Context: an optimization exercise on an open-source flow, tuned for small area and few clock cycles. The choices shown serve that exercise and are no tape-out recipe. The RTL was checked by simulation tests, not by an equivalence proof against the original design. The series may have gaps, and a smaller design here may also do less where the tests do not look.

==> flow/design.v, too long to show whole: its modules and the start of the top module <==
// module qdec_ctx_init: 4028 lines
module qdec_ctx_init (
    input clk,
    input rst_n,
    input  logic       ctx_init_start,
    input  logic [5:0] qp,
    output logic [9:0] ctx_init_addr,
    output logic [6:0] ctx_init_wdata,
    output logic       ctx_init_we,
    output logic       ctx_init_done_intr
);
  // ...
==> flow/run.sh <==
#!/bin/bash
# synth_recipe.tcl (not shown) runs the flow's synth.tcl, then flattens the netlist and writes it again
# the make line also repeats each setting of config.mk as NAME=value (left out here)
make -C /OpenROAD-flow-scripts/flow DESIGN_CONFIG=/design/flow/config.mk WORK_HOME=/design/flow/orfs CLKGATE_MAP_FILE= SYNTH_SCRIPT=/design/flow/synth_recipe.tcl finish
==> flow/config.mk <==
export PLATFORM = sky130hd
export DESIGN_NAME = qdec_ctx_init
export DESIGN_NICKNAME = qdec_ctx_init
export VERILOG_FILES = /design/flow/design.v
export SDC_FILE = /design/flow/constraint.sdc
export NUM_CORES = 4
export LEC_CHECK = 0
export CAP_MARGIN = 20
export CORE_MARGIN = 2
export CORE_UTILIZATION = 25
export SLEW_MARGIN = 20
export SYNTH_MEMORY_MAX_BITS = 65536
==> flow/constraint.sdc <==
create_clock -name core_clock -period 10.0 [get_ports {clk}]
set_input_delay 2.0000 -clock core_clock [delete_from_list [all_inputs] [get_ports {clk}]]
set_output_delay 2.0000 -clock core_clock [all_outputs]
set_load 0.01 [all_outputs]
Fig. 1: run 1, signal wires on met4
Bar = 100 um. Supply wires on this layer in grey. Cells faint in the background.
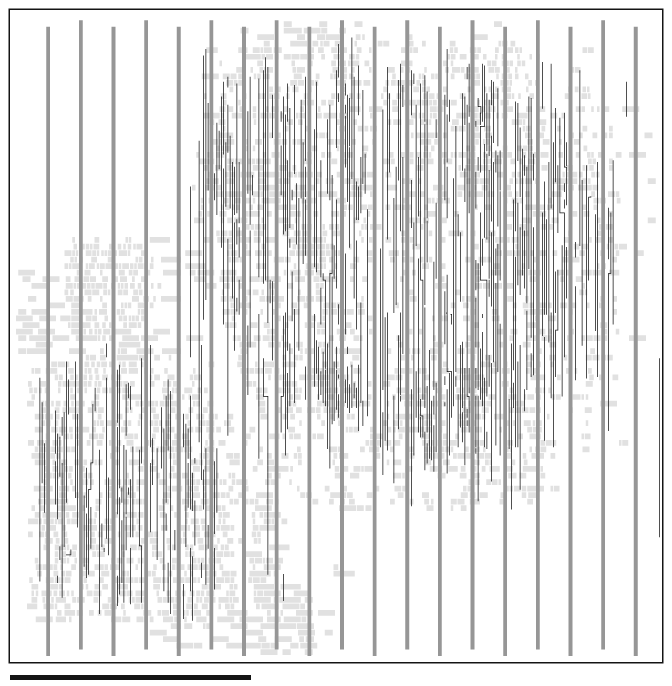
nets with wire on the layer: 266
main direction: vertical
wire length on this layer: 12,900 um
longest straight run: 127 um
Post-Route WL: 134 mm
Vias: 26,100

Fig. 2: run 1, the whole layout, all layers
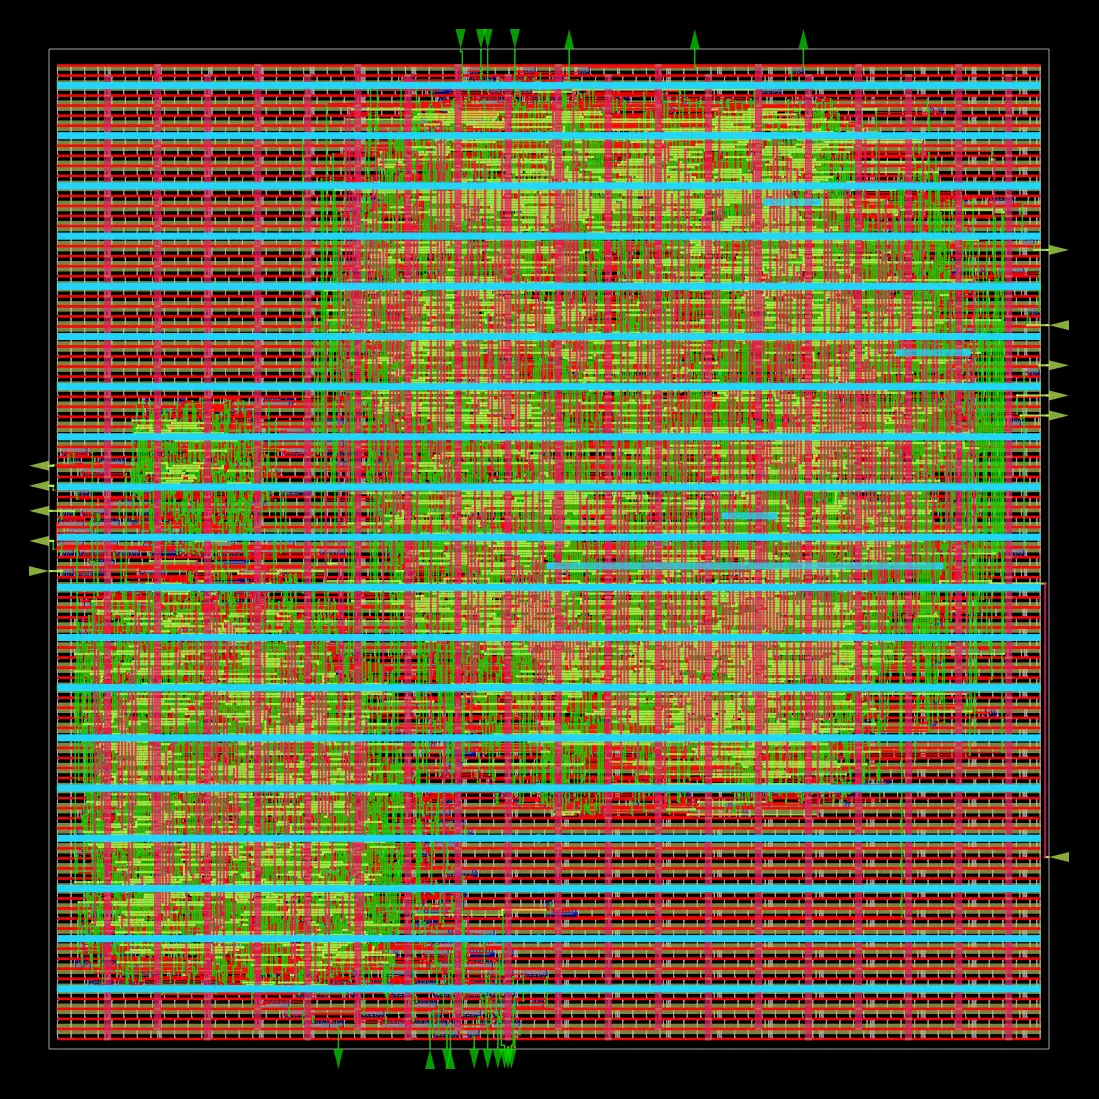
die footprint: 73,500 sq um
io pins: 28
DIE HEIGHT: 271 um
final std cells w/o fill: 3,565

Fig. 3: run 1, signal wires on met3
Bar = 100 um. Cells faint in the background.
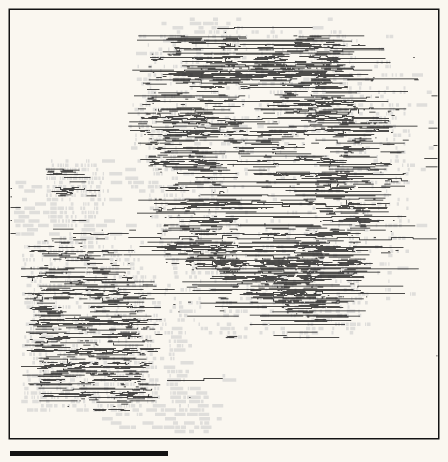
nets with wire on the layer: 628
main direction: horizontal
met3 usage: 0.143

==> impl_metrics.env, run 1 <==
export IMPL_cts_sinks=74
export IMPL_yosysWarnings=2
export IMPL_setup_tns_ns=0
export IMPL_grt_overflow=0
export IMPL_hold_buffers=0
export IMPL_ant_nets=0
export IMPL_status="complete, no violations"
export IMPL_synth_nets=2888
export IMPL_setup_violations=0
export IMPL_post_place_cells=3545
export IMPL_cts_resized=0
export IMPL_fin_nets=2679
export IMPL_path_clk_slew_ns=0.12
export IMPL_wl_met3_mm=20.0
export IMPL_cpMaxStageDelayCell="dfxtp_1"
export IMPL_grt_usage=0.349
export IMPL_finalCritPeriodShare=0.506
export IMPL_r2r_setup_slack_ns=4.94
export IMPL_cp_end_kind="flip-flop"
export IMPL_drt_pre_antenna_iters=8
export IMPL_gp_congestion=1.11
export IMPL_critPathMaxStageDelay_ns=0.86
export IMPL_holdPathStages=0
export IMPL_pre_cts_slack_ns=5.26
export IMPL_grt_max_degree=120
Testbench counts for the RTL of run 1, summed over its fixed seeds: cycles 36,488.
==> run 1: logic make-up after synthesis <==
group,synth area share
muxes,0.0333
xor gates and xnor gates,0.00590
DFF,0.0831
and+or+nand+nor,0.278
AOI/OAI and AO/OA,0.468
buffers and inverters,0.0943
adders and majority gates,0.0378
==> run 1: layout by cell type, fill, tap and decap left out, drive strengths merged, types with 64 or more instances in the layout <==
cell type,count
nand3,105
a21oi,277
o21ai,306
buf,91
nand2,242
a31oi,73
nand2b,64
nor2,254
nor2b,65
a211oi,76
nor3,98
dfxtp,74
==> run 1: routing by layer <==
layer / global-route usage / up-vias
met3: 0.143 / 810
met4: 0.256 / 8
met2: 0.487 / 2680
li1: - / 10400
met5: 0.0105 / -
met1: 0.425 / 12200
==> run 1: cell usage after synthesis (62+ instances only) <==
master	count
a31oi_1	72
nand2b_1	64
nand3_1	104
nor2_1	252
clkbuf_1	194
dfxtp_1	74
nor3_1	96
a211oi_1	75
o21ai_0	298
nand2_1	241
o211ai_1	62
buf_2	74
a21oi_1	275
nor2b_1	65
==> run 1: final cells by class <==
cell class | instances | area, sq um | area share
flip-flops and latches | 74 | 1520 | 0.0806
multi-input cells | 2374 | 14700 | 0.780
well taps | 940 | 1180 | 0.0624
diodes | 4 | 10.0 | 0.000531
repair buffers | 118 | 978 | 0.0519
clock buffers | 11 | 275 | 0.0146
clock inverters | 4 | 28.8 | 0.00153
inverters | 40 | 150 | 0.00797
==> run 2: a larger rewrite; changed files in full <==
==> flow/design.v <==
module qdec_ctx_init (
    input clk,
    input rst_n,
    input  logic       ctx_init_start,
    input  logic [5:0] qp,
    output logic [9:0] ctx_init_addr,
    output logic [6:0] ctx_init_wdata,
    output logic       ctx_init_we,
    output logic       ctx_init_done_intr
);
function automatic logic [7:0] ctx_init_value_rom(input logic [9:0] i);
    case(i)
    10'd0: ctx_init_value_rom = 8'd153;
    10'd1: ctx_init_value_rom = 8'd153;
    10'd2: ctx_init_value_rom = 8'd153;
    10'd3: ctx_init_value_rom = 8'd153;
    10'd4: ctx_init_value_rom = 8'd153;
    10'd5: ctx_init_value_rom = 8'd153;
    10'd6: ctx_init_value_rom = 8'd200;
    10'd7: ctx_init_value_rom = 8'd185;
    10'd8: ctx_init_value_rom = 8'd160;
    10'd9: ctx_init_value_rom = 8'd200;
    10'd10: ctx_init_value_rom = 8'd185;
    10'd11: ctx_init_value_rom = 8'd160;
    10'd12: ctx_init_value_rom = 8'd139;
    10'd13: ctx_init_value_rom = 8'd141;
    10'd14: ctx_init_value_rom = 8'd157;
    10'd15: ctx_init_value_rom = 8'd107;
    10'd16: ctx_init_value_rom = 8'd139;
    10'd17: ctx_init_value_rom = 8'd126;
    10'd18: ctx_init_value_rom = 8'd107;
    10'd19: ctx_init_value_rom = 8'd139;
    10'd20: ctx_init_value_rom = 8'd126;
    10'd21: ctx_init_value_rom = 8'd154;
    10'd22: ctx_init_value_rom = 8'd154;
    10'd23: ctx_init_value_rom = 8'd154;
    10'd24: ctx_init_value_rom = 8'd197;
    10'd25: ctx_init_value_rom = 8'd185;
    10'd26: ctx_init_value_rom = 8'd201;
    10'd27: ctx_init_value_rom = 8'd197;
    10'd28: ctx_init_value_rom = 8'd185;
    10'd29: ctx_init_value_rom = 8'd201;
    10'd30: ctx_init_value_rom = 8'd149;
    10'd31: ctx_init_value_rom = 8'd134;
    10'd32: ctx_init_value_rom = 8'd184;
    10'd33: ctx_init_value_rom = 8'd154;
    10'd34: ctx_init_value_rom = 8'd139;
    10'd35: ctx_init_value_rom = 8'd154;
    10'd36: ctx_init_value_rom = 8'd154;
    10'd37: ctx_init_value_rom = 8'd154;
    10'd38: ctx_init_value_rom = 8'd139;
    10'd39: ctx_init_value_rom = 8'd154;
    10'd40: ctx_init_value_rom = 8'd154;
    10'd41: ctx_init_value_rom = 8'd184;
    10'd42: ctx_init_value_rom = 8'd154;
    10'd43: ctx_init_value_rom = 8'd183;
    10'd44: ctx_init_value_rom = 8'd63;
    10'd45: ctx_init_value_rom = 8'd152;
    10'd46: ctx_init_value_rom = 8'd152;
    10'd47: ctx_init_value_rom = 8'd79;
    10'd48: ctx_init_value_rom = 8'd79;
    10'd49: ctx_init_value_rom = 8'd110;
    10'd50: ctx_init_value_rom = 8'd154;
    10'd51: ctx_init_value_rom = 8'd122;
    10'd52: ctx_init_value_rom = 8'd137;
    10'd53: ctx_init_value_rom = 8'd95;
    10'd54: ctx_init_value_rom = 8'd79;
    10'd55: ctx_init_value_rom = 8'd63;
    10'd56: ctx_init_value_rom = 8'd31;
    10'd57: ctx_init_value_rom = 8'd31;
    10'd58: ctx_init_value_rom = 8'd95;
    10'd59: ctx_init_value_rom = 8'd79;
    10'd60: ctx_init_value_rom = 8'd63;
    10'd61: ctx_init_value_rom = 8'd31;
    10'd62: ctx_init_value_rom = 8'd31;
    10'd63: ctx_init_value_rom = 8'd153;
    10'd64: ctx_init_value_rom = 8'd153;
    10'd65: ctx_init_value_rom = 8'd153;
    10'd66: ctx_init_value_rom = 8'd153;
    10'd67: ctx_init_value_rom = 8'd153;
    10'd68: ctx_init_value_rom = 8'd153;
    10'd69: ctx_init_value_rom = 8'd153;
    10'd70: ctx_init_value_rom = 8'd153;
    10'd71: ctx_init_value_rom = 8'd168;
    10'd72: ctx_init_value_rom = 8'd168;
    10'd73: ctx_init_value_rom = 8'd168;
    10'd74: ctx_init_value_rom = 8'd168;
    10'd75: ctx_init_value_rom = 8'd153;
    10'd76: ctx_init_value_rom = 8'd138;
    10'd77: ctx_init_value_rom = 8'd138;
    10'd78: ctx_init_value_rom = 8'd124;
    10'd79: ctx_init_value_rom = 8'd138;
    10'd80: ctx_init_value_rom = 8'd94;
    10'd81: ctx_init_value_rom = 8'd224;
    10'd82: ctx_init_value_rom = 8'd167;
    10'd83: ctx_init_value_rom = 8'd122;
    10'd84: ctx_init_value_rom = 8'd111;
    10'd85: ctx_init_value_rom = 8'd141;
    10'd86: ctx_init_value_rom = 8'd153;
    10'd87: ctx_init_value_rom = 8'd111;
    10'd88: ctx_init_value_rom = 8'd153;
    10'd89: ctx_init_value_rom = 8'd111;
    10'd90: ctx_init_value_rom = 8'd94;
    10'd91: ctx_init_value_rom = 8'd138;
    10'd92: ctx_init_value_rom = 8'd182;
    10'd93: ctx_init_value_rom = 8'd154;
    10'd94: ctx_init_value_rom = 8'd149;
    10'd95: ctx_init_value_rom = 8'd107;
    10'd96: ctx_init_value_rom = 8'd167;
    10'd97: ctx_init_value_rom = 8'd154;
    10'd98: ctx_init_value_rom = 8'd149;
    10'd99: ctx_init_value_rom = 8'd92;
    10'd100: ctx_init_value_rom = 8'd167;
    10'd101: ctx_init_value_rom = 8'd154;
    10'd102: ctx_init_value_rom = 8'd154;
    10'd103: ctx_init_value_rom = 8'd154;
    10'd104: ctx_init_value_rom = 8'd154;
    10'd105: ctx_init_value_rom = 8'd94;
    10'd106: ctx_init_value_rom = 8'd138;
    10'd107: ctx_init_value_rom = 8'd182;
    10'd108: ctx_init_value_rom = 8'd154;
    10'd109: ctx_init_value_rom = 8'd149;
    10'd110: ctx_init_value_rom = 8'd107;
    10'd111: ctx_init_value_rom = 8'd167;
    10'd112: ctx_init_value_rom = 8'd154;
    10'd113: ctx_init_value_rom = 8'd149;
    10'd114: ctx_init_value_rom = 8'd92;
    10'd115: ctx_init_value_rom = 8'd167;
    10'd116: ctx_init_value_rom = 8'd154;
    10'd117: ctx_init_value_rom = 8'd154;
    10'd118: ctx_init_value_rom = 8'd154;
    10'd119: ctx_init_value_rom = 8'd154;
    10'd120: ctx_init_value_rom = 8'd140;
    10'd121: ctx_init_value_rom = 8'd198;
    10'd122: ctx_init_value_rom = 8'd169;
    10'd123: ctx_init_value_rom = 8'd198;
    10'd124: ctx_init_value_rom = 8'd140;
    10'd125: ctx_init_value_rom = 8'd198;
    10'd126: ctx_init_value_rom = 8'd169;
    10'd127: ctx_init_value_rom = 8'd198;
    10'd128: ctx_init_value_rom = 8'd154;
    10'd129: ctx_init_value_rom = 8'd154;
    10'd130: ctx_init_value_rom = 8'd154;
    10'd131: ctx_init_value_rom = 8'd154;
    10'd132: ctx_init_value_rom = 8'd154;
    10'd133: ctx_init_value_rom = 8'd154;
    10'd134: ctx_init_value_rom = 8'd139;
    10'd135: ctx_init_value_rom = 8'd139;
    10'd136: ctx_init_value_rom = 8'd139;
    10'd137: ctx_init_value_rom = 8'd139;
    10'd138: ctx_init_value_rom = 8'd139;
    10'd139: ctx_init_value_rom = 8'd139;
    10'd140: ctx_init_value_rom = 8'd110;
    10'd141: ctx_init_value_rom = 8'd110;
    10'd142: ctx_init_value_rom = 8'd124;
    10'd143: ctx_init_value_rom = 8'd125;
    10'd144: ctx_init_value_rom = 8'd140;
    10'd145: ctx_init_value_rom = 8'd153;
    10'd146: ctx_init_value_rom = 8'd125;
    10'd147: ctx_init_value_rom = 8'd127;
    10'd148: ctx_init_value_rom = 8'd140;
    10'd149: ctx_init_value_rom = 8'd109;
    10'd150: ctx_init_value_rom = 8'd111;
    10'd151: ctx_init_value_rom = 8'd143;
    10'd152: ctx_init_value_rom = 8'd127;
    10'd153: ctx_init_value_rom = 8'd111;
    10'd154: ctx_init_value_rom = 8'd79;
    10'd155: ctx_init_value_rom = 8'd108;
    10'd156: ctx_init_value_rom = 8'd123;
    10'd157: ctx_init_value_rom = 8'd63;
    10'd158: ctx_init_value_rom = 8'd125;
    10'd159: ctx_init_value_rom = 8'd110;
    10'd160: ctx_init_value_rom = 8'd94;
    10'd161: ctx_init_value_rom = 8'd110;
    10'd162: ctx_init_value_rom = 8'd95;
    10'd163: ctx_init_value_rom = 8'd79;
    10'd164: ctx_init_value_rom = 8'd125;
    10'd165: ctx_init_value_rom = 8'd111;
    10'd166: ctx_init_value_rom = 8'd110;
    10'd167: ctx_init_value_rom = 8'd78;
    10'd168: ctx_init_value_rom = 8'd110;
    10'd169: ctx_init_value_rom = 8'd111;
    10'd170: ctx_init_value_rom = 8'd111;
    10'd171: ctx_init_value_rom = 8'd95;
    10'd172: ctx_init_value_rom = 8'd94;
    10'd173: ctx_init_value_rom = 8'd108;
    10'd174: ctx_init_value_rom = 8'd123;
    10'd175: ctx_init_value_rom = 8'd108;
    10'd176: ctx_init_value_rom = 8'd125;
    10'd177: ctx_init_value_rom = 8'd110;
    10'd178: ctx_init_value_rom = 8'd124;
    10'd179: ctx_init_value_rom = 8'd110;
    10'd180: ctx_init_value_rom = 8'd95;
    10'd181: ctx_init_value_rom = 8'd94;
    10'd182: ctx_init_value_rom = 8'd125;
    10'd183: ctx_init_value_rom = 8'd111;
    10'd184: ctx_init_value_rom = 8'd111;
    10'd185: ctx_init_value_rom = 8'd79;
    10'd186: ctx_init_value_rom = 8'd125;
    10'd187: ctx_init_value_rom = 8'd126;
    10'd188: ctx_init_value_rom = 8'd111;
    10'd189: ctx_init_value_rom = 8'd111;
    10'd190: ctx_init_value_rom = 8'd79;
    10'd191: ctx_init_value_rom = 8'd108;
    10'd192: ctx_init_value_rom = 8'd123;
    10'd193: ctx_init_value_rom = 8'd93;
    10'd194: ctx_init_value_rom = 8'd110;
    10'd195: ctx_init_value_rom = 8'd110;
    10'd196: ctx_init_value_rom = 8'd124;
    10'd197: ctx_init_value_rom = 8'd125;
    10'd198: ctx_init_value_rom = 8'd140;
    10'd199: ctx_init_value_rom = 8'd153;
    10'd200: ctx_init_value_rom = 8'd125;
    10'd201: ctx_init_value_rom = 8'd127;
    10'd202: ctx_init_value_rom = 8'd140;
    10'd203: ctx_init_value_rom = 8'd109;
    10'd204: ctx_init_value_rom = 8'd111;
    10'd205: ctx_init_value_rom = 8'd143;
    10'd206: ctx_init_value_rom = 8'd127;
    10'd207: ctx_init_value_rom = 8'd111;
    10'd208: ctx_init_value_rom = 8'd79;
    10'd209: ctx_init_value_rom = 8'd108;
    10'd210: ctx_init_value_rom = 8'd123;
    10'd211: ctx_init_value_rom = 8'd63;
    10'd212: ctx_init_value_rom = 8'd125;
    10'd213: ctx_init_value_rom = 8'd110;
    10'd214: ctx_init_value_rom = 8'd94;
    10'd215: ctx_init_value_rom = 8'd110;
    10'd216: ctx_init_value_rom = 8'd95;
    10'd217: ctx_init_value_rom = 8'd79;
    10'd218: ctx_init_value_rom = 8'd125;
    10'd219: ctx_init_value_rom = 8'd111;
    10'd220: ctx_init_value_rom = 8'd110;
    10'd221: ctx_init_value_rom = 8'd78;
    10'd222: ctx_init_value_rom = 8'd110;
    10'd223: ctx_init_value_rom = 8'd111;
    10'd224: ctx_init_value_rom = 8'd111;
    10'd225: ctx_init_value_rom = 8'd95;
    10'd226: ctx_init_value_rom = 8'd94;
    10'd227: ctx_init_value_rom = 8'd108;
    10'd228: ctx_init_value_rom = 8'd123;
    10'd229: ctx_init_value_rom = 8'd108;
    10'd230: ctx_init_value_rom = 8'd125;
    10'd231: ctx_init_value_rom = 8'd110;
    10'd232: ctx_init_value_rom = 8'd124;
    10'd233: ctx_init_value_rom = 8'd110;
    10'd234: ctx_init_value_rom = 8'd95;
    10'd235: ctx_init_value_rom = 8'd94;
    10'd236: ctx_init_value_rom = 8'd125;
    10'd237: ctx_init_value_rom = 8'd111;
    10'd238: ctx_init_value_rom = 8'd111;
    10'd239: ctx_init_value_rom = 8'd79;
    10'd240: ctx_init_value_rom = 8'd125;
    10'd241: ctx_init_value_rom = 8'd126;
    10'd242: ctx_init_value_rom = 8'd111;
    10'd243: ctx_init_value_rom = 8'd111;
    10'd244: ctx_init_value_rom = 8'd79;
    10'd245: ctx_init_value_rom = 8'd108;
    10'd246: ctx_init_value_rom = 8'd123;
    10'd247: ctx_init_value_rom = 8'd93;
    10'd248: ctx_init_value_rom = 8'd91;
    10'd249: ctx_init_value_rom = 8'd171;
    10'd250: ctx_init_value_rom = 8'd134;
    10'd251: ctx_init_value_rom = 8'd141;
    10'd252: ctx_init_value_rom = 8'd121;
    10'd253: ctx_init_value_rom = 8'd140;
    10'd254: ctx_init_value_rom = 8'd61;
    10'd255: ctx_init_value_rom = 8'd154;
    10'd256: ctx_init_value_rom = 8'd121;
    10'd257: ctx_init_value_rom = 8'd140;
    10'd258: ctx_init_value_rom = 8'd61;
    10'd259: ctx_init_value_rom = 8'd154;
    10'd260: ctx_init_value_rom = 8'd111;
    10'd261: ctx_init_value_rom = 8'd111;
    10'd262: ctx_init_value_rom = 8'd125;
    10'd263: ctx_init_value_rom = 8'd110;
    10'd264: ctx_init_value_rom = 8'd110;
    10'd265: ctx_init_value_rom = 8'd94;
    10'd266: ctx_init_value_rom = 8'd124;
    10'd267: ctx_init_value_rom = 8'd108;
    10'd268: ctx_init_value_rom = 8'd124;
    10'd269: ctx_init_value_rom = 8'd107;
    10'd270: ctx_init_value_rom = 8'd125;
    10'd271: ctx_init_value_rom = 8'd141;
    10'd272: ctx_init_value_rom = 8'd179;
    10'd273: ctx_init_value_rom = 8'd153;
    10'd274: ctx_init_value_rom = 8'd125;
    10'd275: ctx_init_value_rom = 8'd107;
    10'd276: ctx_init_value_rom = 8'd125;
    10'd277: ctx_init_value_rom = 8'd141;
    10'd278: ctx_init_value_rom = 8'd179;
    10'd279: ctx_init_value_rom = 8'd153;
    10'd280: ctx_init_value_rom = 8'd125;
    10'd281: ctx_init_value_rom = 8'd107;
    10'd282: ctx_init_value_rom = 8'd125;
    10'd283: ctx_init_value_rom = 8'd141;
    10'd284: ctx_init_value_rom = 8'd179;
    10'd285: ctx_init_value_rom = 8'd153;
    10'd286: ctx_init_value_rom = 8'd125;
    10'd287: ctx_init_value_rom = 8'd140;
    10'd288: ctx_init_value_rom = 8'd139;
    10'd289: ctx_init_value_rom = 8'd182;
    10'd290: ctx_init_value_rom = 8'd182;
    10'd291: ctx_init_value_rom = 8'd152;
    10'd292: ctx_init_value_rom = 8'd136;
    10'd293: ctx_init_value_rom = 8'd152;
    10'd294: ctx_init_value_rom = 8'd136;
    10'd295: ctx_init_value_rom = 8'd153;
    10'd296: ctx_init_value_rom = 8'd136;
    10'd297: ctx_init_value_rom = 8'd139;
    10'd298: ctx_init_value_rom = 8'd111;
    10'd299: ctx_init_value_rom = 8'd136;
    10'd300: ctx_init_value_rom = 8'd139;
    10'd301: ctx_init_value_rom = 8'd111;
    10'd302: ctx_init_value_rom = 8'd155;
    10'd303: ctx_init_value_rom = 8'd154;
    10'd304: ctx_init_value_rom = 8'd139;
    10'd305: ctx_init_value_rom = 8'd153;
    10'd306: ctx_init_value_rom = 8'd139;
    10'd307: ctx_init_value_rom = 8'd123;
    10'd308: ctx_init_value_rom = 8'd123;
    10'd309: ctx_init_value_rom = 8'd63;
    10'd310: ctx_init_value_rom = 8'd153;
    10'd311: ctx_init_value_rom = 8'd166;
    10'd312: ctx_init_value_rom = 8'd183;
    10'd313: ctx_init_value_rom = 8'd140;
    10'd314: ctx_init_value_rom = 8'd136;
    10'd315: ctx_init_value_rom = 8'd153;
    10'd316: ctx_init_value_rom = 8'd154;
    10'd317: ctx_init_value_rom = 8'd166;
    10'd318: ctx_init_value_rom = 8'd183;
    10'd319: ctx_init_value_rom = 8'd140;
    10'd320: ctx_init_value_rom = 8'd136;
    10'd321: ctx_init_value_rom = 8'd153;
    10'd322: ctx_init_value_rom = 8'd154;
    10'd323: ctx_init_value_rom = 8'd166;
    10'd324: ctx_init_value_rom = 8'd183;
    10'd325: ctx_init_value_rom = 8'd140;
    10'd326: ctx_init_value_rom = 8'd136;
    10'd327: ctx_init_value_rom = 8'd153;
    10'd328: ctx_init_value_rom = 8'd154;
    10'd329: ctx_init_value_rom = 8'd170;
    10'd330: ctx_init_value_rom = 8'd153;
    10'd331: ctx_init_value_rom = 8'd123;
    10'd332: ctx_init_value_rom = 8'd123;
    10'd333: ctx_init_value_rom = 8'd107;
    10'd334: ctx_init_value_rom = 8'd121;
    10'd335: ctx_init_value_rom = 8'd107;
    10'd336: ctx_init_value_rom = 8'd121;
    10'd337: ctx_init_value_rom = 8'd167;
    10'd338: ctx_init_value_rom = 8'd151;
    10'd339: ctx_init_value_rom = 8'd183;
    10'd340: ctx_init_value_rom = 8'd140;
    10'd341: ctx_init_value_rom = 8'd151;
    10'd342: ctx_init_value_rom = 8'd183;
    10'd343: ctx_init_value_rom = 8'd140;
    10'd344: ctx_init_value_rom = 8'd170;
    10'd345: ctx_init_value_rom = 8'd154;
    10'd346: ctx_init_value_rom = 8'd139;
    10'd347: ctx_init_value_rom = 8'd153;
    10'd348: ctx_init_value_rom = 8'd139;
    10'd349: ctx_init_value_rom = 8'd123;
    10'd350: ctx_init_value_rom = 8'd123;
    10'd351: ctx_init_value_rom = 8'd63;
    10'd352: ctx_init_value_rom = 8'd124;
    10'd353: ctx_init_value_rom = 8'd166;
    10'd354: ctx_init_value_rom = 8'd183;
    10'd355: ctx_init_value_rom = 8'd140;
    10'd356: ctx_init_value_rom = 8'd136;
    10'd357: ctx_init_value_rom = 8'd153;
    10'd358: ctx_init_value_rom = 8'd154;
    10'd359: ctx_init_value_rom = 8'd166;
    10'd360: ctx_init_value_rom = 8'd183;
    10'd361: ctx_init_value_rom = 8'd140;
    10'd362: ctx_init_value_rom = 8'd136;
    10'd363: ctx_init_value_rom = 8'd153;
    10'd364: ctx_init_value_rom = 8'd154;
    10'd365: ctx_init_value_rom = 8'd166;
    10'd366: ctx_init_value_rom = 8'd183;
    10'd367: ctx_init_value_rom = 8'd140;
    10'd368: ctx_init_value_rom = 8'd136;
    10'd369: ctx_init_value_rom = 8'd153;
    10'd370: ctx_init_value_rom = 8'd154;
    10'd371: ctx_init_value_rom = 8'd170;
    10'd372: ctx_init_value_rom = 8'd153;
    10'd373: ctx_init_value_rom = 8'd138;
    10'd374: ctx_init_value_rom = 8'd138;
    10'd375: ctx_init_value_rom = 8'd122;
    10'd376: ctx_init_value_rom = 8'd121;
    10'd377: ctx_init_value_rom = 8'd122;
    10'd378: ctx_init_value_rom = 8'd121;
    10'd379: ctx_init_value_rom = 8'd167;
    10'd380: ctx_init_value_rom = 8'd151;
    10'd381: ctx_init_value_rom = 8'd183;
    10'd382: ctx_init_value_rom = 8'd140;
    10'd383: ctx_init_value_rom = 8'd151;
    10'd384: ctx_init_value_rom = 8'd183;
    10'd385: ctx_init_value_rom = 8'd140;
    10'd386: ctx_init_value_rom = 8'd141;
    10'd387: ctx_init_value_rom = 8'd111;
    10'd388: ctx_init_value_rom = 8'd140;
    10'd389: ctx_init_value_rom = 8'd140;
    10'd390: ctx_init_value_rom = 8'd140;
    10'd391: ctx_init_value_rom = 8'd140;
    10'd392: ctx_init_value_rom = 8'd140;
    10'd393: ctx_init_value_rom = 8'd92;
    10'd394: ctx_init_value_rom = 8'd137;
    10'd395: ctx_init_value_rom = 8'd138;
    10'd396: ctx_init_value_rom = 8'd140;
    10'd397: ctx_init_value_rom = 8'd152;
    10'd398: ctx_init_value_rom = 8'd138;
    10'd399: ctx_init_value_rom = 8'd139;
    10'd400: ctx_init_value_rom = 8'd153;
    10'd401: ctx_init_value_rom = 8'd74;
    10'd402: ctx_init_value_rom = 8'd149;
    10'd403: ctx_init_value_rom = 8'd92;
    10'd404: ctx_init_value_rom = 8'd139;
    10'd405: ctx_init_value_rom = 8'd107;
    10'd406: ctx_init_value_rom = 8'd122;
    10'd407: ctx_init_value_rom = 8'd152;
    10'd408: ctx_init_value_rom = 8'd140;
    10'd409: ctx_init_value_rom = 8'd179;
    10'd410: ctx_init_value_rom = 8'd166;
    10'd411: ctx_init_value_rom = 8'd182;
    10'd412: ctx_init_value_rom = 8'd140;
    10'd413: ctx_init_value_rom = 8'd227;
    10'd414: ctx_init_value_rom = 8'd122;
    10'd415: ctx_init_value_rom = 8'd197;
    10'd416: ctx_init_value_rom = 8'd154;
    10'd417: ctx_init_value_rom = 8'd196;
    10'd418: ctx_init_value_rom = 8'd196;
    10'd419: ctx_init_value_rom = 8'd167;
    10'd420: ctx_init_value_rom = 8'd154;
    10'd421: ctx_init_value_rom = 8'd152;
    10'd422: ctx_init_value_rom = 8'd167;
    10'd423: ctx_init_value_rom = 8'd182;
    10'd424: ctx_init_value_rom = 8'd182;
    10'd425: ctx_init_value_rom = 8'd134;
    10'd426: ctx_init_value_rom = 8'd149;
    10'd427: ctx_init_value_rom = 8'd136;
    10'd428: ctx_init_value_rom = 8'd153;
    10'd429: ctx_init_value_rom = 8'd121;
    10'd430: ctx_init_value_rom = 8'd136;
    10'd431: ctx_init_value_rom = 8'd137;
    10'd432: ctx_init_value_rom = 8'd169;
    10'd433: ctx_init_value_rom = 8'd194;
    10'd434: ctx_init_value_rom = 8'd166;
    10'd435: ctx_init_value_rom = 8'd167;
    10'd436: ctx_init_value_rom = 8'd154;
    10'd437: ctx_init_value_rom = 8'd167;
    10'd438: ctx_init_value_rom = 8'd137;
    10'd439: ctx_init_value_rom = 8'd182;
    10'd440: ctx_init_value_rom = 8'd154;
    10'd441: ctx_init_value_rom = 8'd196;
    10'd442: ctx_init_value_rom = 8'd167;
    10'd443: ctx_init_value_rom = 8'd167;
    10'd444: ctx_init_value_rom = 8'd154;
    10'd445: ctx_init_value_rom = 8'd152;
    10'd446: ctx_init_value_rom = 8'd167;
    10'd447: ctx_init_value_rom = 8'd182;
    10'd448: ctx_init_value_rom = 8'd182;
    10'd449: ctx_init_value_rom = 8'd134;
    10'd450: ctx_init_value_rom = 8'd149;
    10'd451: ctx_init_value_rom = 8'd136;
    10'd452: ctx_init_value_rom = 8'd153;
    10'd453: ctx_init_value_rom = 8'd121;
    10'd454: ctx_init_value_rom = 8'd136;
    10'd455: ctx_init_value_rom = 8'd122;
    10'd456: ctx_init_value_rom = 8'd169;
    10'd457: ctx_init_value_rom = 8'd208;
    10'd458: ctx_init_value_rom = 8'd166;
    10'd459: ctx_init_value_rom = 8'd167;
    10'd460: ctx_init_value_rom = 8'd154;
    10'd461: ctx_init_value_rom = 8'd152;
    10'd462: ctx_init_value_rom = 8'd167;
    10'd463: ctx_init_value_rom = 8'd182;
    10'd464: ctx_init_value_rom = 8'd138;
    10'd465: ctx_init_value_rom = 8'd153;
    10'd466: ctx_init_value_rom = 8'd136;
    10'd467: ctx_init_value_rom = 8'd167;
    10'd468: ctx_init_value_rom = 8'd152;
    10'd469: ctx_init_value_rom = 8'd152;
    10'd470: ctx_init_value_rom = 8'd107;
    10'd471: ctx_init_value_rom = 8'd167;
    10'd472: ctx_init_value_rom = 8'd91;
    10'd473: ctx_init_value_rom = 8'd122;
    10'd474: ctx_init_value_rom = 8'd107;
    10'd475: ctx_init_value_rom = 8'd167;
    10'd476: ctx_init_value_rom = 8'd107;
    10'd477: ctx_init_value_rom = 8'd167;
    10'd478: ctx_init_value_rom = 8'd91;
    10'd479: ctx_init_value_rom = 8'd107;
    10'd480: ctx_init_value_rom = 8'd107;
    10'd481: ctx_init_value_rom = 8'd167;
    10'd482: ctx_init_value_rom = 8'd139;
    10'd483: ctx_init_value_rom = 8'd139;
    10'd484: ctx_init_value_rom = 8'd139;
    10'd485: ctx_init_value_rom = 8'd139;
    10'd486: ctx_init_value_rom = 8'd139;
    10'd487: ctx_init_value_rom = 8'd139;
    10'd488: ctx_init_value_rom = 8'd139;
    10'd489: ctx_init_value_rom = 8'd139;
    10'd490: ctx_init_value_rom = 8'd154;
    10'd491: ctx_init_value_rom = 8'd154;
    10'd492: ctx_init_value_rom = 8'd154;
    10'd493: ctx_init_value_rom = 8'd154;
    10'd494: ctx_init_value_rom = 8'd154;
    10'd495: ctx_init_value_rom = 8'd154;
    10'd496: ctx_init_value_rom = 8'd154;
    10'd497: ctx_init_value_rom = 8'd154;
    10'd498: ctx_init_value_rom = 8'd154;
    10'd499: ctx_init_value_rom = 8'd154;
    10'd500: ctx_init_value_rom = 8'd154;
    10'd501: ctx_init_value_rom = 8'd154;
    10'd502: ctx_init_value_rom = 8'd154;
    10'd503: ctx_init_value_rom = 8'd154;
    10'd504: ctx_init_value_rom = 8'd154;
    10'd505: ctx_init_value_rom = 8'd154;
    10'd506: ctx_init_value_rom = 8'd154;
    10'd507: ctx_init_value_rom = 8'd154;
    10'd508: ctx_init_value_rom = 8'd154;
    10'd509: ctx_init_value_rom = 8'd154;
    10'd510: ctx_init_value_rom = 8'd154;
    10'd511: ctx_init_value_rom = 8'd154;
    10'd512: ctx_init_value_rom = 8'd154;
    10'd513: ctx_init_value_rom = 8'd154;
    10'd514: ctx_init_value_rom = 8'd154;
    10'd515: ctx_init_value_rom = 8'd154;
    10'd516: ctx_init_value_rom = 8'd154;
    10'd517: ctx_init_value_rom = 8'd154;
    10'd518: ctx_init_value_rom = 8'd154;
    10'd519: ctx_init_value_rom = 8'd154;
    10'd520: ctx_init_value_rom = 8'd154;
    10'd521: ctx_init_value_rom = 8'd154;
    10'd522: ctx_init_value_rom = 8'd154;
    10'd523: ctx_init_value_rom = 8'd154;
    10'd524: ctx_init_value_rom = 8'd154;
    10'd525: ctx_init_value_rom = 8'd154;
    10'd526: ctx_init_value_rom = 8'd154;
    10'd527: ctx_init_value_rom = 8'd154;
    10'd528: ctx_init_value_rom = 8'd154;
    10'd529: ctx_init_value_rom = 8'd154;
    10'd530: ctx_init_value_rom = 8'd154;
    10'd531: ctx_init_value_rom = 8'd154;
    10'd532: ctx_init_value_rom = 8'd154;
    10'd533: ctx_init_value_rom = 8'd154;
    10'd534: ctx_init_value_rom = 8'd154;
    10'd535: ctx_init_value_rom = 8'd154;
    10'd536: ctx_init_value_rom = 8'd154;
    10'd537: ctx_init_value_rom = 8'd154;
    10'd538: ctx_init_value_rom = 8'd154;
    10'd539: ctx_init_value_rom = 8'd154;
    10'd540: ctx_init_value_rom = 8'd154;
    10'd541: ctx_init_value_rom = 8'd154;
    10'd542: ctx_init_value_rom = 8'd154;
    10'd543: ctx_init_value_rom = 8'd154;
    10'd544: ctx_init_value_rom = 8'd154;
    10'd545: ctx_init_value_rom = 8'd154;
    10'd546: ctx_init_value_rom = 8'd154;
    10'd547: ctx_init_value_rom = 8'd154;
    10'd548: ctx_init_value_rom = 8'd154;
    10'd549: ctx_init_value_rom = 8'd154;
    10'd550: ctx_init_value_rom = 8'd154;
    10'd551: ctx_init_value_rom = 8'd154;
    10'd552: ctx_init_value_rom = 8'd154;
    10'd553: ctx_init_value_rom = 8'd154;
    10'd554: ctx_init_value_rom = 8'd154;
    10'd555: ctx_init_value_rom = 8'd154;
    10'd556: ctx_init_value_rom = 8'd154;
    10'd557: ctx_init_value_rom = 8'd154;
    10'd558: ctx_init_value_rom = 8'd154;
    10'd559: ctx_init_value_rom = 8'd154;
    10'd560: ctx_init_value_rom = 8'd154;
    10'd561: ctx_init_value_rom = 8'd154;
    10'd562: ctx_init_value_rom = 8'd154;
    10'd563: ctx_init_value_rom = 8'd154;
    10'd564: ctx_init_value_rom = 8'd154;
    10'd565: ctx_init_value_rom = 8'd154;
    10'd566: ctx_init_value_rom = 8'd154;
    default: ctx_init_value_rom = 8'd0;
    endcase
endfunction
logic [9:0] cnt, cnt_next;
logic       run;
logic       last;
assign last     = (cnt == 10'd566);
assign cnt_next = ctx_init_start ? 10'd0 : cnt + 10'd1;
always_ff @(posedge clk) cnt <= cnt_next;
always_ff @(posedge clk)
    if (!rst_n) run <= 1'b0;
    else run <= ctx_init_start | (run & ~last);
logic [7:0] init_value_next;
logic [3:0] slope_u, offset_r;
assign init_value_next = ctx_init_value_rom(cnt_next);
always_ff @(posedge clk) begin
    slope_u  <= init_value_next[7:4] + 4'd7;
    offset_r <= init_value_next[3:0];
end
logic [7:0]  qp5;
logic [12:0] y;
logic [8:0]  yq;
logic [6:0]  pre_c;
assign qp5   = {2'd0, qp} + {qp, 2'b00};
assign y     = {10'd0, slope_u[2:0]} * {5'd0, qp5} - (slope_u[3] ? {2'b0, qp5, 3'b000} : 13'd0)
             + {2'd0, offset_r, 7'd0} + 13'd4096;
assign yq    = y[12:4];
assign pre_c = (yq < 9'd273) ? 7'd1 : (yq > 9'd398) ? 7'd126 : (yq[6:0] - 7'd16);
assign ctx_init_addr      = cnt;
assign ctx_init_wdata     = {pre_c[5:0] ^ {6{~pre_c[6]}}, pre_c[6]};
assign ctx_init_we        = run;
assign ctx_init_done_intr = run & last;
endmodule
==> flow/config.mk <==
export PLATFORM = sky130hd
export DESIGN_NAME = qdec_ctx_init
export DESIGN_NICKNAME = qdec_ctx_init
export VERILOG_FILES = /design/flow/design.v
export SDC_FILE = /design/flow/constraint.sdc
export NUM_CORES = 4
export LEC_CHECK = 0
export ABC_AREA = 1
export CAP_MARGIN = 20
export CORE_MARGIN = 2
export CORE_UTILIZATION = 50
export SLEW_MARGIN = 20
export SYNTH_MEMORY_MAX_BITS = 65536
Fig. 4: run 2, metal 1
Supply wires on this layer in grey.
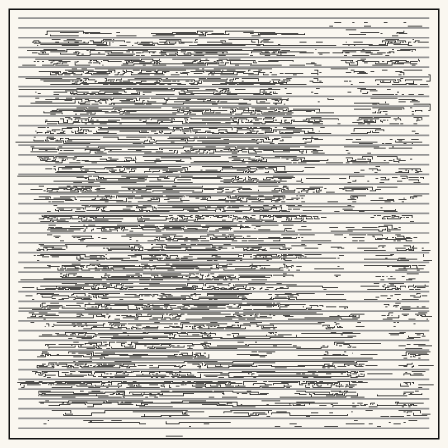
share of all routed wire: 34%
wire length on this layer: 10,900 um

Fig. 5: run 2, signal wires on met2
Bar = 20 um. Cells faint in the background.
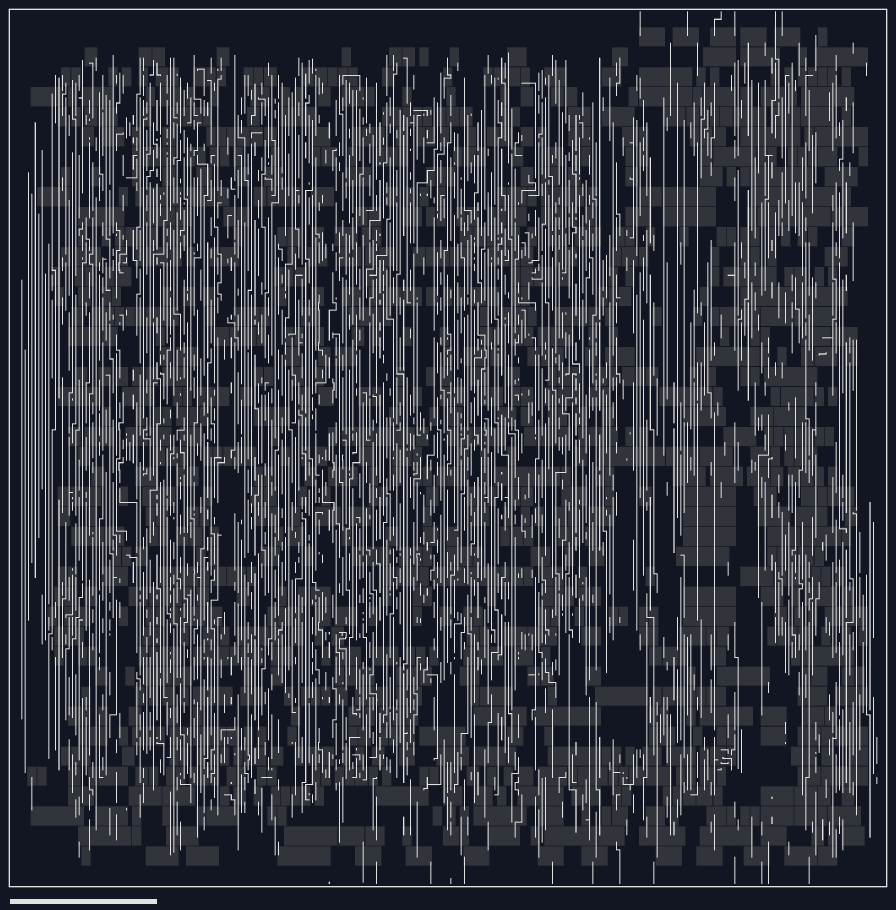
share of all routed wire: 41%
wire length on this layer: 13,200 um
Post-Route WL: 31.8 mm
GR met2 Demand/Resource: 0.659
Vias: 8,869

==> impl_metrics.env, run 2 <==
export IMPL_cp_end_kind="primary output"
export IMPL_synth_top_family_by_area="simple AND/OR/NAND/NOR gates"
export IMPL_post_place_cells=1369
export IMPL_finalCritPeriodShare=0.961
export IMPL_final_common_cell="nand2_1"
export IMPL_gp_congestion=1.13
export IMPL_cpMaxStageDelayCell="fa_1"
export IMPL_drive_gt1_frac=0.0551
export IMPL_synth_nets=1283
export IMPL_layout_common_cells="nand2_1 (407), nand3_1 (169), inv_1 (127)"
export IMPL_use_met3=0.145
export IMPL_ios=28
export IMPL_synth_adder_area_share=0.139
export IMPL_synth_compound_area_frac=0.169
export IMPL_holdPathStages=2
export IMPL_yosys_area_share_simple=0.475
export IMPL_setup_violations=0
export IMPL_stdcell_count=1374
export IMPL_grt_usage=0.439
export IMPL_status="complete, no violations"
export IMPL_top_usage_layer="met2"
export IMPL_path_clk_slew_ns=0.06
export IMPL_yosysWarnings=1
export IMPL_fin_nets=1272
export IMPL_grt_overflow=0
export IMPL_clock_latency_ns=0.26
export IMPL_ant_nets=0
export IMPL_cts_sinks=19
export IMPL_r2r_setup_slack_ns=4.96
export IMPL_setup_tns_ns=0
export IMPL_use_met1=0.526
export IMPL_yosysMostFrequentCell="nand2_1"
export IMPL_synth_mux_area_fraction=0
export IMPL_start_util=0.508
export IMPL_critPathMaxStageDelay_ns=0.53
export IMPL_synth_top_cells_by_count="nand2_1 (408), nand3_1 (169), inv_1 (127), nor2_1 (90), o21ai_0 (71)"
Testbench counts for the RTL of run 2, summed over its fixed seeds: cycles 36,296.
Fig. 6: run 2, signal wires on met3
Bar = 20 um. Cells faint in the background.
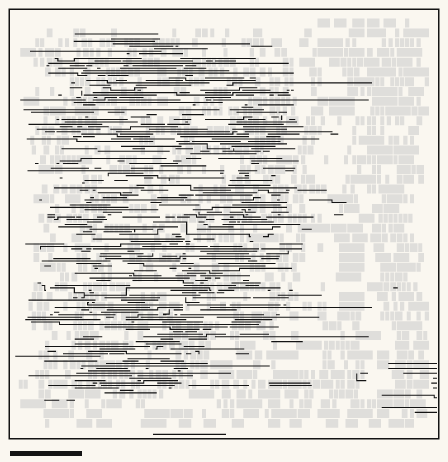
main direction: horizontal
share of all routed wire: 15%
longest straight run: 66.7 um
nets with wire on the layer: 207
wire length on this layer: 4,720 um

Fig. 7: run 2, the whole layout, all layers
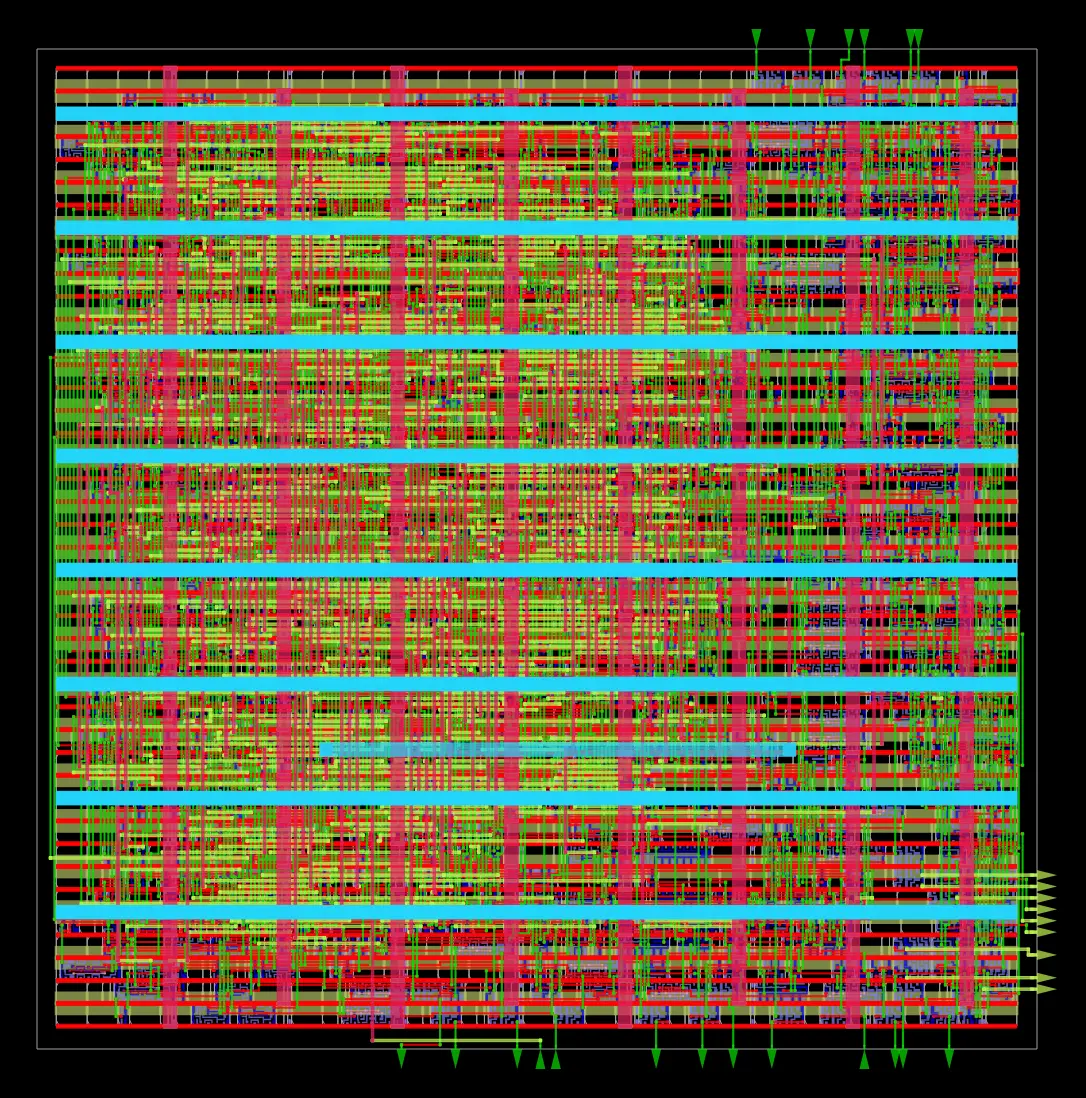
Core Util, Final: 0.533
DIE HEIGHT: 119 um
row count: 42
die footprint: 14,200 sq um

[run 2: per-stage QoR]
stage | setup WS (ns) | hold WS (ns)
global placement | -0.00644 | 0.475
finish | 0.386 | 0.486
CTS | -0.00101 | 0.489
global route | 0.0304 | 0.520
floorplan | 1.21 | 0.506
detailed placement | -0.128 | 0.480
[run 2: layer usage]
| layer | part of all wire | wire, um |
|---|---|---|
| met1 | 0.34 | 10900 |
| met2 | 0.41 | 13200 |
| met3 | 0.15 | 4720 |
| met4 | 0.092 | 2930 |
| met5 | 0.0017 | 55 |
[run 2: cell families (layout without fill, tap and decap cells)]
logic type               after synthesis  after routing
AND/OR/NAND/NOR                      725            725
AO/OA/AOI/OAI                        194            194
buffers and inverters                190            178
adder cells (fa/ha/maj)               64             64
flip-flops                            19             19
XOR/XNOR                              18             18
[run 2: worst max-delay path: cells and delay by family]
family                   cells  cell delay (ns)
adder cells (fa/ha/maj)      7             2.65
buffers and inverters        7             1.07
AND/OR/NAND/NOR              7             0.99
AO/OA/AOI/OAI                5             0.74
XOR/XNOR                     1             0.17
[run 2: cell type report]
type	count	area, sq um
clock buffers	3	75.1
clock inverters	1	7.51
fillers	1444	6120
inverters	133	499
multi-input cells	1001	5390
flip-flops and latches	19	380
well taps	176	220
repair buffers	41	393
[run 2: what timing repair did]
item                       in CTS  in global routing
hold buffers                    0                  0
pin swaps                       0                  2
setup endpoints to repair       6                  7
setup buffers                   0                  1
cloned                          0                  0
resized for setup               1                 13
==> inputs of run 3 (changes only) <==
--- a/flow/design.v
+++ b/flow/design.v
@@ -592,10 +592,8 @@
 logic [7:0] init_value_next;
 logic [3:0] slope_u, offset_r;
 assign init_value_next = ctx_init_value_rom(cnt_next);
-always_ff @(posedge clk) begin
-    slope_u  <= init_value_next[7:4] + 4'd7;
-    offset_r <= init_value_next[3:0];
-end
+assign slope_u  = init_value_next[7:4] + 4'd7;
+assign offset_r = init_value_next[3:0];
 logic [7:0]  qp5;
 logic [12:0] y;
 logic [8:0]  yq;
@@ -605,8 +603,10 @@
              + {2'd0, offset_r, 7'd0} + 13'd4096;
 assign yq    = y[12:4];
 assign pre_c = (yq < 9'd273) ? 7'd1 : (yq > 9'd398) ? 7'd126 : (yq[6:0] - 7'd16);
+logic [6:0] wdata_r;
+always_ff @(posedge clk) wdata_r <= {pre_c[5:0] ^ {6{~pre_c[6]}}, pre_c[6]};
 assign ctx_init_addr      = cnt;
-assign ctx_init_wdata     = {pre_c[5:0] ^ {6{~pre_c[6]}}, pre_c[6]};
+assign ctx_init_wdata     = wdata_r;
 assign ctx_init_we        = run;
 assign ctx_init_done_intr = run & last;
 endmodule
==> flow/flow/run.sh (new file) <==
#!/bin/bash
# Own flow: the standard ORFS flow, but synthesis maps logic with an area-oriented ABC script
# (flow/abc_area.script) and leaves adders to ABC instead of mapping them to full/half-adder
# cells. Everything else (registers, their names, floorplan, place, CTS, route) is standard.
set -euo pipefail
W=$(pwd)
cp -r "$FLOW_HOME/scripts" "$W/scripts_own"
cp "$W/flow/abc_area.script" "$W/scripts_own/abc_area.script"
bash "$W/standard.sh" SCRIPTS_DIR="$W/scripts_own" ADDER_MAP_FILE= synth > "$W/own_synth.log" 2>&1
bash "$W/standard.sh" finish > "$W/own_finish.log" 2>&1
==> flow/flow/abc_area.script (new file) <==
strash
&get -n
&deepsyn -T 30
&put
dch
amap
topo
==> flow/standard.sh (new file) <==
#!/bin/bash
# synth_recipe.tcl (not shown) runs the flow's synth.tcl, then flattens the netlist and writes it again
# the make line also repeats each setting of config.mk as NAME=value (left out here)
make -C /OpenROAD-flow-scripts/flow DESIGN_CONFIG=/design/flow/config.mk WORK_HOME=/design/flow/orfs CLKGATE_MAP_FILE= SYNTH_SCRIPT=/design/flow/synth_recipe.tcl "${@:-finish}"
--- a/flow/config.mk
+++ b/flow/config.mk
@@ -8,6 +8,6 @@
 export ABC_AREA = 1
 export CAP_MARGIN = 20
 export CORE_MARGIN = 2
-export CORE_UTILIZATION = 50
+export CORE_UTILIZATION = 40
 export SLEW_MARGIN = 20
 export SYNTH_MEMORY_MAX_BITS = 65536
removed: flow/run.sh
Fig. 8: run 3, metal 1
Supply wires on this layer in grey.
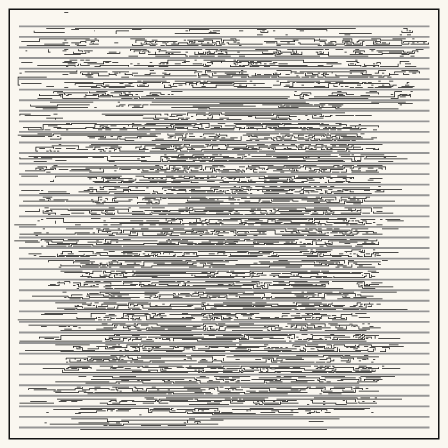
main direction: horizontal
share of all routed wire: 36%

Fig. 9: run 3, signal wires on met2
Bar = 20 um. Cells faint in the background.
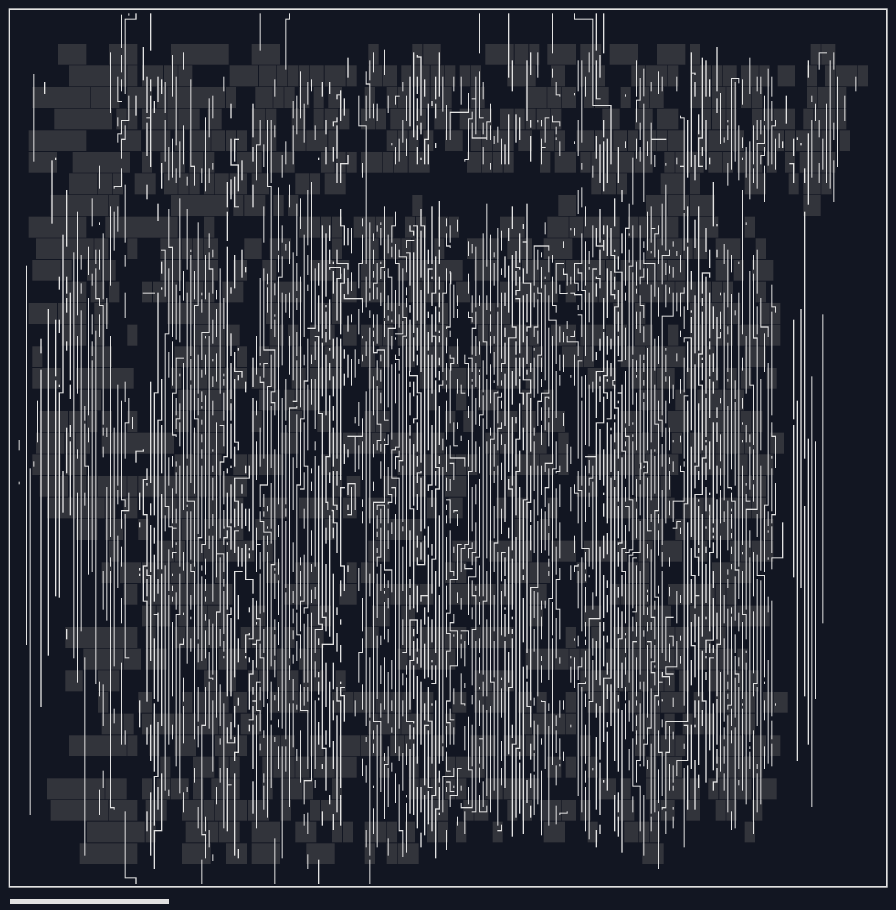
main direction: vertical
longest straight run: 54.1 um
nets with wire on the layer: 834
share of all routed wire: 35%
wire length on this layer: 10,300 um

Fig. 10: run 3, signal wires on met4
Bar = 20 um. Supply wires on this layer in grey. Cells faint in the background.
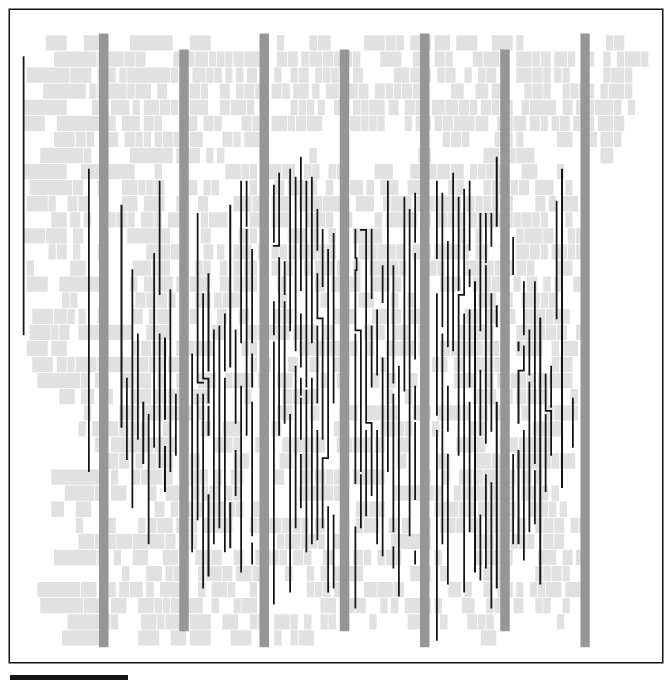
main direction: vertical
wire length on this layer: 2,870 um
share of all routed wire: 9.8%
nets with wire on the layer: 115
Vias: 7,987
Post-Route WL: 29.4 mm

Fig. 11: run 3, signal wires on met3
Bar = 20 um. Cells faint in the background.
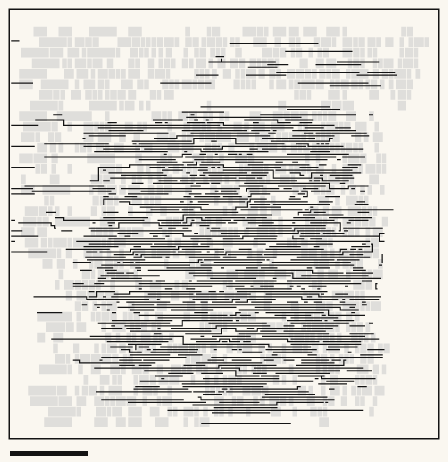
met3 usage: 0.290

==> impl_metrics.env, run 3 <==
export IMPL_cpMaxStageDelayCell="o21ai_0"
export IMPL_path_clk_slew_ns=0.06
export IMPL_criticalPathCategory="in -> reg"
export IMPL_grt_first_pass_wirelength_mm=42.8
export IMPL_fin_nets=999
export IMPL_hold_buffers=0
export IMPL_final_common_cell="nor2_1"
export IMPL_largest_reg_flops=10
export IMPL_gp_congestion=1.25
export IMPL_multi_input_area_sq_um=3870
export IMPL_seq_area_frac_synth=0.0797
export IMPL_yosysWarnings=1
export IMPL_clock_latency_ns=0.26
export IMPL_crit_fanout=14
export IMPL_cts_made_buffers=3
export IMPL_wl_per_cell_um=26.0
export IMPL_drive_gt1_frac=0.108
export IMPL_crit_buf_inv=9
export IMPL_cap_violations=0
export IMPL_setup_violations=0
export IMPL_cp_top_family="simple AND/OR/NAND/NOR gates"
export IMPL_holdPathStages=3
export IMPL_start_util=0.413
export IMPL_route_detailed_drc=0
export IMPL_synthTopCellsByArea="nor2_1 (25%), o21ai_0 (12%), dfxtp_1 (8.0%), clkinv_1 (7.9%), a21oi_1 (7.1%)"
export IMPL_grt_usage=0.490
export IMPL_dieArea_sq_um=12200
export IMPL_critPathMaxStageDelay_ns=0.50
export IMPL_grt_overflow=0
export IMPL_syn_area_sq_um=4520
export IMPL_finalCritPeriodShare=0.941
export IMPL_critical_path_startpoint_type="input port"
export IMPL_r2r_setup_slack_ns=1.03
export IMPL_ff_latch_area_sq_um=360
export IMPL_synth_nets=885
export IMPL_status="complete, no violations"
export IMPL_holdWs_ns=0.603
export IMPL_n_fill_cell=1177
export IMPL_ant_nets=0
export IMPL_yosysMostFrequentCell="nor2_1"
export IMPL_worstSetupPathDepth=45
export IMPL_cp_end_kind="flip-flop"
export IMPL_grt_pass1_vias=6999
export IMPL_synth_top_cells_by_count="nor2_1 (303), o21ai_0 (112), clkinv_1 (95), nand2_1 (67), a21oi_1 (64)"
export IMPL_core_area_sq_um=10900
export IMPL_required_ns=10.12
export IMPL_ys_async_sr_fraction=0
export IMPL_max_slew_margin_rel=0.353
export IMPL_layout_common_cells="nor2_1 (296), o21ai_0 (102), clkinv_1 (93)"
export IMPL_rows=38
export IMPL_setup_tns_ns=0
export IMPL_fin_crit_ns=9.41
export IMPL_ios=28
export IMPL_ys_ff_latch=18
export IMPL_cts_tree="built"
export IMPL_cts_sinks=18
export IMPL_die_h_um=110
export IMPL_r2r_cells=53
export IMPL_area_delta_synth_final_pct=27.6
Testbench counts for the RTL of run 3, summed over its fixed seeds: cycles 36,296.
## run 3: worst reg2reg max path, delay by kind of cell (launching register included)
| kind | cells | cell delay [ns] |
|---|---|---|
| AOI/OAI and AO/OA | 14 | 2.64 |
| buffers and inverters | 14 | 2.40 |
| DFF | 1 | 0.37 |
| and+or+nand+nor | 25 | 3.42 |
## run 3: stage by stage
step,cell area [sq um],std cells,worst slack (ns),utilization
6_report,5770,1130,0.589,0.527
5_1_grt,5760,1129,-0.00915,0.527
4_1_cts,5680,1126,0.445,0.519
3_5_place_dp,5590,1122,0.223,0.511
3_3_place_gp,5580,1121,0.355,0.511
2_1_floorplan,4520,876,0.115,-
## run 3: cell families after synthesis
kind of cell | after synthesis | share of synthesized area
flops | 18 | 0.0797
simple gates | 449 | 0.404
buf+inv | 95 | 0.0789
compound gates | 314 | 0.438
## run 3: cell type report
cell class / instances / area share
Tap cell: 140 / 0.0304
Sequential cell: 18 / 0.0625
Multi-Input combinational cell: 763 / 0.672
Inverter: 95 / 0.0618
Clock buffer: 4 / 0.0154
Antenna cell: 1 / 0.000434
Timing Repair Buffer: 109 / 0.158
## run 3: per-layer routing
metal | up-vias | global-route usage | part of all wire | wire, um
met5 | - | 0.0179 | 0 | 0
met2 | 875 | 0.629 | 0.35 | 10300
met1 | 3427 | 0.608 | 0.36 | 10700
met4 | 0 | 0.309 | 0.098 | 2870
met3 | 307 | 0.290 | 0.19 | 5490
li1 | 3378 | - | - | -
## run 3: repair_timing
item / 4_1_cts / 5_1_grt
endpoints found under the setup margin: 0 / 7
setup buffers: 0 / 3
gates resized for setup: 0 / 28
==> inputs of run 4 (changes only) <==
==> flow/flow/abc_area.script (replaced) <==
strash
&get -n
&deepsyn -T 30
&put
dch
amap
topo
strash
dch
amap
topo
--- a/flow/config.mk
+++ b/flow/config.mk
@@ -8,6 +8,6 @@
 export ABC_AREA = 1
 export CAP_MARGIN = 20
 export CORE_MARGIN = 2
-export CORE_UTILIZATION = 40
+export CORE_UTILIZATION = 30
 export SLEW_MARGIN = 20
 export SYNTH_MEMORY_MAX_BITS = 65536
Fig. 12: run 4, signal wires on met3
Bar = 50 um. Cells faint in the background.
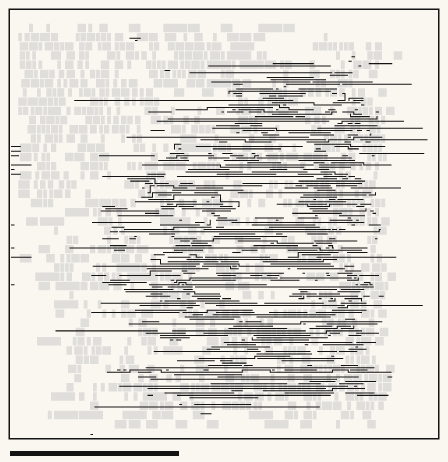
nets with wire on the layer: 223
share of all routed wire: 15%

Fig. 13: run 4, signal wires on met2
Bar = 50 um. Cells faint in the background.
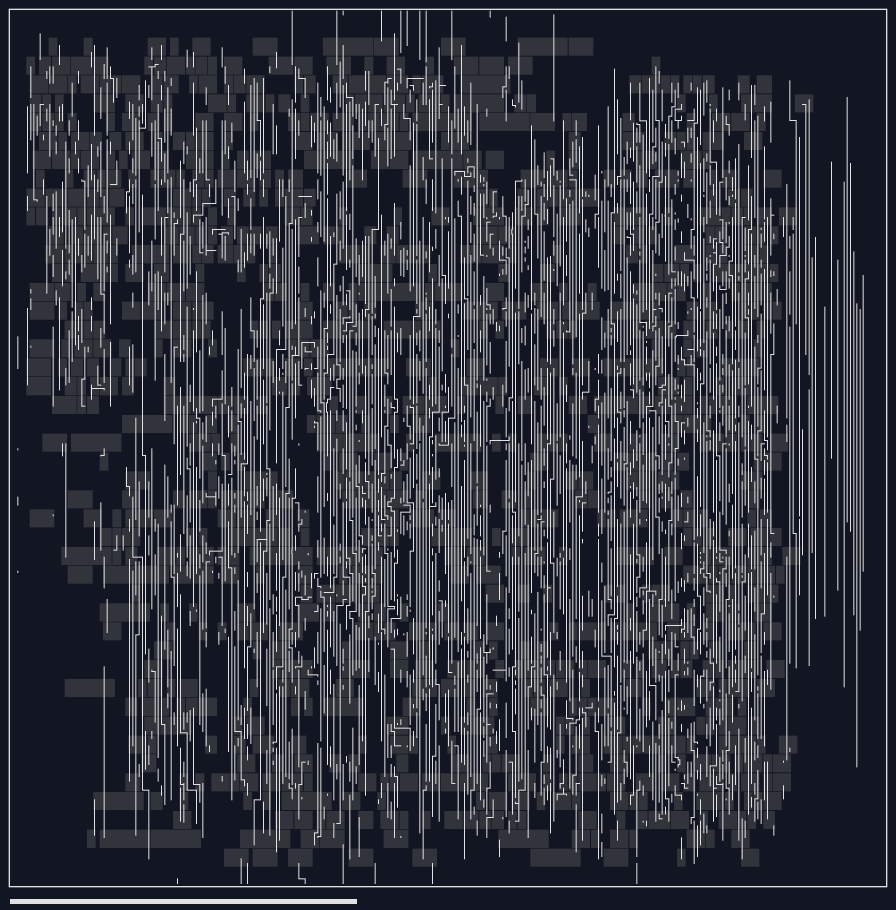
Vias: 8,161
GR met2 Demand/Resource: 0.600
Post-Route WL: 33.8 mm

==> impl_metrics.env, run 4 <==
export IMPL_worstSetupPathDepth=47
export IMPL_n_fill_cell=1611
export IMPL_criticalPathCategory="in -> reg"
export IMPL_ios=28
export IMPL_cts_resized=0
export IMPL_setup_violations=0
export IMPL_cp_end_kind="flip-flop"
export IMPL_ys_ff_latch=18
export IMPL_syn_area_sq_um=4490
export IMPL_grt_overflow=0
export IMPL_synthTopCellsByArea="nor2_1 (26%), o21ai_0 (10%), dfxtp_1 (8.0%), clkinv_1 (7.7%), a21oi_1 (7.0%)"
export IMPL_route_detailed_drc=0
export IMPL_fin_crit_ns=9.34
export IMPL_finalCritPeriodShare=0.934
export IMPL_layout_common_cells="nor2_1 (294), buf_4 (178), clkinv_1 (87)"
export IMPL_grt_usage=0.414
export IMPL_path_clk_slew_ns=0.07
export IMPL_core_area_sq_um=14600
export IMPL_dieArea_sq_um=16000
export IMPL_ff_latch_area_sq_um=360
export IMPL_critPathMaxStageDelay_ns=0.51
export IMPL_max_slew_margin_rel=0.326
export IMPL_grt_pass1_vias=7597
export IMPL_status="complete, no violations"
export IMPL_start_util=0.308
export IMPL_yosysMostFrequentCell="nor2_1"
export IMPL_clock_latency_ns=0.26
export IMPL_cts_made_buffers=3
Fig. 14: run 4, metal 1
Supply wires on this layer in grey.
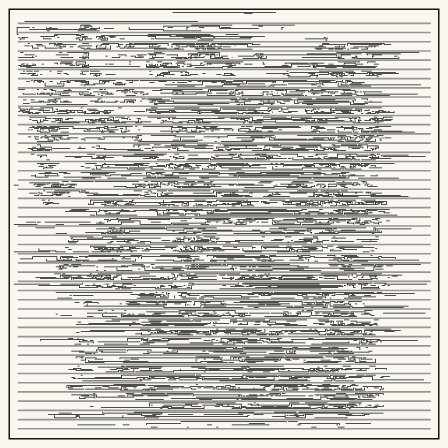
main direction: horizontal
longest straight run: 51.1 um
met1 Usage GRT: 0.517

Fig. 15: run 4, the whole layout, all layers
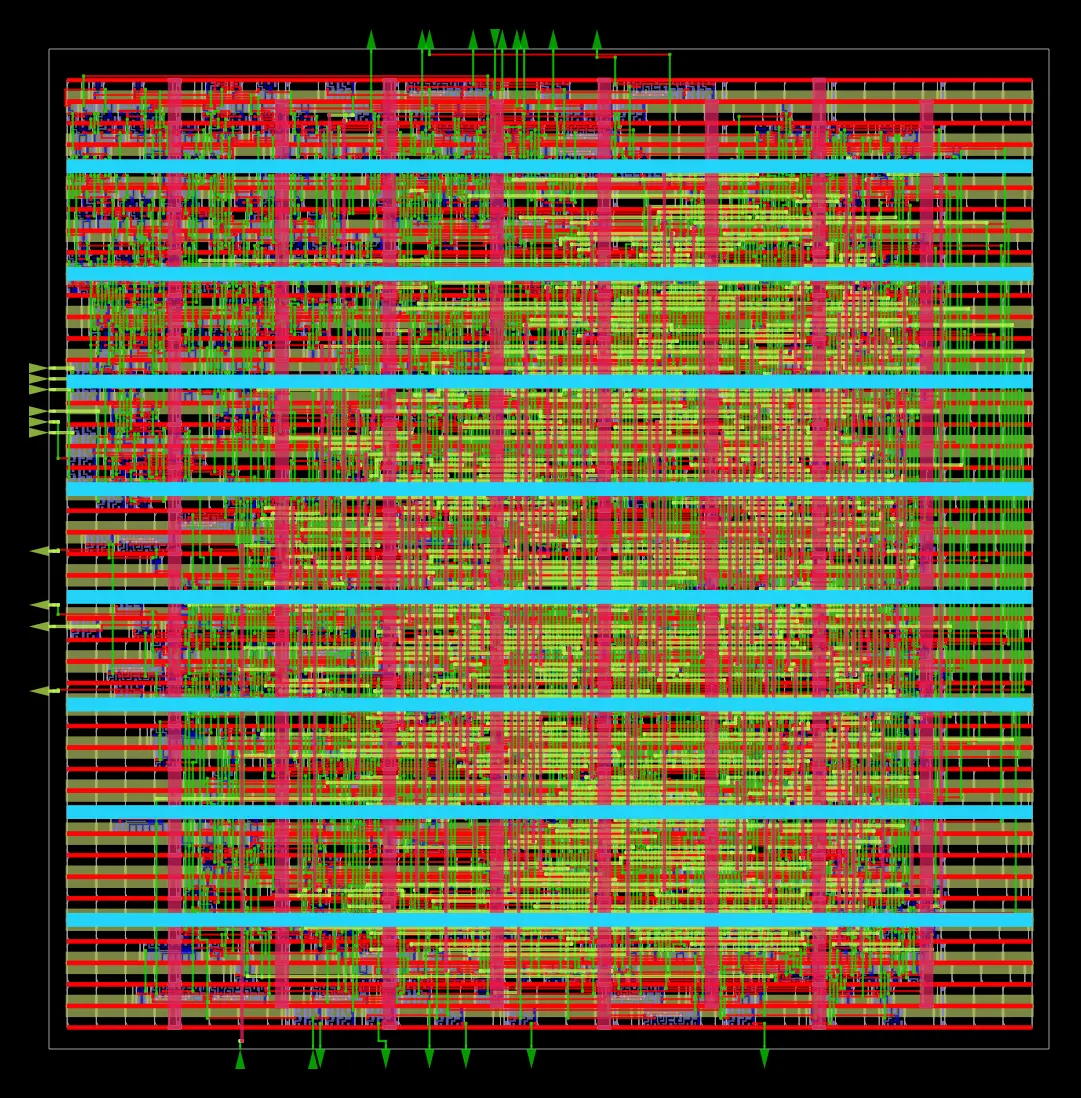
Core Util, Final: 0.451
Die X: 126 um
Design Area, Final: 6570 sq um
DIE HEIGHT: 126 um
row count: 44

run 4: changes by cell type after synthesis, moves of 7 or more:
cell      change
a311oi_1      -8
o21ai_0      -22
nand2_1       -7
nor3_1       +10
o22ai_1       +7
run 4: cells by family (layout without fill, tap and decap cells):
| family | after synthesis | after routing | synth area share |
|---|---|---|---|
| AOI/OAI and AO/OA | 304 | 304 | 0.431 |
| and+or+nand+nor | 454 | 454 | 0.412 |
| DFF | 18 | 18 | 0.0803 |
| other | 0 | 3 | 0 |
| buffers and inverters | 92 | 304 | 0.0769 |
run 4: worst reg2reg max path, delay by kind of cell, from the launching register on:
kind	cells	cell delay, ns
compound gates	16	2.22
simple gates	27	3.65
flops	1	0.45
buf+inv	14	2.12
run 4: metal layers:
layer / GRT usage / up-vias / share of wire / wire length, um
met5: 0 / - / 0 / 0
met4: 0.256 / 0 / 0.085 / 2870
met3: 0.159 / 231 / 0.15 / 5150
met2: 0.600 / 757 / 0.40 / 13400
met1: 0.517 / 3625 / 0.36 / 12300
li1: - / 3548 / - / -
run 4: metrics by stage:
stage	setup WS (ns)	cell area (sq um)	hold slack [ns]	utilization	std cells
floorplan	0.133	4490	0.608	-	868
global placement	-0.00674	6390	0.637	0.438	1260
detailed placement	-0.0491	6390	0.656	0.438	1260
CTS	0.200	6480	0.666	0.444	1264
global route	-0.0580	6570	0.681	0.450	1264
finish	0.658	6570	0.665	0.451	1267
run 4: final cells by class:
cell class / instances / area share
repair buffers: 208 / 0.254
multi-input cells: 758 / 0.589
clock buffers: 4 / 0.0135
well taps: 184 / 0.0350
inverters: 92 / 0.0535
flip-flops and latches: 18 / 0.0548
diodes: 3 / 0.00114
==> inputs of run 5 (changes only) <==
--- a/flow/design.v
+++ b/flow/design.v
@@ -580,18 +580,20 @@
     default: ctx_init_value_rom = 8'd0;
     endcase
 endfunction
-logic [9:0] cnt, cnt_next;
+logic [9:0] cnt, cnt_dec;
 logic       run;
 logic       last;
-assign last     = (cnt == 10'd566);
-assign cnt_next = ctx_init_start ? 10'd0 : cnt + 10'd1;
-always_ff @(posedge clk) cnt <= cnt_next;
+assign last    = (cnt == 10'd0);
+assign cnt_dec = cnt - 10'd1;
+always_ff @(posedge clk)
+    if (ctx_init_start) cnt <= 10'd566;
+    else cnt <= cnt_dec;
 always_ff @(posedge clk)
     if (!rst_n) run <= 1'b0;
     else run <= ctx_init_start | (run & ~last);
 logic [7:0] init_value_next;
 logic [3:0] slope_u, offset_r;
-assign init_value_next = ctx_init_value_rom(cnt_next);
+assign init_value_next = ctx_init_value_rom(cnt_dec);
 assign slope_u  = init_value_next[7:4] + 4'd7;
 assign offset_r = init_value_next[3:0];
 logic [7:0]  qp5;
@@ -604,7 +606,9 @@
 assign yq    = y[12:4];
 assign pre_c = (yq < 9'd273) ? 7'd1 : (yq > 9'd398) ? 7'd126 : (yq[6:0] - 7'd16);
 logic [6:0] wdata_r;
-always_ff @(posedge clk) wdata_r <= {pre_c[5:0] ^ {6{~pre_c[6]}}, pre_c[6]};
+always_ff @(posedge clk)
+    if (ctx_init_start) wdata_r <= 7'd1;
+    else wdata_r <= {pre_c[5:0] ^ {6{~pre_c[6]}}, pre_c[6]};
 assign ctx_init_addr      = cnt;
 assign ctx_init_wdata     = wdata_r;
 assign ctx_init_we        = run;
--- a/flow/config.mk
+++ b/flow/config.mk
@@ -8,6 +8,6 @@
 export ABC_AREA = 1
 export CAP_MARGIN = 20
 export CORE_MARGIN = 2
-export CORE_UTILIZATION = 30
+export CORE_UTILIZATION = 35
 export SLEW_MARGIN = 20
 export SYNTH_MEMORY_MAX_BITS = 65536
Fig. 16: run 5, signal wires on met2
Bar = 20 um. Cells faint in the background.
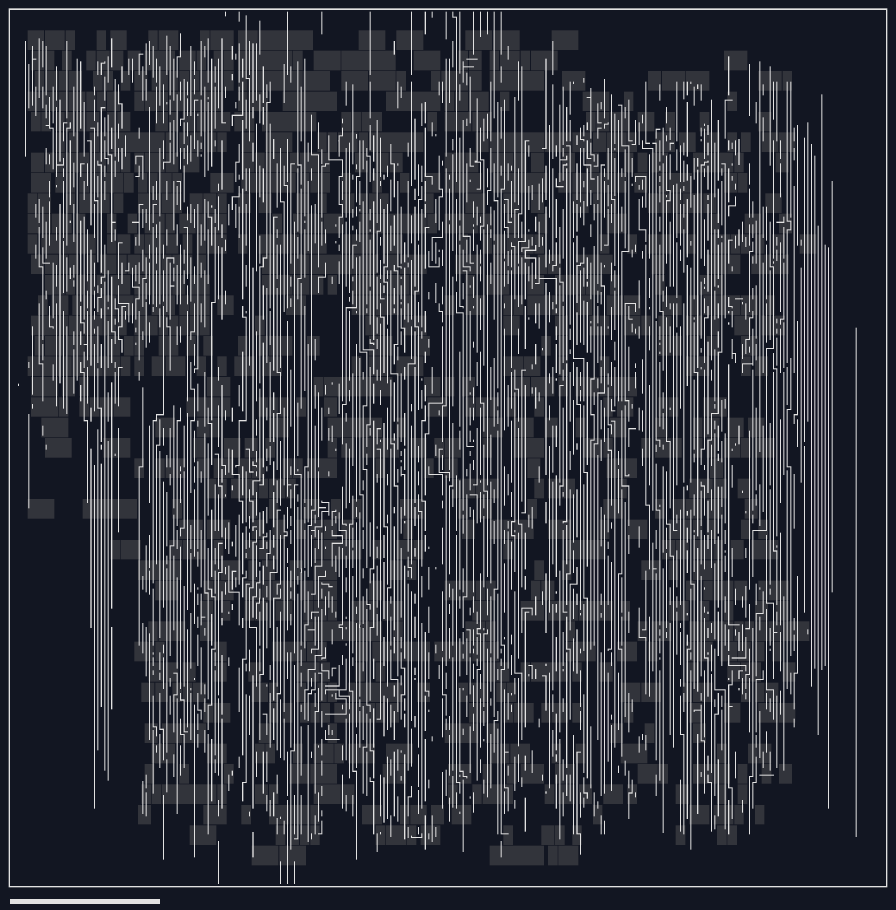
Vias: 8,084
Post-Route WL: 34.1 mm
GR met2 Demand/Resource: 0.684

Fig. 17: run 5, the whole layout, all layers
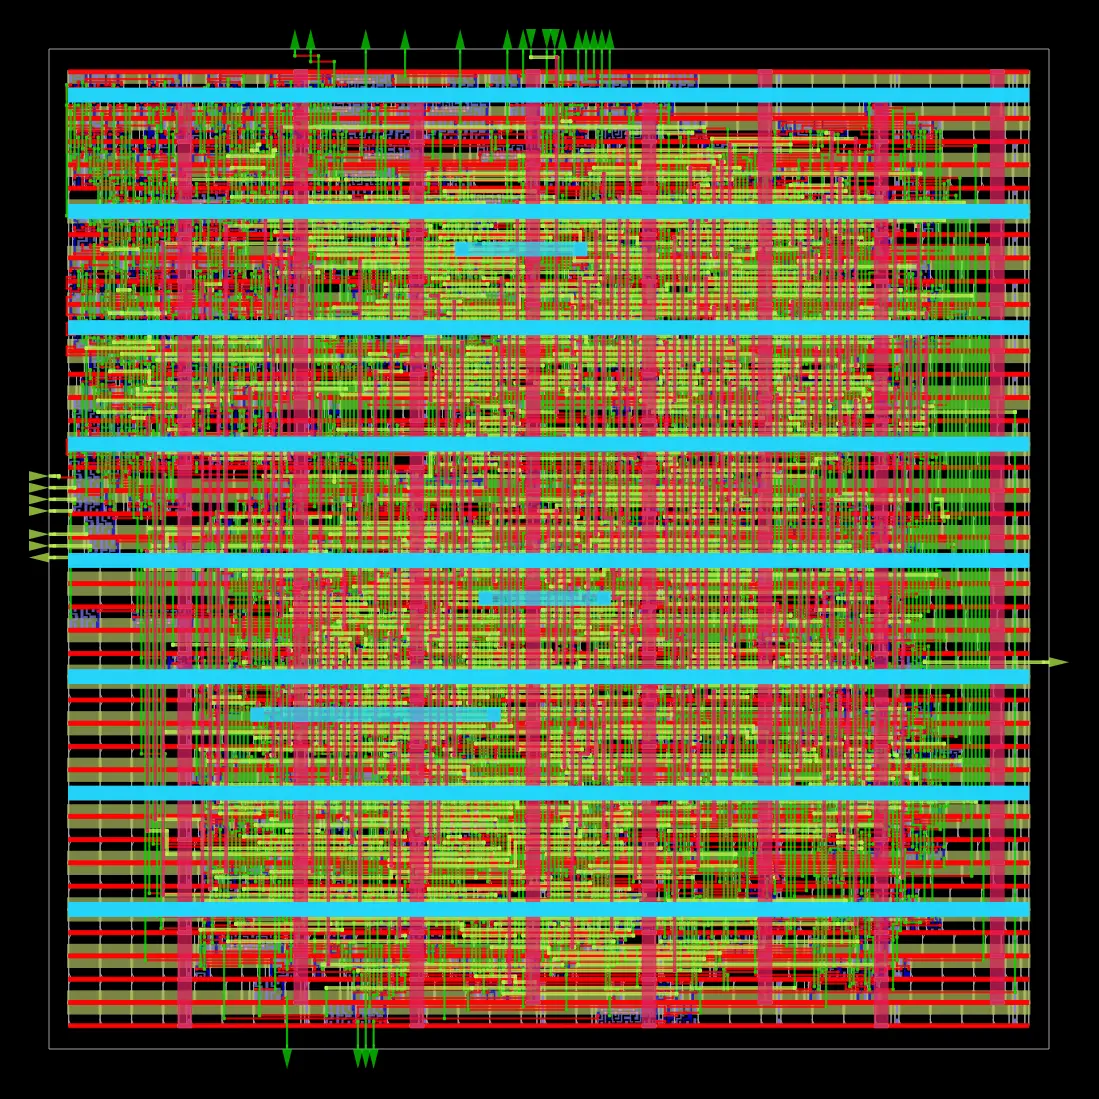
row count: 41
Core Util, Final: 0.448
Die X: 117 um
final std cells w/o fill: 1,128

Fig. 18: run 5, signal wires on met4
Bar = 20 um. Supply wires on this layer in grey. Cells faint in the background.
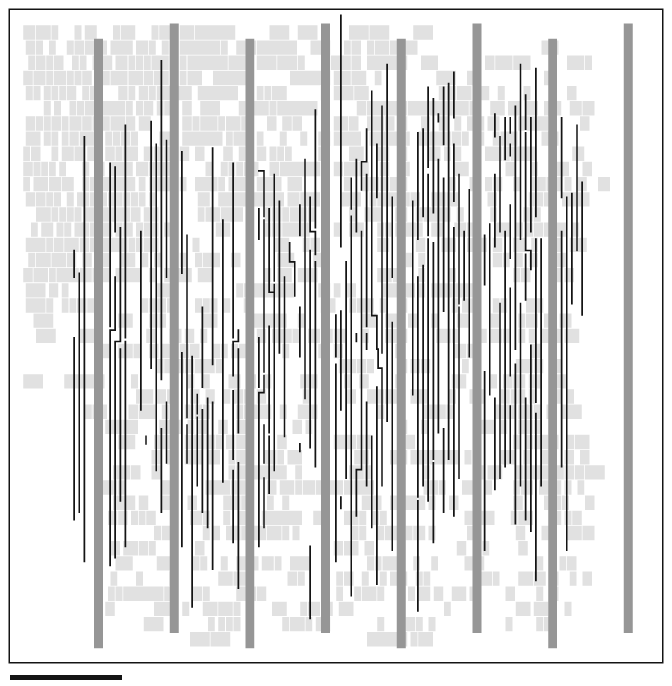

Fig. 19: run 5, metal 1
Supply wires on this layer in grey.
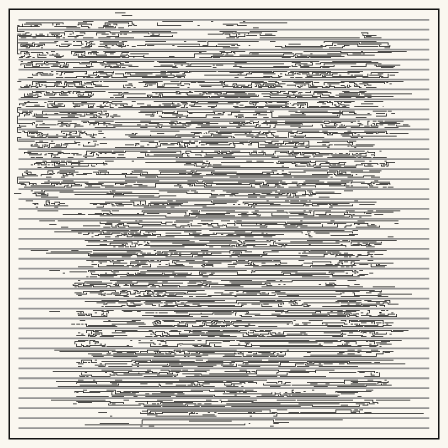
longest straight run: 52.4 um
wire length on this layer: 11,400 um
nets with wire on the layer: 921
share of all routed wire: 33%
main direction: horizontal

==> impl_metrics.env, run 5 <==
export IMPL_n_fill_cell=1431
export IMPL_crit_buf_inv=5
export IMPL_core_area_sq_um=12500
export IMPL_start_util=0.356
export IMPL_cp_end_kind="flip-flop"
export IMPL_finalCritPeriodShare=0.934
export IMPL_criticalPathCategory="reg -> reg"
export IMPL_ant_nets=0
export IMPL_design_area_sq_um=5610
export IMPL_dieArea_sq_um=13700
export IMPL_post_place_cells=1124
export IMPL_status="complete, no violations"
export IMPL_fin_nets=966
export IMPL_ys_ff_latch=18
export IMPL_grt_overflow=0
export IMPL_antennaDiodeCount=0
export IMPL_dpl_cell_area_sq_um=5510
export IMPL_route_detailed_drc=0
export IMPL_fmax_ghz=0.107
export IMPL_layout_common_cells="nor2_1 (284), clkinv_1 (79), o21ai_0 (75)"
export IMPL_grt_pass1_vias=7349
export IMPL_cts_resized=0
export IMPL_clock_latency_ns=0.28
export IMPL_finalMaxSlewViolations=0
export IMPL_synth_cells=854
export IMPL_syn_area_sq_um=4460
export IMPL_setup_violations=0
export IMPL_worstSetupPathDepth=49
export IMPL_critPathMaxStageDelay_ns=1.11
export IMPL_path_clk_slew_ns=0.08
export IMPL_fin_crit_ns=9.34
export IMPL_synthTopCellsByArea="nor2_1 (24%), o21ai_0 (8.6%), nor3_1 (8.3%), dfxtp_1 (8.1%), clkinv_1 (6.7%)"
export IMPL_yosysMostFrequentCell="nor2_1"
export IMPL_ys_types=42
export IMPL_rsz0062_at_grt="false"
export IMPL_synthFlopType="dfxtp_1"
export IMPL_grt_usage=0.499
export IMPL_ios=28
export IMPL_cts_made_buffers=3
export IMPL_cp_top_family="compound AO/OA/AOI/OAI gates"
export IMPL_worst_slew_pin_slew_ns=1.42
export IMPL_r2r_setup_slack_ns=0.66
export IMPL_max_slew_margin_rel=0.0493
export IMPL_avgSynthCellArea_sq_um=5.22
export IMPL_arrival_ns=9.46
export IMPL_yosysWarnings=1
Testbench counts for the RTL of run 5, summed over its fixed seeds: cycles 36,296.
run 5: cell types whose count changed after synthesis, sizes merged, moves of 9 or more:
cell and change:
nand2 +9, clkinv -12, nor2 -20, o21ai -13
nor3 +23, nand3 -9, a21oi -9, nor4 +11
o221ai -11
run 5: metrics by stage:
step                      utilization  hold WS, ns  setup slack, ns
after global placement          0.440        0.581             1.46
after floorplan                     -        0.613            0.157
final                           0.448        0.596            0.658
after detailed placement        0.440        0.591             1.24
after CTS                       0.447        0.599             1.17
after global routing            0.448        0.628           0.0877
run 5: tightest hold or removal path, stage by stage (launching register included):
cell,delay [ns]
dfxtp_1,0.31
clkinv_1,0.05
nor2_1,0.04
o21a_1,0.15
run 5: logic make-up after synthesis:
group                  Yosys count  synth area share
AND/OR/NAND/NOR                474             0.444
AO/OA/AOI/OAI                  282             0.407
flip-flops                      18            0.0808
buffers and inverters           80            0.0673
run 5: area by class of cell:
cell class | instances | area (sq um) | area share
clock buffers | 4 | 88.8 | 0.0158
inverters | 80 | 302 | 0.0537
well taps | 172 | 215 | 0.0383
multi-input cells | 756 | 3830 | 0.682
repair buffers | 98 | 816 | 0.145
flip-flops and latches | 18 | 360 | 0.0642
run 5: metal layers:
layer,up-vias,global-route usage,part of all wire
met3,318,0.304,0.18
met5,-,0,0.0016
met4,6,0.373,0.11
met1,3611,0.559,0.33
li1,3315,-,-
met2,834,0.684,0.38
==> inputs of run 6 (changes only) <==
==> flow/flow/run.sh (replaced) <==
#!/bin/bash
# Own flow: the standard ORFS flow (standard.sh), with two changes:
#  - synthesis maps the logic with an area-oriented ABC script (flow/abc_area.script) and leaves
#    adders to ABC instead of mapping them to full/half-adder cells; the registers, their
#    names and cells are as in the standard synthesis;
#  - the port buffers are sky130_fd_sc_hd__buf_1 (every input and output port still gets one).
# Each step's full output goes to its own log here (own_synth.log, own_finish.log) and to
# ORFS's logs under orfs/logs.
set -euo pipefail
W=$(pwd)
cp -r "$FLOW_HOME/scripts" "$W/scripts_own"
cp "$W/flow/abc_area.script" "$W/scripts_own/abc_area.script"
bash "$W/standard.sh" SCRIPTS_DIR="$W/scripts_own" ADDER_MAP_FILE= synth > "$W/own_synth.log" 2>&1
bash "$W/standard.sh" "BUFFER_PORTS_ARGS=-buffer_cell sky130_fd_sc_hd__buf_1" finish > "$W/own_finish.log" 2>&1
--- a/flow/config.mk
+++ b/flow/config.mk
@@ -9,5 +9,6 @@
 export CAP_MARGIN = 20
 export CORE_MARGIN = 2
 export CORE_UTILIZATION = 35
+export GPL_TIMING_DRIVEN = 0
 export SLEW_MARGIN = 20
 export SYNTH_MEMORY_MAX_BITS = 65536
==> impl_metrics.env, run 6 <==
export IMPL_worstSetupPathDepth=44
export IMPL_finalCritPeriodShare=0.955
export IMPL_design_area_sq_um=5300
export IMPL_synth_cells=854
export IMPL_yosysMostFrequentCell="nor2_1"
export IMPL_ys_ff_latch=18
export IMPL_status="complete, no violations"
export IMPL_fin_crit_ns=9.55
export IMPL_grt_pass1_vias=6608
export IMPL_cts_made_buffers=3
export IMPL_grt_usage=0.437
export IMPL_critPathMaxStageDelay_ns=0.65
export IMPL_setup_violations=0
export IMPL_ys_types=42
export IMPL_fmax_ghz=0.105
export IMPL_dpl_cell_area_sq_um=4940
export IMPL_ios=28
export IMPL_fin_nets=909
export IMPL_r2r_setup_slack_ns=0.45
export IMPL_criticalPathCategory="reg -> reg"
export IMPL_cp_top_family="compound AO/OA/AOI/OAI gates"
export IMPL_clock_latency_ns=0.25
export IMPL_path_clk_slew_ns=0.05
export IMPL_rows=41
export IMPL_route_detailed_drc=0
export IMPL_start_util=0.356
export IMPL_cp_end_kind="flip-flop"
export IMPL_synthTopCellsByArea="nor2_1 (24%), o21ai_0 (8.6%), nor3_1 (8.3%), dfxtp_1 (8.1%), clkinv_1 (6.7%)"
export IMPL_arrival_ns=9.66
export IMPL_layout_common_cells="nor2_1 (263), nor3_1 (72), o21ai_0 (72)"
-- run 6: metrics by stage --
stage / setup TNS (ns) / std cells / hold slack (ns) / worst slack, ns
after floorplan: 0 / 854 / 0.613 / 0.157
after global placement: -36.41 / 1053 / 0.576 / -5.41
after detailed placement: -9.94 / 1058 / 0.612 / -1.63
after CTS: 0 / 1062 / 0.625 / 0.0566
after global routing: 0 / 1071 / 0.644 / 0.0162
final: 0 / 1073 / 0.621 / 0.453
-- run 6: kinds of logic after synthesis --
family | count (synthesis) | synth area share
and+or+nand+nor | 474 | 0.444
DFF | 18 | 0.0808
buffers and inverters | 80 | 0.0673
AOI/OAI and AO/OA | 282 | 0.407
-- run 6: layout make-up --
| cell class | instances | area (sq um) | area share |
|---|---|---|---|
| multi-input cells | 757 | 3990 | 0.753 |
| diodes | 2 | 5.00 | 0.000945 |
| repair buffers | 40 | 279 | 0.0527 |
| flip-flops and latches | 18 | 370 | 0.0699 |
| well taps | 172 | 215 | 0.0406 |
| inverters | 80 | 349 | 0.0659 |
| clock buffers | 4 | 88.8 | 0.0168 |
-- run 6: routing by layer --
metal,share of wire,up-vias,global-route usage
met2,0.39,772,0.632
met3,0.16,282,0.165
met4,0.11,0,0.288
met1,0.34,3433,0.541
li1,-,3220,-
met5,0,-,0
-- run 6: tightest hold or removal path: cells and delay by family, from the launching register on --
kind	cells	cell delay, ns
flops	1	0.32
compound gates	1	0.16
simple gates	1	0.04
buf+inv	1	0.06
-- run 6: timing repair --
action / in CTS / in global routing
gates resized for setup: 22 / 46
pin swaps: 0 / 4
cloned: 0 / 1
setup buffers: 0 / 8
setup endpoints to repair: 7 / 7
Fig. 20: run 6, signal wires on met2
Bar = 20 um. Cells faint in the background.
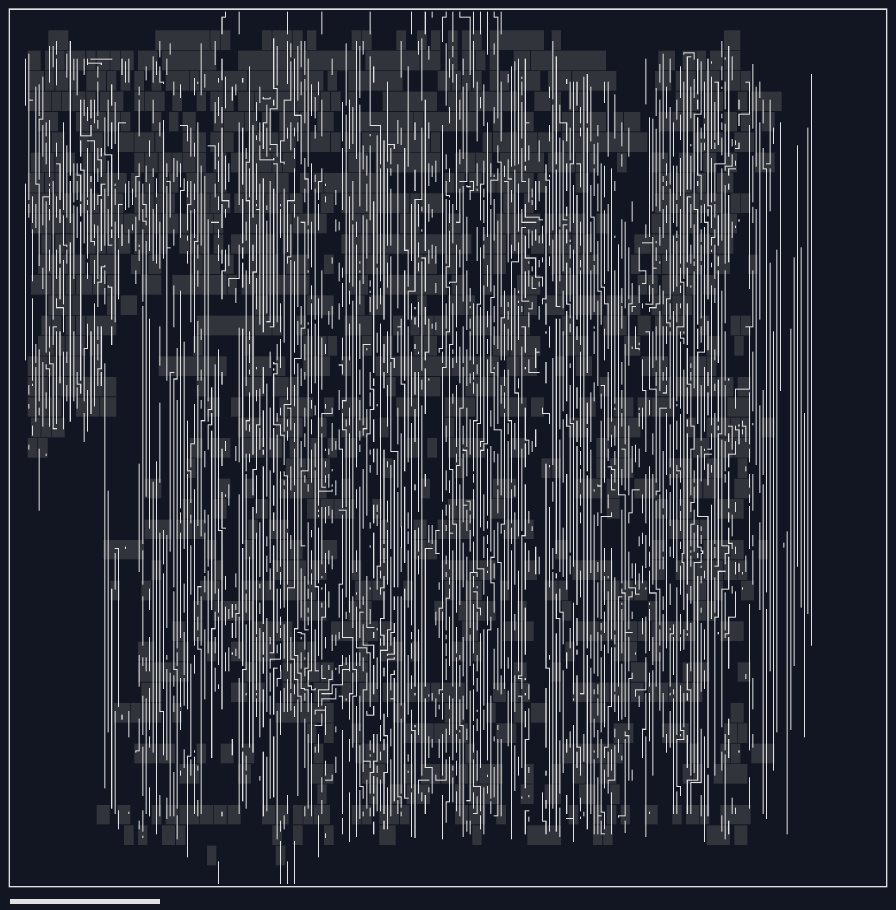
nets with wire on the layer: 779
main direction: vertical
GR met2 Demand/Resource: 0.632
Vias: 7,707

Fig. 21: run 6, signal wires on met3
Bar = 20 um. Cells faint in the background.
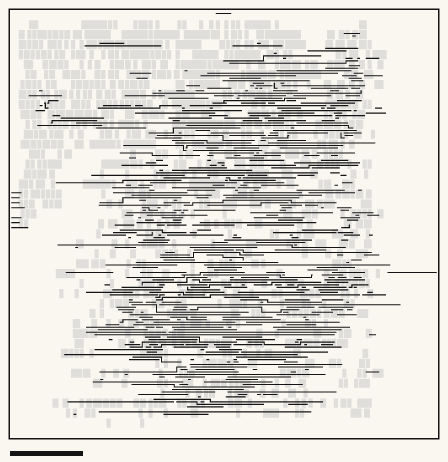
main direction: horizontal
share of all routed wire: 16%
longest straight run: 65.5 um
wire length on this layer: 4,900 um
nets with wire on the layer: 216
Post-Route WL: 30.7 mm
met3 usage: 0.165

Fig. 22: run 6, metal 1
Supply wires on this layer in grey.
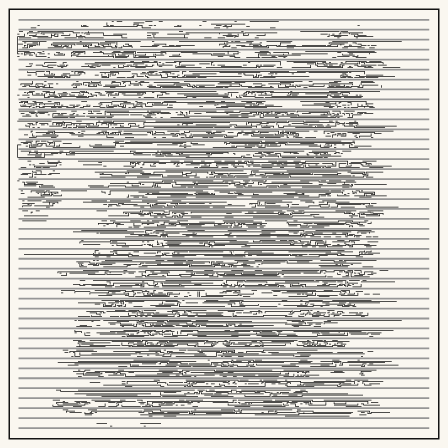
nets with wire on the layer: 868
wire length on this layer: 10,500 um
share of all routed wire: 34%
main direction: horizontal

Fig. 23: run 6, signal wires on met4
Bar = 20 um. Supply wires on this layer in grey. Cells faint in the background.
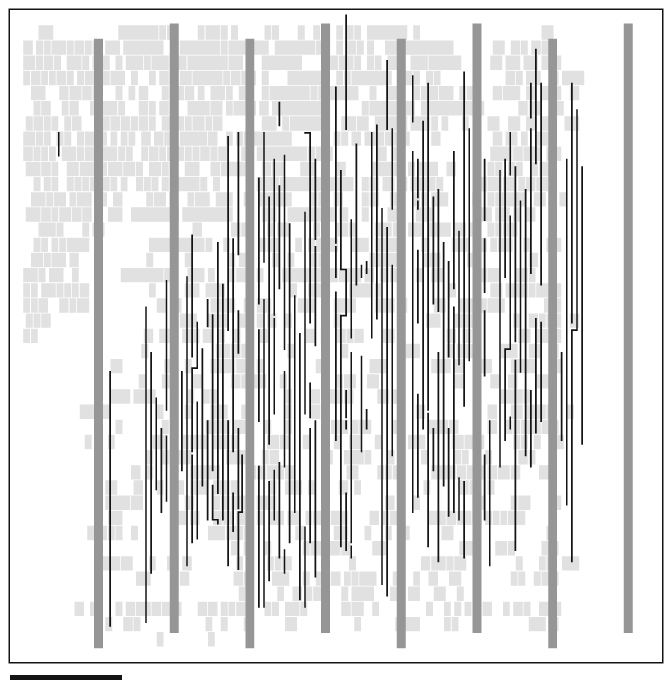
main direction: vertical
wire length on this layer: 3,260 um
nets with wire on the layer: 99
share of all routed wire: 11%
longest straight run: 67.3 um

==> inputs of run 7 (changes only) <==
--- a/flow/config.mk
+++ b/flow/config.mk
@@ -9,6 +9,7 @@
 export CAP_MARGIN = 20
 export CORE_MARGIN = 2
 export CORE_UTILIZATION = 35
+export CTS_BUF_LIST = sky130_fd_sc_hd__clkbuf_2 sky130_fd_sc_hd__clkbuf_4
 export GPL_TIMING_DRIVEN = 0
 export SLEW_MARGIN = 20
 export SYNTH_MEMORY_MAX_BITS = 65536
==> impl_metrics.env, run 7 <==
export IMPL_layout_common_cells="nor2_1 (265), nor3_1 (72), o21ai_0 (72)"
export IMPL_start_util=0.356
export IMPL_dpl_cell_area_sq_um=4940
export IMPL_clock_latency_ns=0.30
export IMPL_r2r_setup_slack_ns=0.44
export IMPL_arrival_ns=9.73
export IMPL_ios=28
export IMPL_grt_pass1_vias=6602
export IMPL_setup_violations=0
export IMPL_fin_crit_ns=9.56
export IMPL_grt_usage=0.435
export IMPL_route_detailed_drc=0
export IMPL_fmax_ghz=0.105
export IMPL_setup_tns_ns=0
export IMPL_ys_ff_latch=18
export IMPL_pre_cts_slack_ns=-1.63
export IMPL_finalWorstSetupSlack_ns=0.441
export IMPL_synth_top_cells_by_count="nor2_1 (286), clkinv_1 (80), o21ai_0 (77), nor3_1 (74), nand2_1 (69)"
export IMPL_fin_nets=910
export IMPL_path_clk_slew_ns=0.11
export IMPL_numPortBuffers=27
export IMPL_criticalPathCategory="reg -> reg"
export IMPL_yosysMostFrequentCell="nor2_1"
export IMPL_design_area_sq_um=5220
export IMPL_status="complete, no violations"
export IMPL_htree_levels=1
export IMPL_largest_reg_flops=10
export IMPL_dr_first_iter_drc_count=1320
export IMPL_synthTopCellsByArea="nor2_1 (24%), o21ai_0 (8.6%), nor3_1 (8.3%), dfxtp_1 (8.1%), clkinv_1 (6.7%)"
export IMPL_rsz0062_at_grt="false"
export IMPL_cp_end_kind="flip-flop"
==> run 7: per-stage QoR <==
stage | cells | hold slack [ns] | utilization
global route | 1072 | 0.637 | 0.417
detailed placement | 1058 | 0.612 | 0.395
finish | 1074 | 0.622 | 0.417
floorplan | 854 | 0.613 | -
global placement | 1053 | 0.576 | 0.382
CTS | 1062 | 0.625 | 0.401
==> run 7: critical path, delay by kind of cell (launching register included) <==
kind / cells / cell delay [ns]
AOI/OAI and AO/OA: 17 / 4.25
DFF: 1 / 0.57
buffers and inverters: 4 / 0.86
and+or+nand+nor: 24 / 3.70
==> run 7: what timing repair did <==
item / CTS / global route
setup endpoints to repair: 7 / 7
pin swaps: 0 / 3
cloned: 0 / 1
setup buffers: 0 / 9
gates resized for setup: 22 / 41
==> run 7: metal layers <==
metal / up-vias / part of all wire / GRT usage
li1: 3231 / - / -
met3: 274 / 0.16 / 0.170
met5: - / 0 / 0
met2: 746 / 0.40 / 0.629
met4: 0 / 0.099 / 0.300
met1: 3424 / 0.34 / 0.530
==> run 7: area by class of cell <==
class	count	area, sq um
Antenna cell	2	5.00
Inverter	80	342
Clock buffer	3	22.5
Tap cell	172	215
Multi-Input combinational cell	757	3970
Sequential cell	18	373
Fill cell	1475	7300
Timing Repair Buffer	41	287
Clock inverter	1	3.75
==> run 7: logic make-up after synthesis <==
| group | share of synthesized area |
|---|---|
| AND/OR/NAND/NOR | 0.444 |
| AO/OA/AOI/OAI | 0.407 |
| flip-flops | 0.0808 |
| buffers and inverters | 0.0673 |
Fig. 24: run 7, signal wires on met4
Bar = 20 um. Supply wires on this layer in grey. Cells faint in the background.
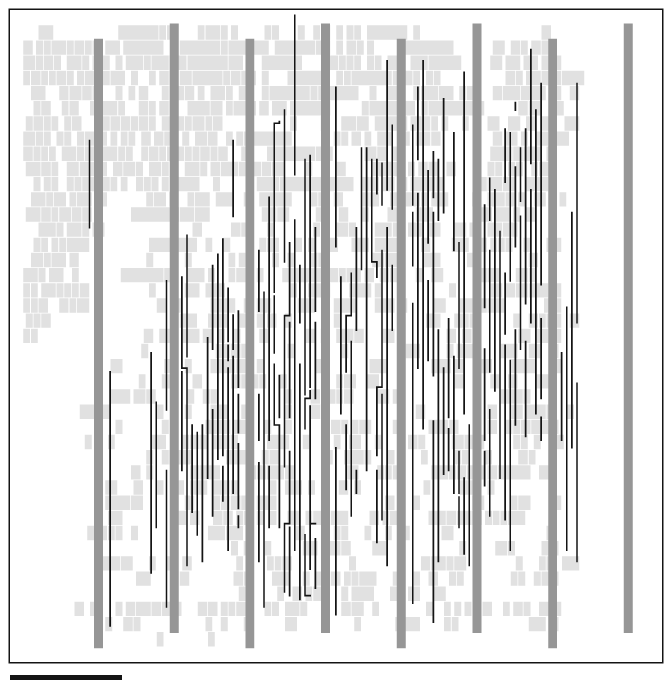
nets with wire on the layer: 103
wire length on this layer: 3,020 um

Fig. 25: run 7, the whole layout, all layers
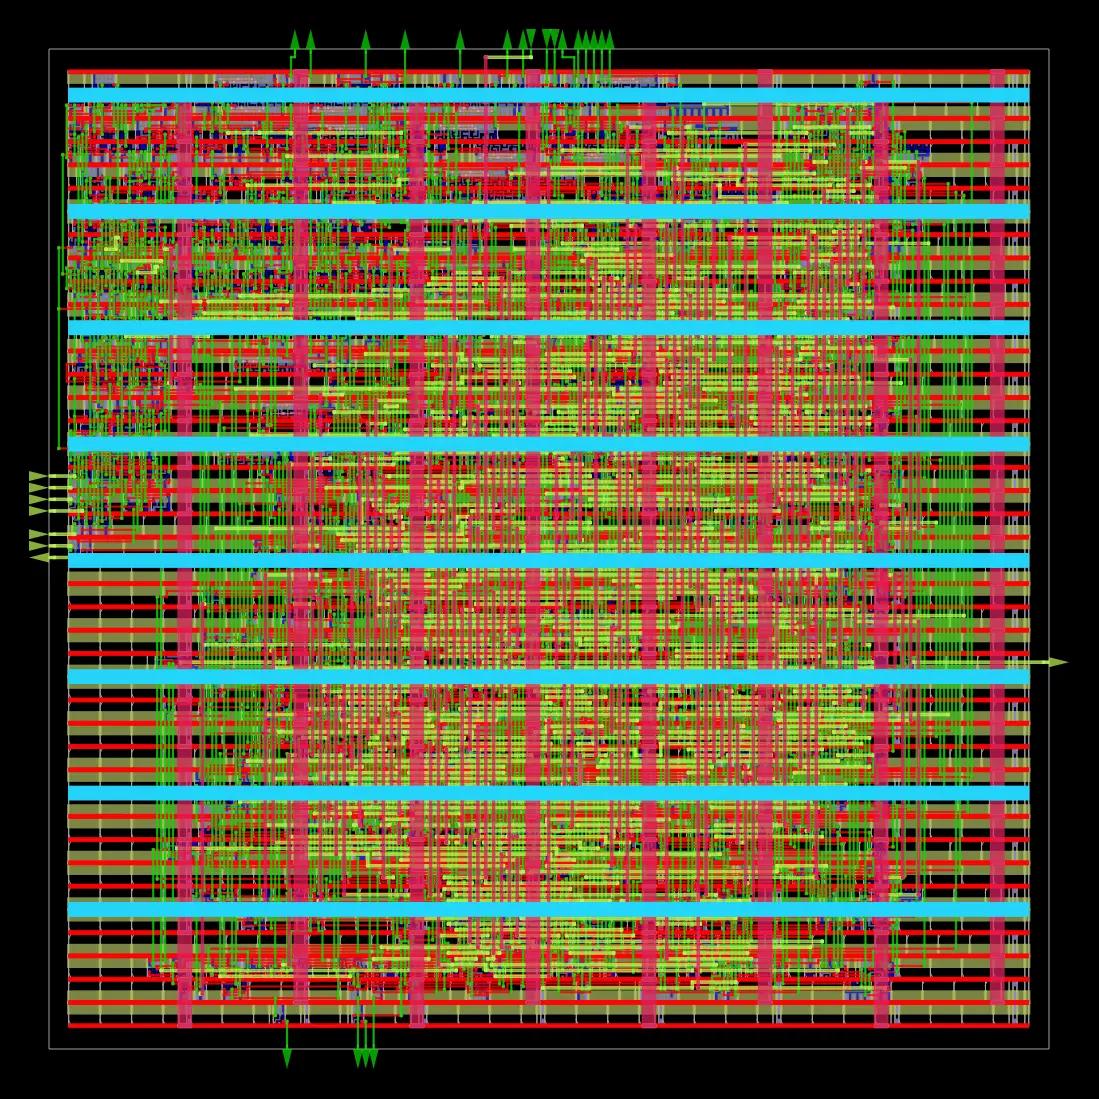
die footprint: 13,700 sq um
Core Util, Final: 0.417

Fig. 26: run 7, signal wires on met2
Bar = 20 um. Cells faint in the background.
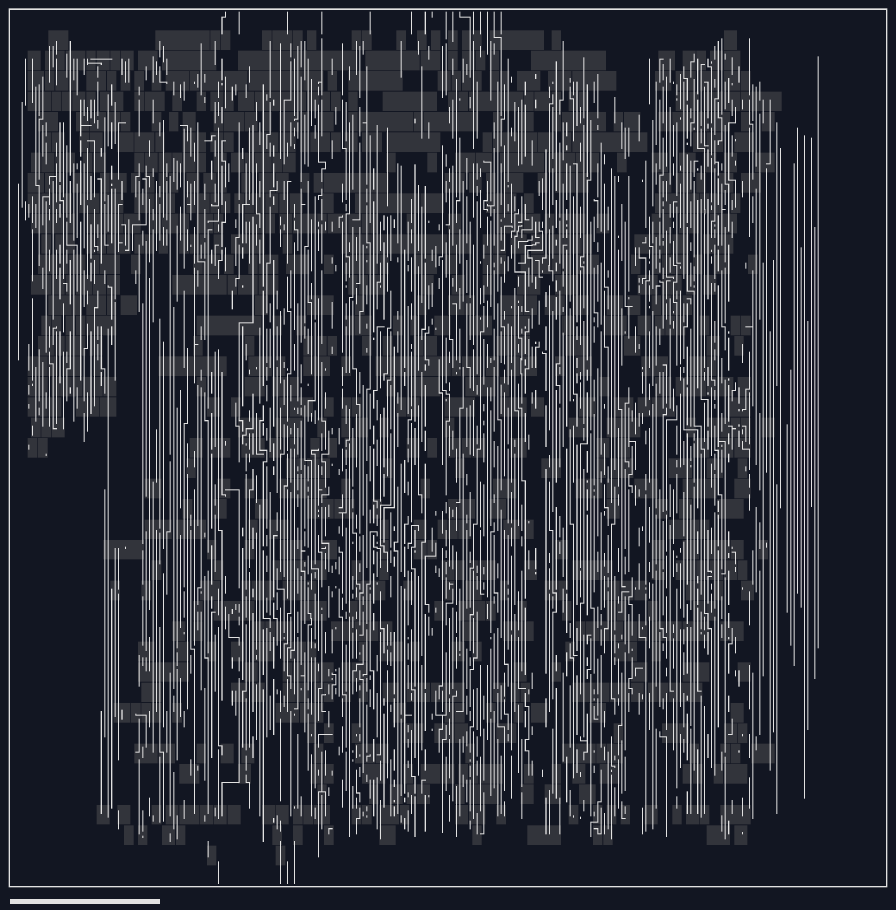
wire length on this layer: 12,200 um
longest straight run: 88.4 um

Fig. 27: run 7, metal 1
Supply wires on this layer in grey.
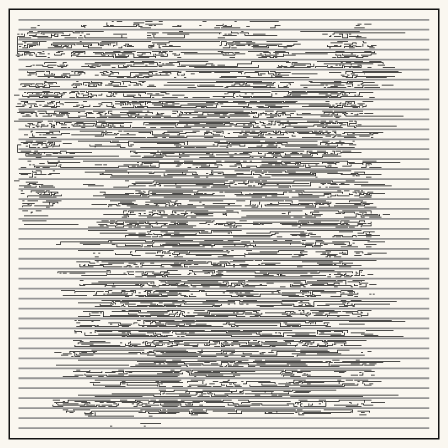
longest straight run: 53.4 um
wire length on this layer: 10,500 um
nets with wire on the layer: 865
met1 Usage GRT: 0.530
Vias: 7,675
Post-Route WL: 30.6 mm

==> inputs of run 8 (changes only) <==
--- a/flow/design.v
+++ b/flow/design.v
@@ -596,13 +596,12 @@
 assign init_value_next = ctx_init_value_rom(cnt_dec);
 assign slope_u  = init_value_next[7:4] + 4'd7;
 assign offset_r = init_value_next[3:0];
-logic [7:0]  qp5;
+logic [12:0] uq;
 logic [12:0] y;
 logic [8:0]  yq;
 logic [6:0]  pre_c;
-assign qp5   = {2'd0, qp} + {qp, 2'b00};
-assign y     = {10'd0, slope_u[2:0]} * {5'd0, qp5} - (slope_u[3] ? {2'b0, qp5, 3'b000} : 13'd0)
-             + {2'd0, offset_r, 7'd0} + 13'd4096;
+assign uq    = {10'd0, slope_u[2:0]} * {7'd0, qp} - (slope_u[3] ? {4'b0, qp, 3'b000} : 13'd0);
+assign y     = uq + {uq[10:0], 2'b00} + {2'd0, offset_r, 7'd0} + 13'd4096;
 assign yq    = y[12:4];
 assign pre_c = (yq < 9'd273) ? 7'd1 : (yq > 9'd398) ? 7'd126 : (yq[6:0] - 7'd16);
 logic [6:0] wdata_r;
Fig. 28: run 8, metal 1
Supply wires on this layer in grey.
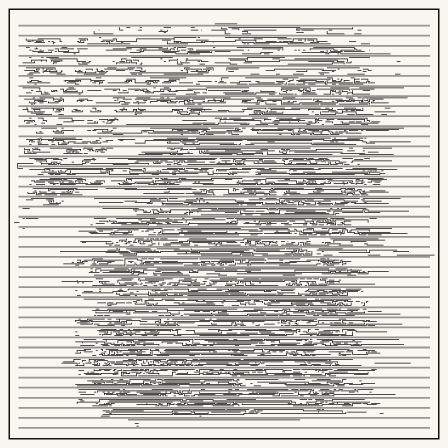
nets with wire on the layer: 864
longest straight run: 46.5 um
met1 Usage GRT: 0.509
Vias: 7,344
Post-Route WL: 28.3 mm

Fig. 29: run 8, signal wires on met2
Bar = 20 um. Cells faint in the background.
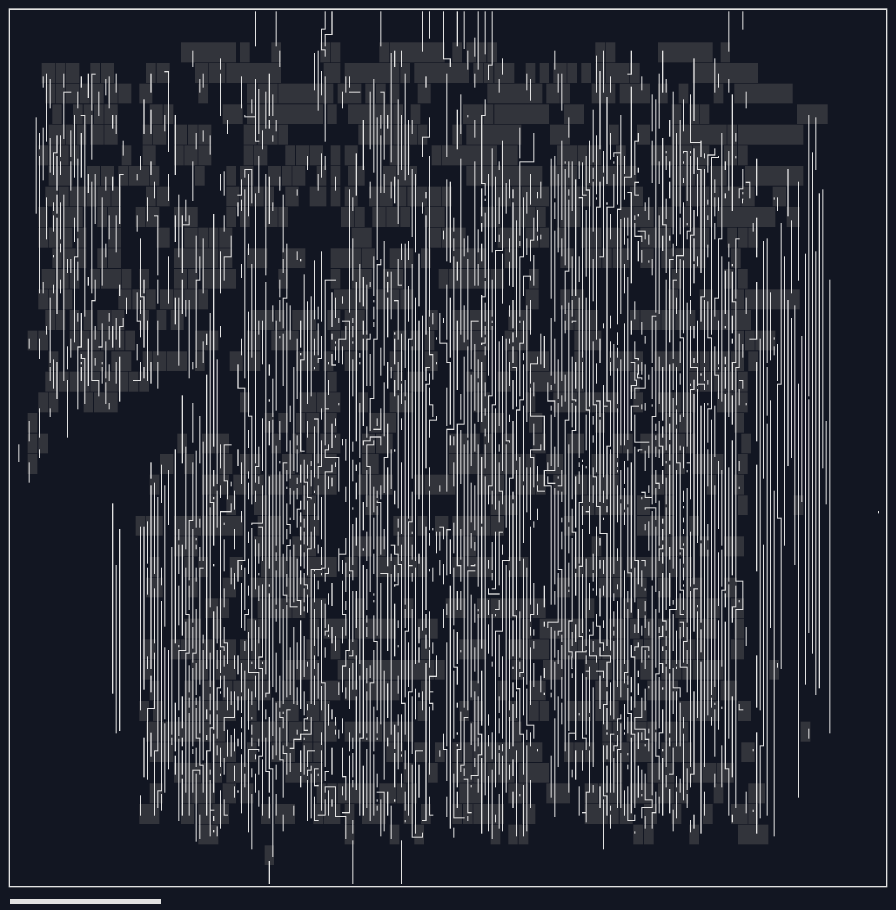
longest straight run: 66.1 um
share of all routed wire: 38%
nets with wire on the layer: 748
main direction: vertical
GR met2 Demand/Resource: 0.568

==> impl_metrics.env, run 8 <==
export IMPL_required_ns=10.15
export IMPL_synth_mux_area_fraction=0
export IMPL_grt_first_pass_wirelength_mm=40.9
export IMPL_path_clk_slew_ns=0.11
export IMPL_finalWorstSetupSlack_ns=0.785
export IMPL_grt_pass1_vias=6461
export IMPL_dieArea_sq_um=13400
export IMPL_numPortBuffers=27
export IMPL_synth_adder_area_share=0
export IMPL_yosysMostFrequentCell="nor2_1"
export IMPL_start_util=0.361
export IMPL_ys_ff_latch=18
export IMPL_criticalPathCategory="reg -> reg"
export IMPL_synth_compound_area_frac=0.436
export IMPL_r2r_setup_slack_ns=0.78
export IMPL_fmax_ghz=0.109
export IMPL_layout_common_cells="nor2_1 (245), o21ai_0 (105), clkinv_1 (81)"
export IMPL_fin_crit_ns=9.22
export IMPL_route_detailed_drc=0
export IMPL_synth_xor_area_frac=0
export IMPL_cp_end_kind="flip-flop"
export IMPL_grt_usage=0.412
export IMPL_yosysTopAreaCell="nor2_1"
export IMPL_post_place_cells=1046
export IMPL_synthTopCellsByArea="nor2_1 (23%), o21ai_0 (12%), dfxtp_1 (8.2%), a21oi_1 (8.0%), clkinv_1 (8.0%)"
export IMPL_final_util=0.423
export IMPL_antenna_found_initial=3
export IMPL_pre_cts_slack_ns=-1.20
export IMPL_setup_violations=0
export IMPL_antennaDiodeCount=0
export IMPL_ios=28
export IMPL_design_area_sq_um=5120
export IMPL_dpl_cell_area_sq_um=4810
export IMPL_yosys_area_share_simple=0.402
export IMPL_synth_top_family_by_area="compound AO/OA/AOI/OAI gates"
export IMPL_synth_top_cells_by_count="nor2_1 (265), o21ai_0 (107), clkinv_1 (93), nand2_1 (73), a21oi_1 (70)"
export IMPL_fin_nets=904
export IMPL_clock_latency_ns=0.30
export IMPL_status="complete, no violations"
Testbench counts for the RTL of run 8, summed over its fixed seeds: cycles 36,296.
Fig. 30: run 8, the whole layout, all layers
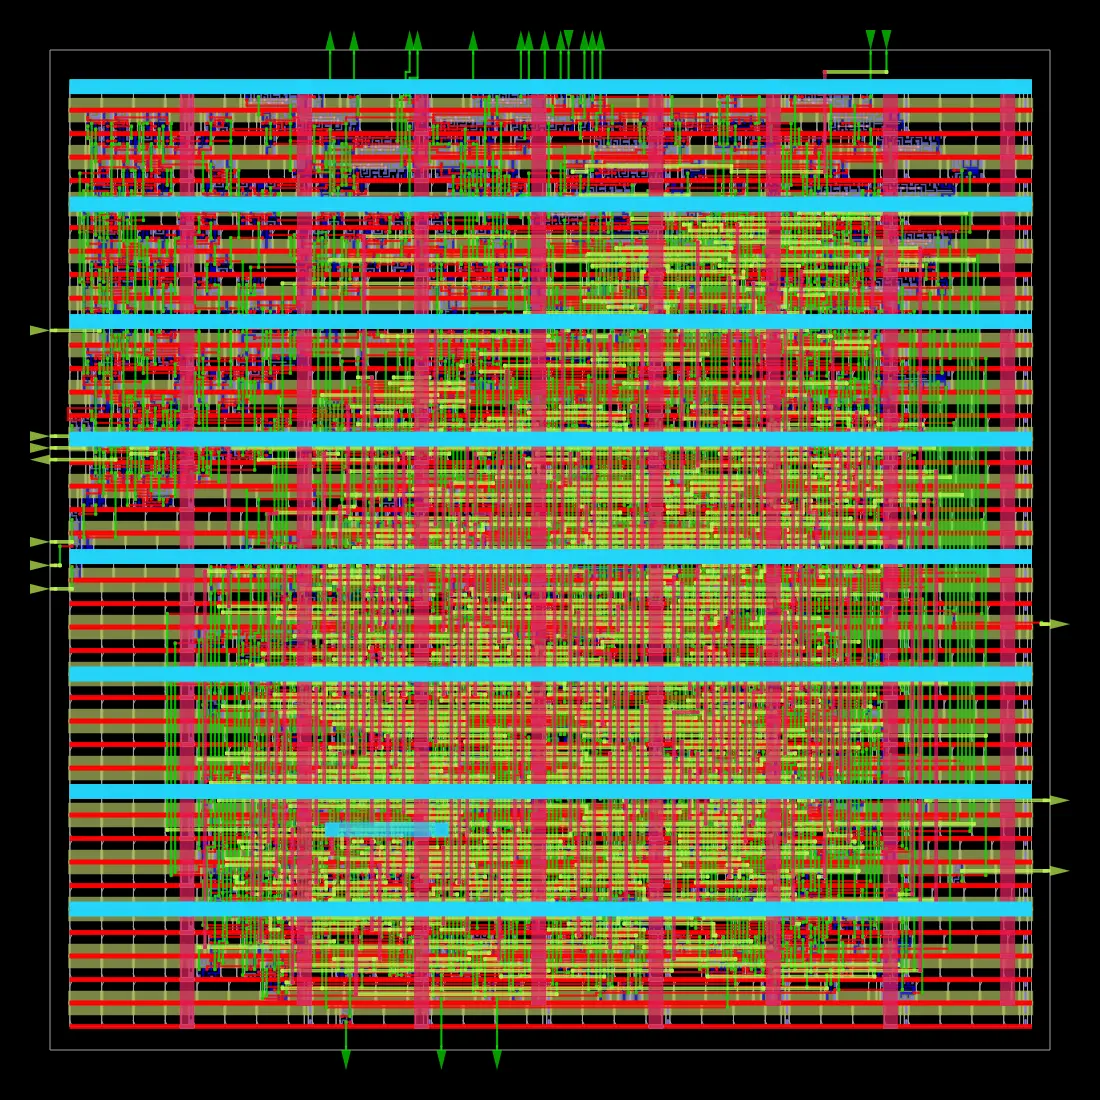
final std cells w/o fill: 1,062
row count: 40

Fig. 31: run 8, signal wires on met3
Bar = 20 um. Cells faint in the background.
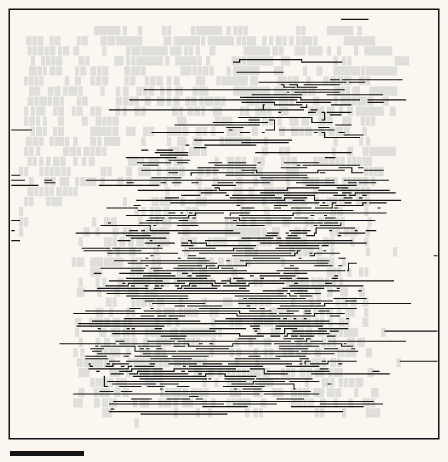
met3 usage: 0.209

==> run 8: cell types whose count changed after synthesis, moves of 5 or more <==
cell,change
a21o_1,-5
nor4_1,-10
o21ai_0,+30
nor2_1,-21
nor3_1,-23
o22a_1,-6
clkinv_1,+13
a21oi_1,+16
o21a_1,-8
nand3_1,+10
o22ai_1,-15
o311ai_0,+10
or2_0,-7
==> run 8: final cells by class <==
| cell class | instances | area [sq um] | area share |
|---|---|---|---|
| clock buffer | 3 | 22.5 | 0.00440 |
| clock inverter | 1 | 3.75 | 0.000733 |
| inverter | 93 | 390 | 0.0763 |
| multi-input combinational | 736 | 3820 | 0.747 |
| sequential | 18 | 372 | 0.0726 |
| tap | 168 | 210 | 0.0411 |
| timing repair buffer | 42 | 289 | 0.0565 |
| timing repair inverter | 1 | 5.00 | 0.000978 |
==> run 8: metal layers <==
metal | vias up | wire (um)
li1 | 3178 | -
met1 | 3148 | 10100
met2 | 749 | 10700
met3 | 267 | 4790
met4 | 2 | 2710
met5 | - | 12
==> run 8: worst max-delay path, delay by kind of cell, from the launching register on <==
family	cells	cell delay, ns
compound gates	18	3.76
flops	1	0.47
simple gates	19	3.82
buf+inv	5	0.97
==> run 8: through the flow <==
| stage | setup TNS [ns] | hold WS (ns) |
|---|---|---|
| global placement | -33.18 | 0.579 |
| detailed placement | -7.65 | 0.585 |
| floorplan | 0 | 0.613 |
| finish | 0 | 0.602 |
| global route | -0.0310 | 0.618 |
| CTS | 0 | 0.599 |
==> run 8: logic make-up (layout without fill, tap and decap cells) <==
group                  count (synthesis)  count (layout)
AND/OR/NAND/NOR                      429             430
flip-flops                            18              18
buffers and inverters                 93             140
AO/OA/AOI/OAI                        306             306
==> run 8: timing repair <==
item / CTS / global route
cloned: 0 / 2
resized for setup: 14 / 39
pin swaps: 0 / 3
endpoints found under the setup margin: 7 / 7
setup buffers: 0 / 10

==> layout pictures side by side <==
Signal wires on met4.
(a)
Bar = 50 um. Supply wires on this layer in grey. Cells faint in the background.
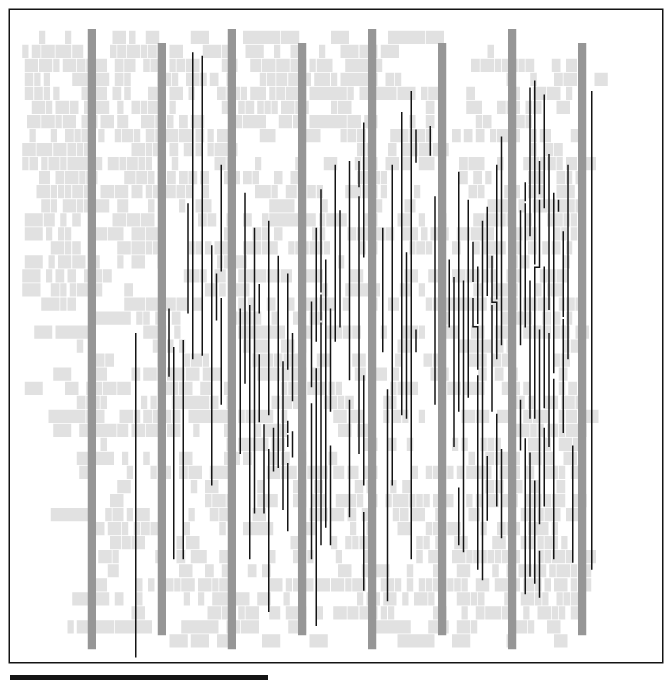
(b)
Bar = 20 um. Supply wires on this layer in grey. Cells faint in the background.
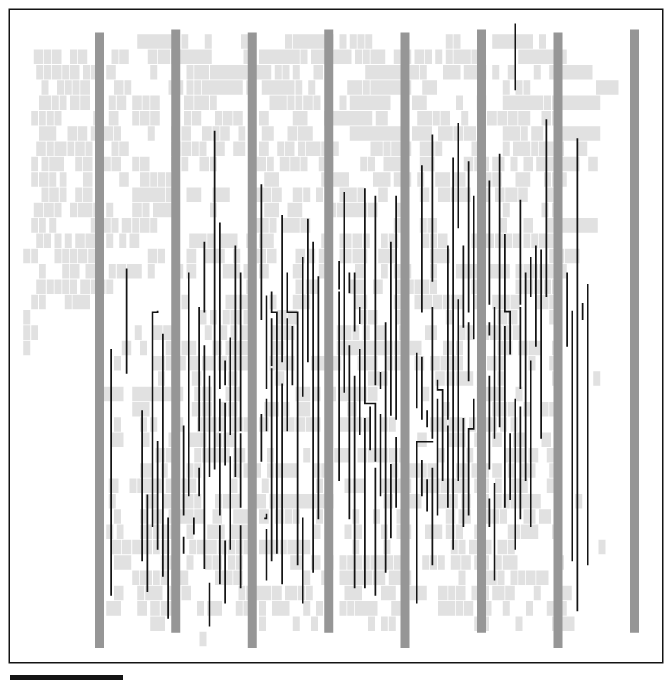
(c)
Bar = 20 um. Supply wires on this layer in grey. Cells faint in the background.
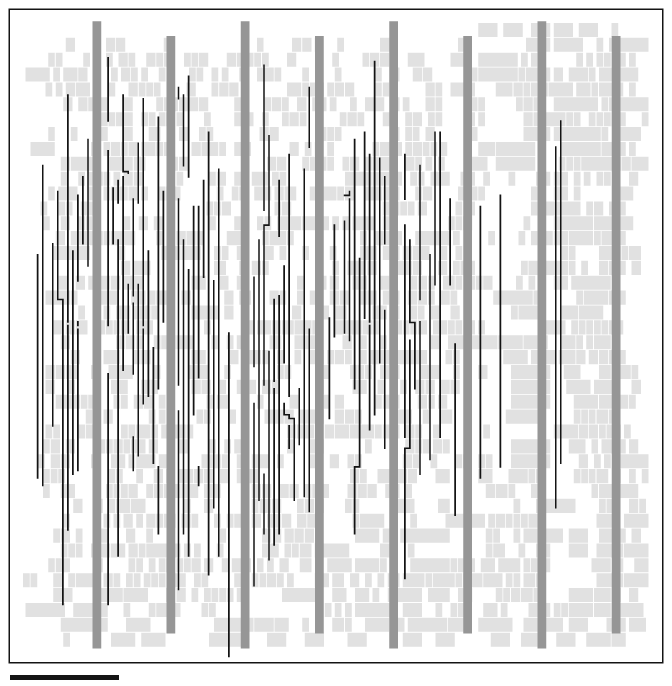
For run 8, see (b).
For run 4, see (a).
For run 2, see (c).

Key to (b):
wire length on this layer: 2,710 um
share of all routed wire: 9.6%

==> port drivers added, routing unchanged <==
The flow's constraints put no driver on any port. The routed layouts listed below were extracted and timed again, unchanged, in two steps.
Step 1, drivers: a clkbuf_16 drives clk and a buf_2 each remaining input, both assumed.
Step 2 adds t to the input delays and takes it off the output delays; t is the mean of the earliest and latest rising clock arrival at the registers after step 1. Input paths then give back, and output paths get back, about the clock's delay inside the block.
a / b / c = ideal / step 1 / step 2; a / b = the first two.
| run | shift t [ns] | setup WS [ns] | clock arrival spread, ns |
|---|---|---|---|
| run 1 | 0.456 | 4.937 / 4.937 / 4.937 | 0.054 / 0.054 |
| run 2 | 0.302 | 0.386 / 0.364 / 0.364 | 0.008 / 0.008 |
| run 3 | 0.287 | 0.589 / 0.596 / 0.308 | 0.007 / 0.007 |
| run 4 | 0.301 | 0.658 / 0.673 / 0.371 | 0.003 / 0.003 |
| run 5 | 0.311 | 0.658 / 0.658 / 0.658 | 0.015 / 0.015 |
| run 6 | 0.284 | 0.453 / 0.452 / 0.452 | 0.003 / 0.003 |
| run 7 | 0.322 | 0.441 / 0.441 / 0.441 | 0.006 / 0.006 |
| run 8 | 0.315 | 0.785 / 0.785 / 0.785 | 0.009 / 0.009 |
After both steps setup and hold are still met in every run listed. The setup slack of run 4, which loses most, moves by +0.015 ns with the drivers and by -0.287 ns with both steps.
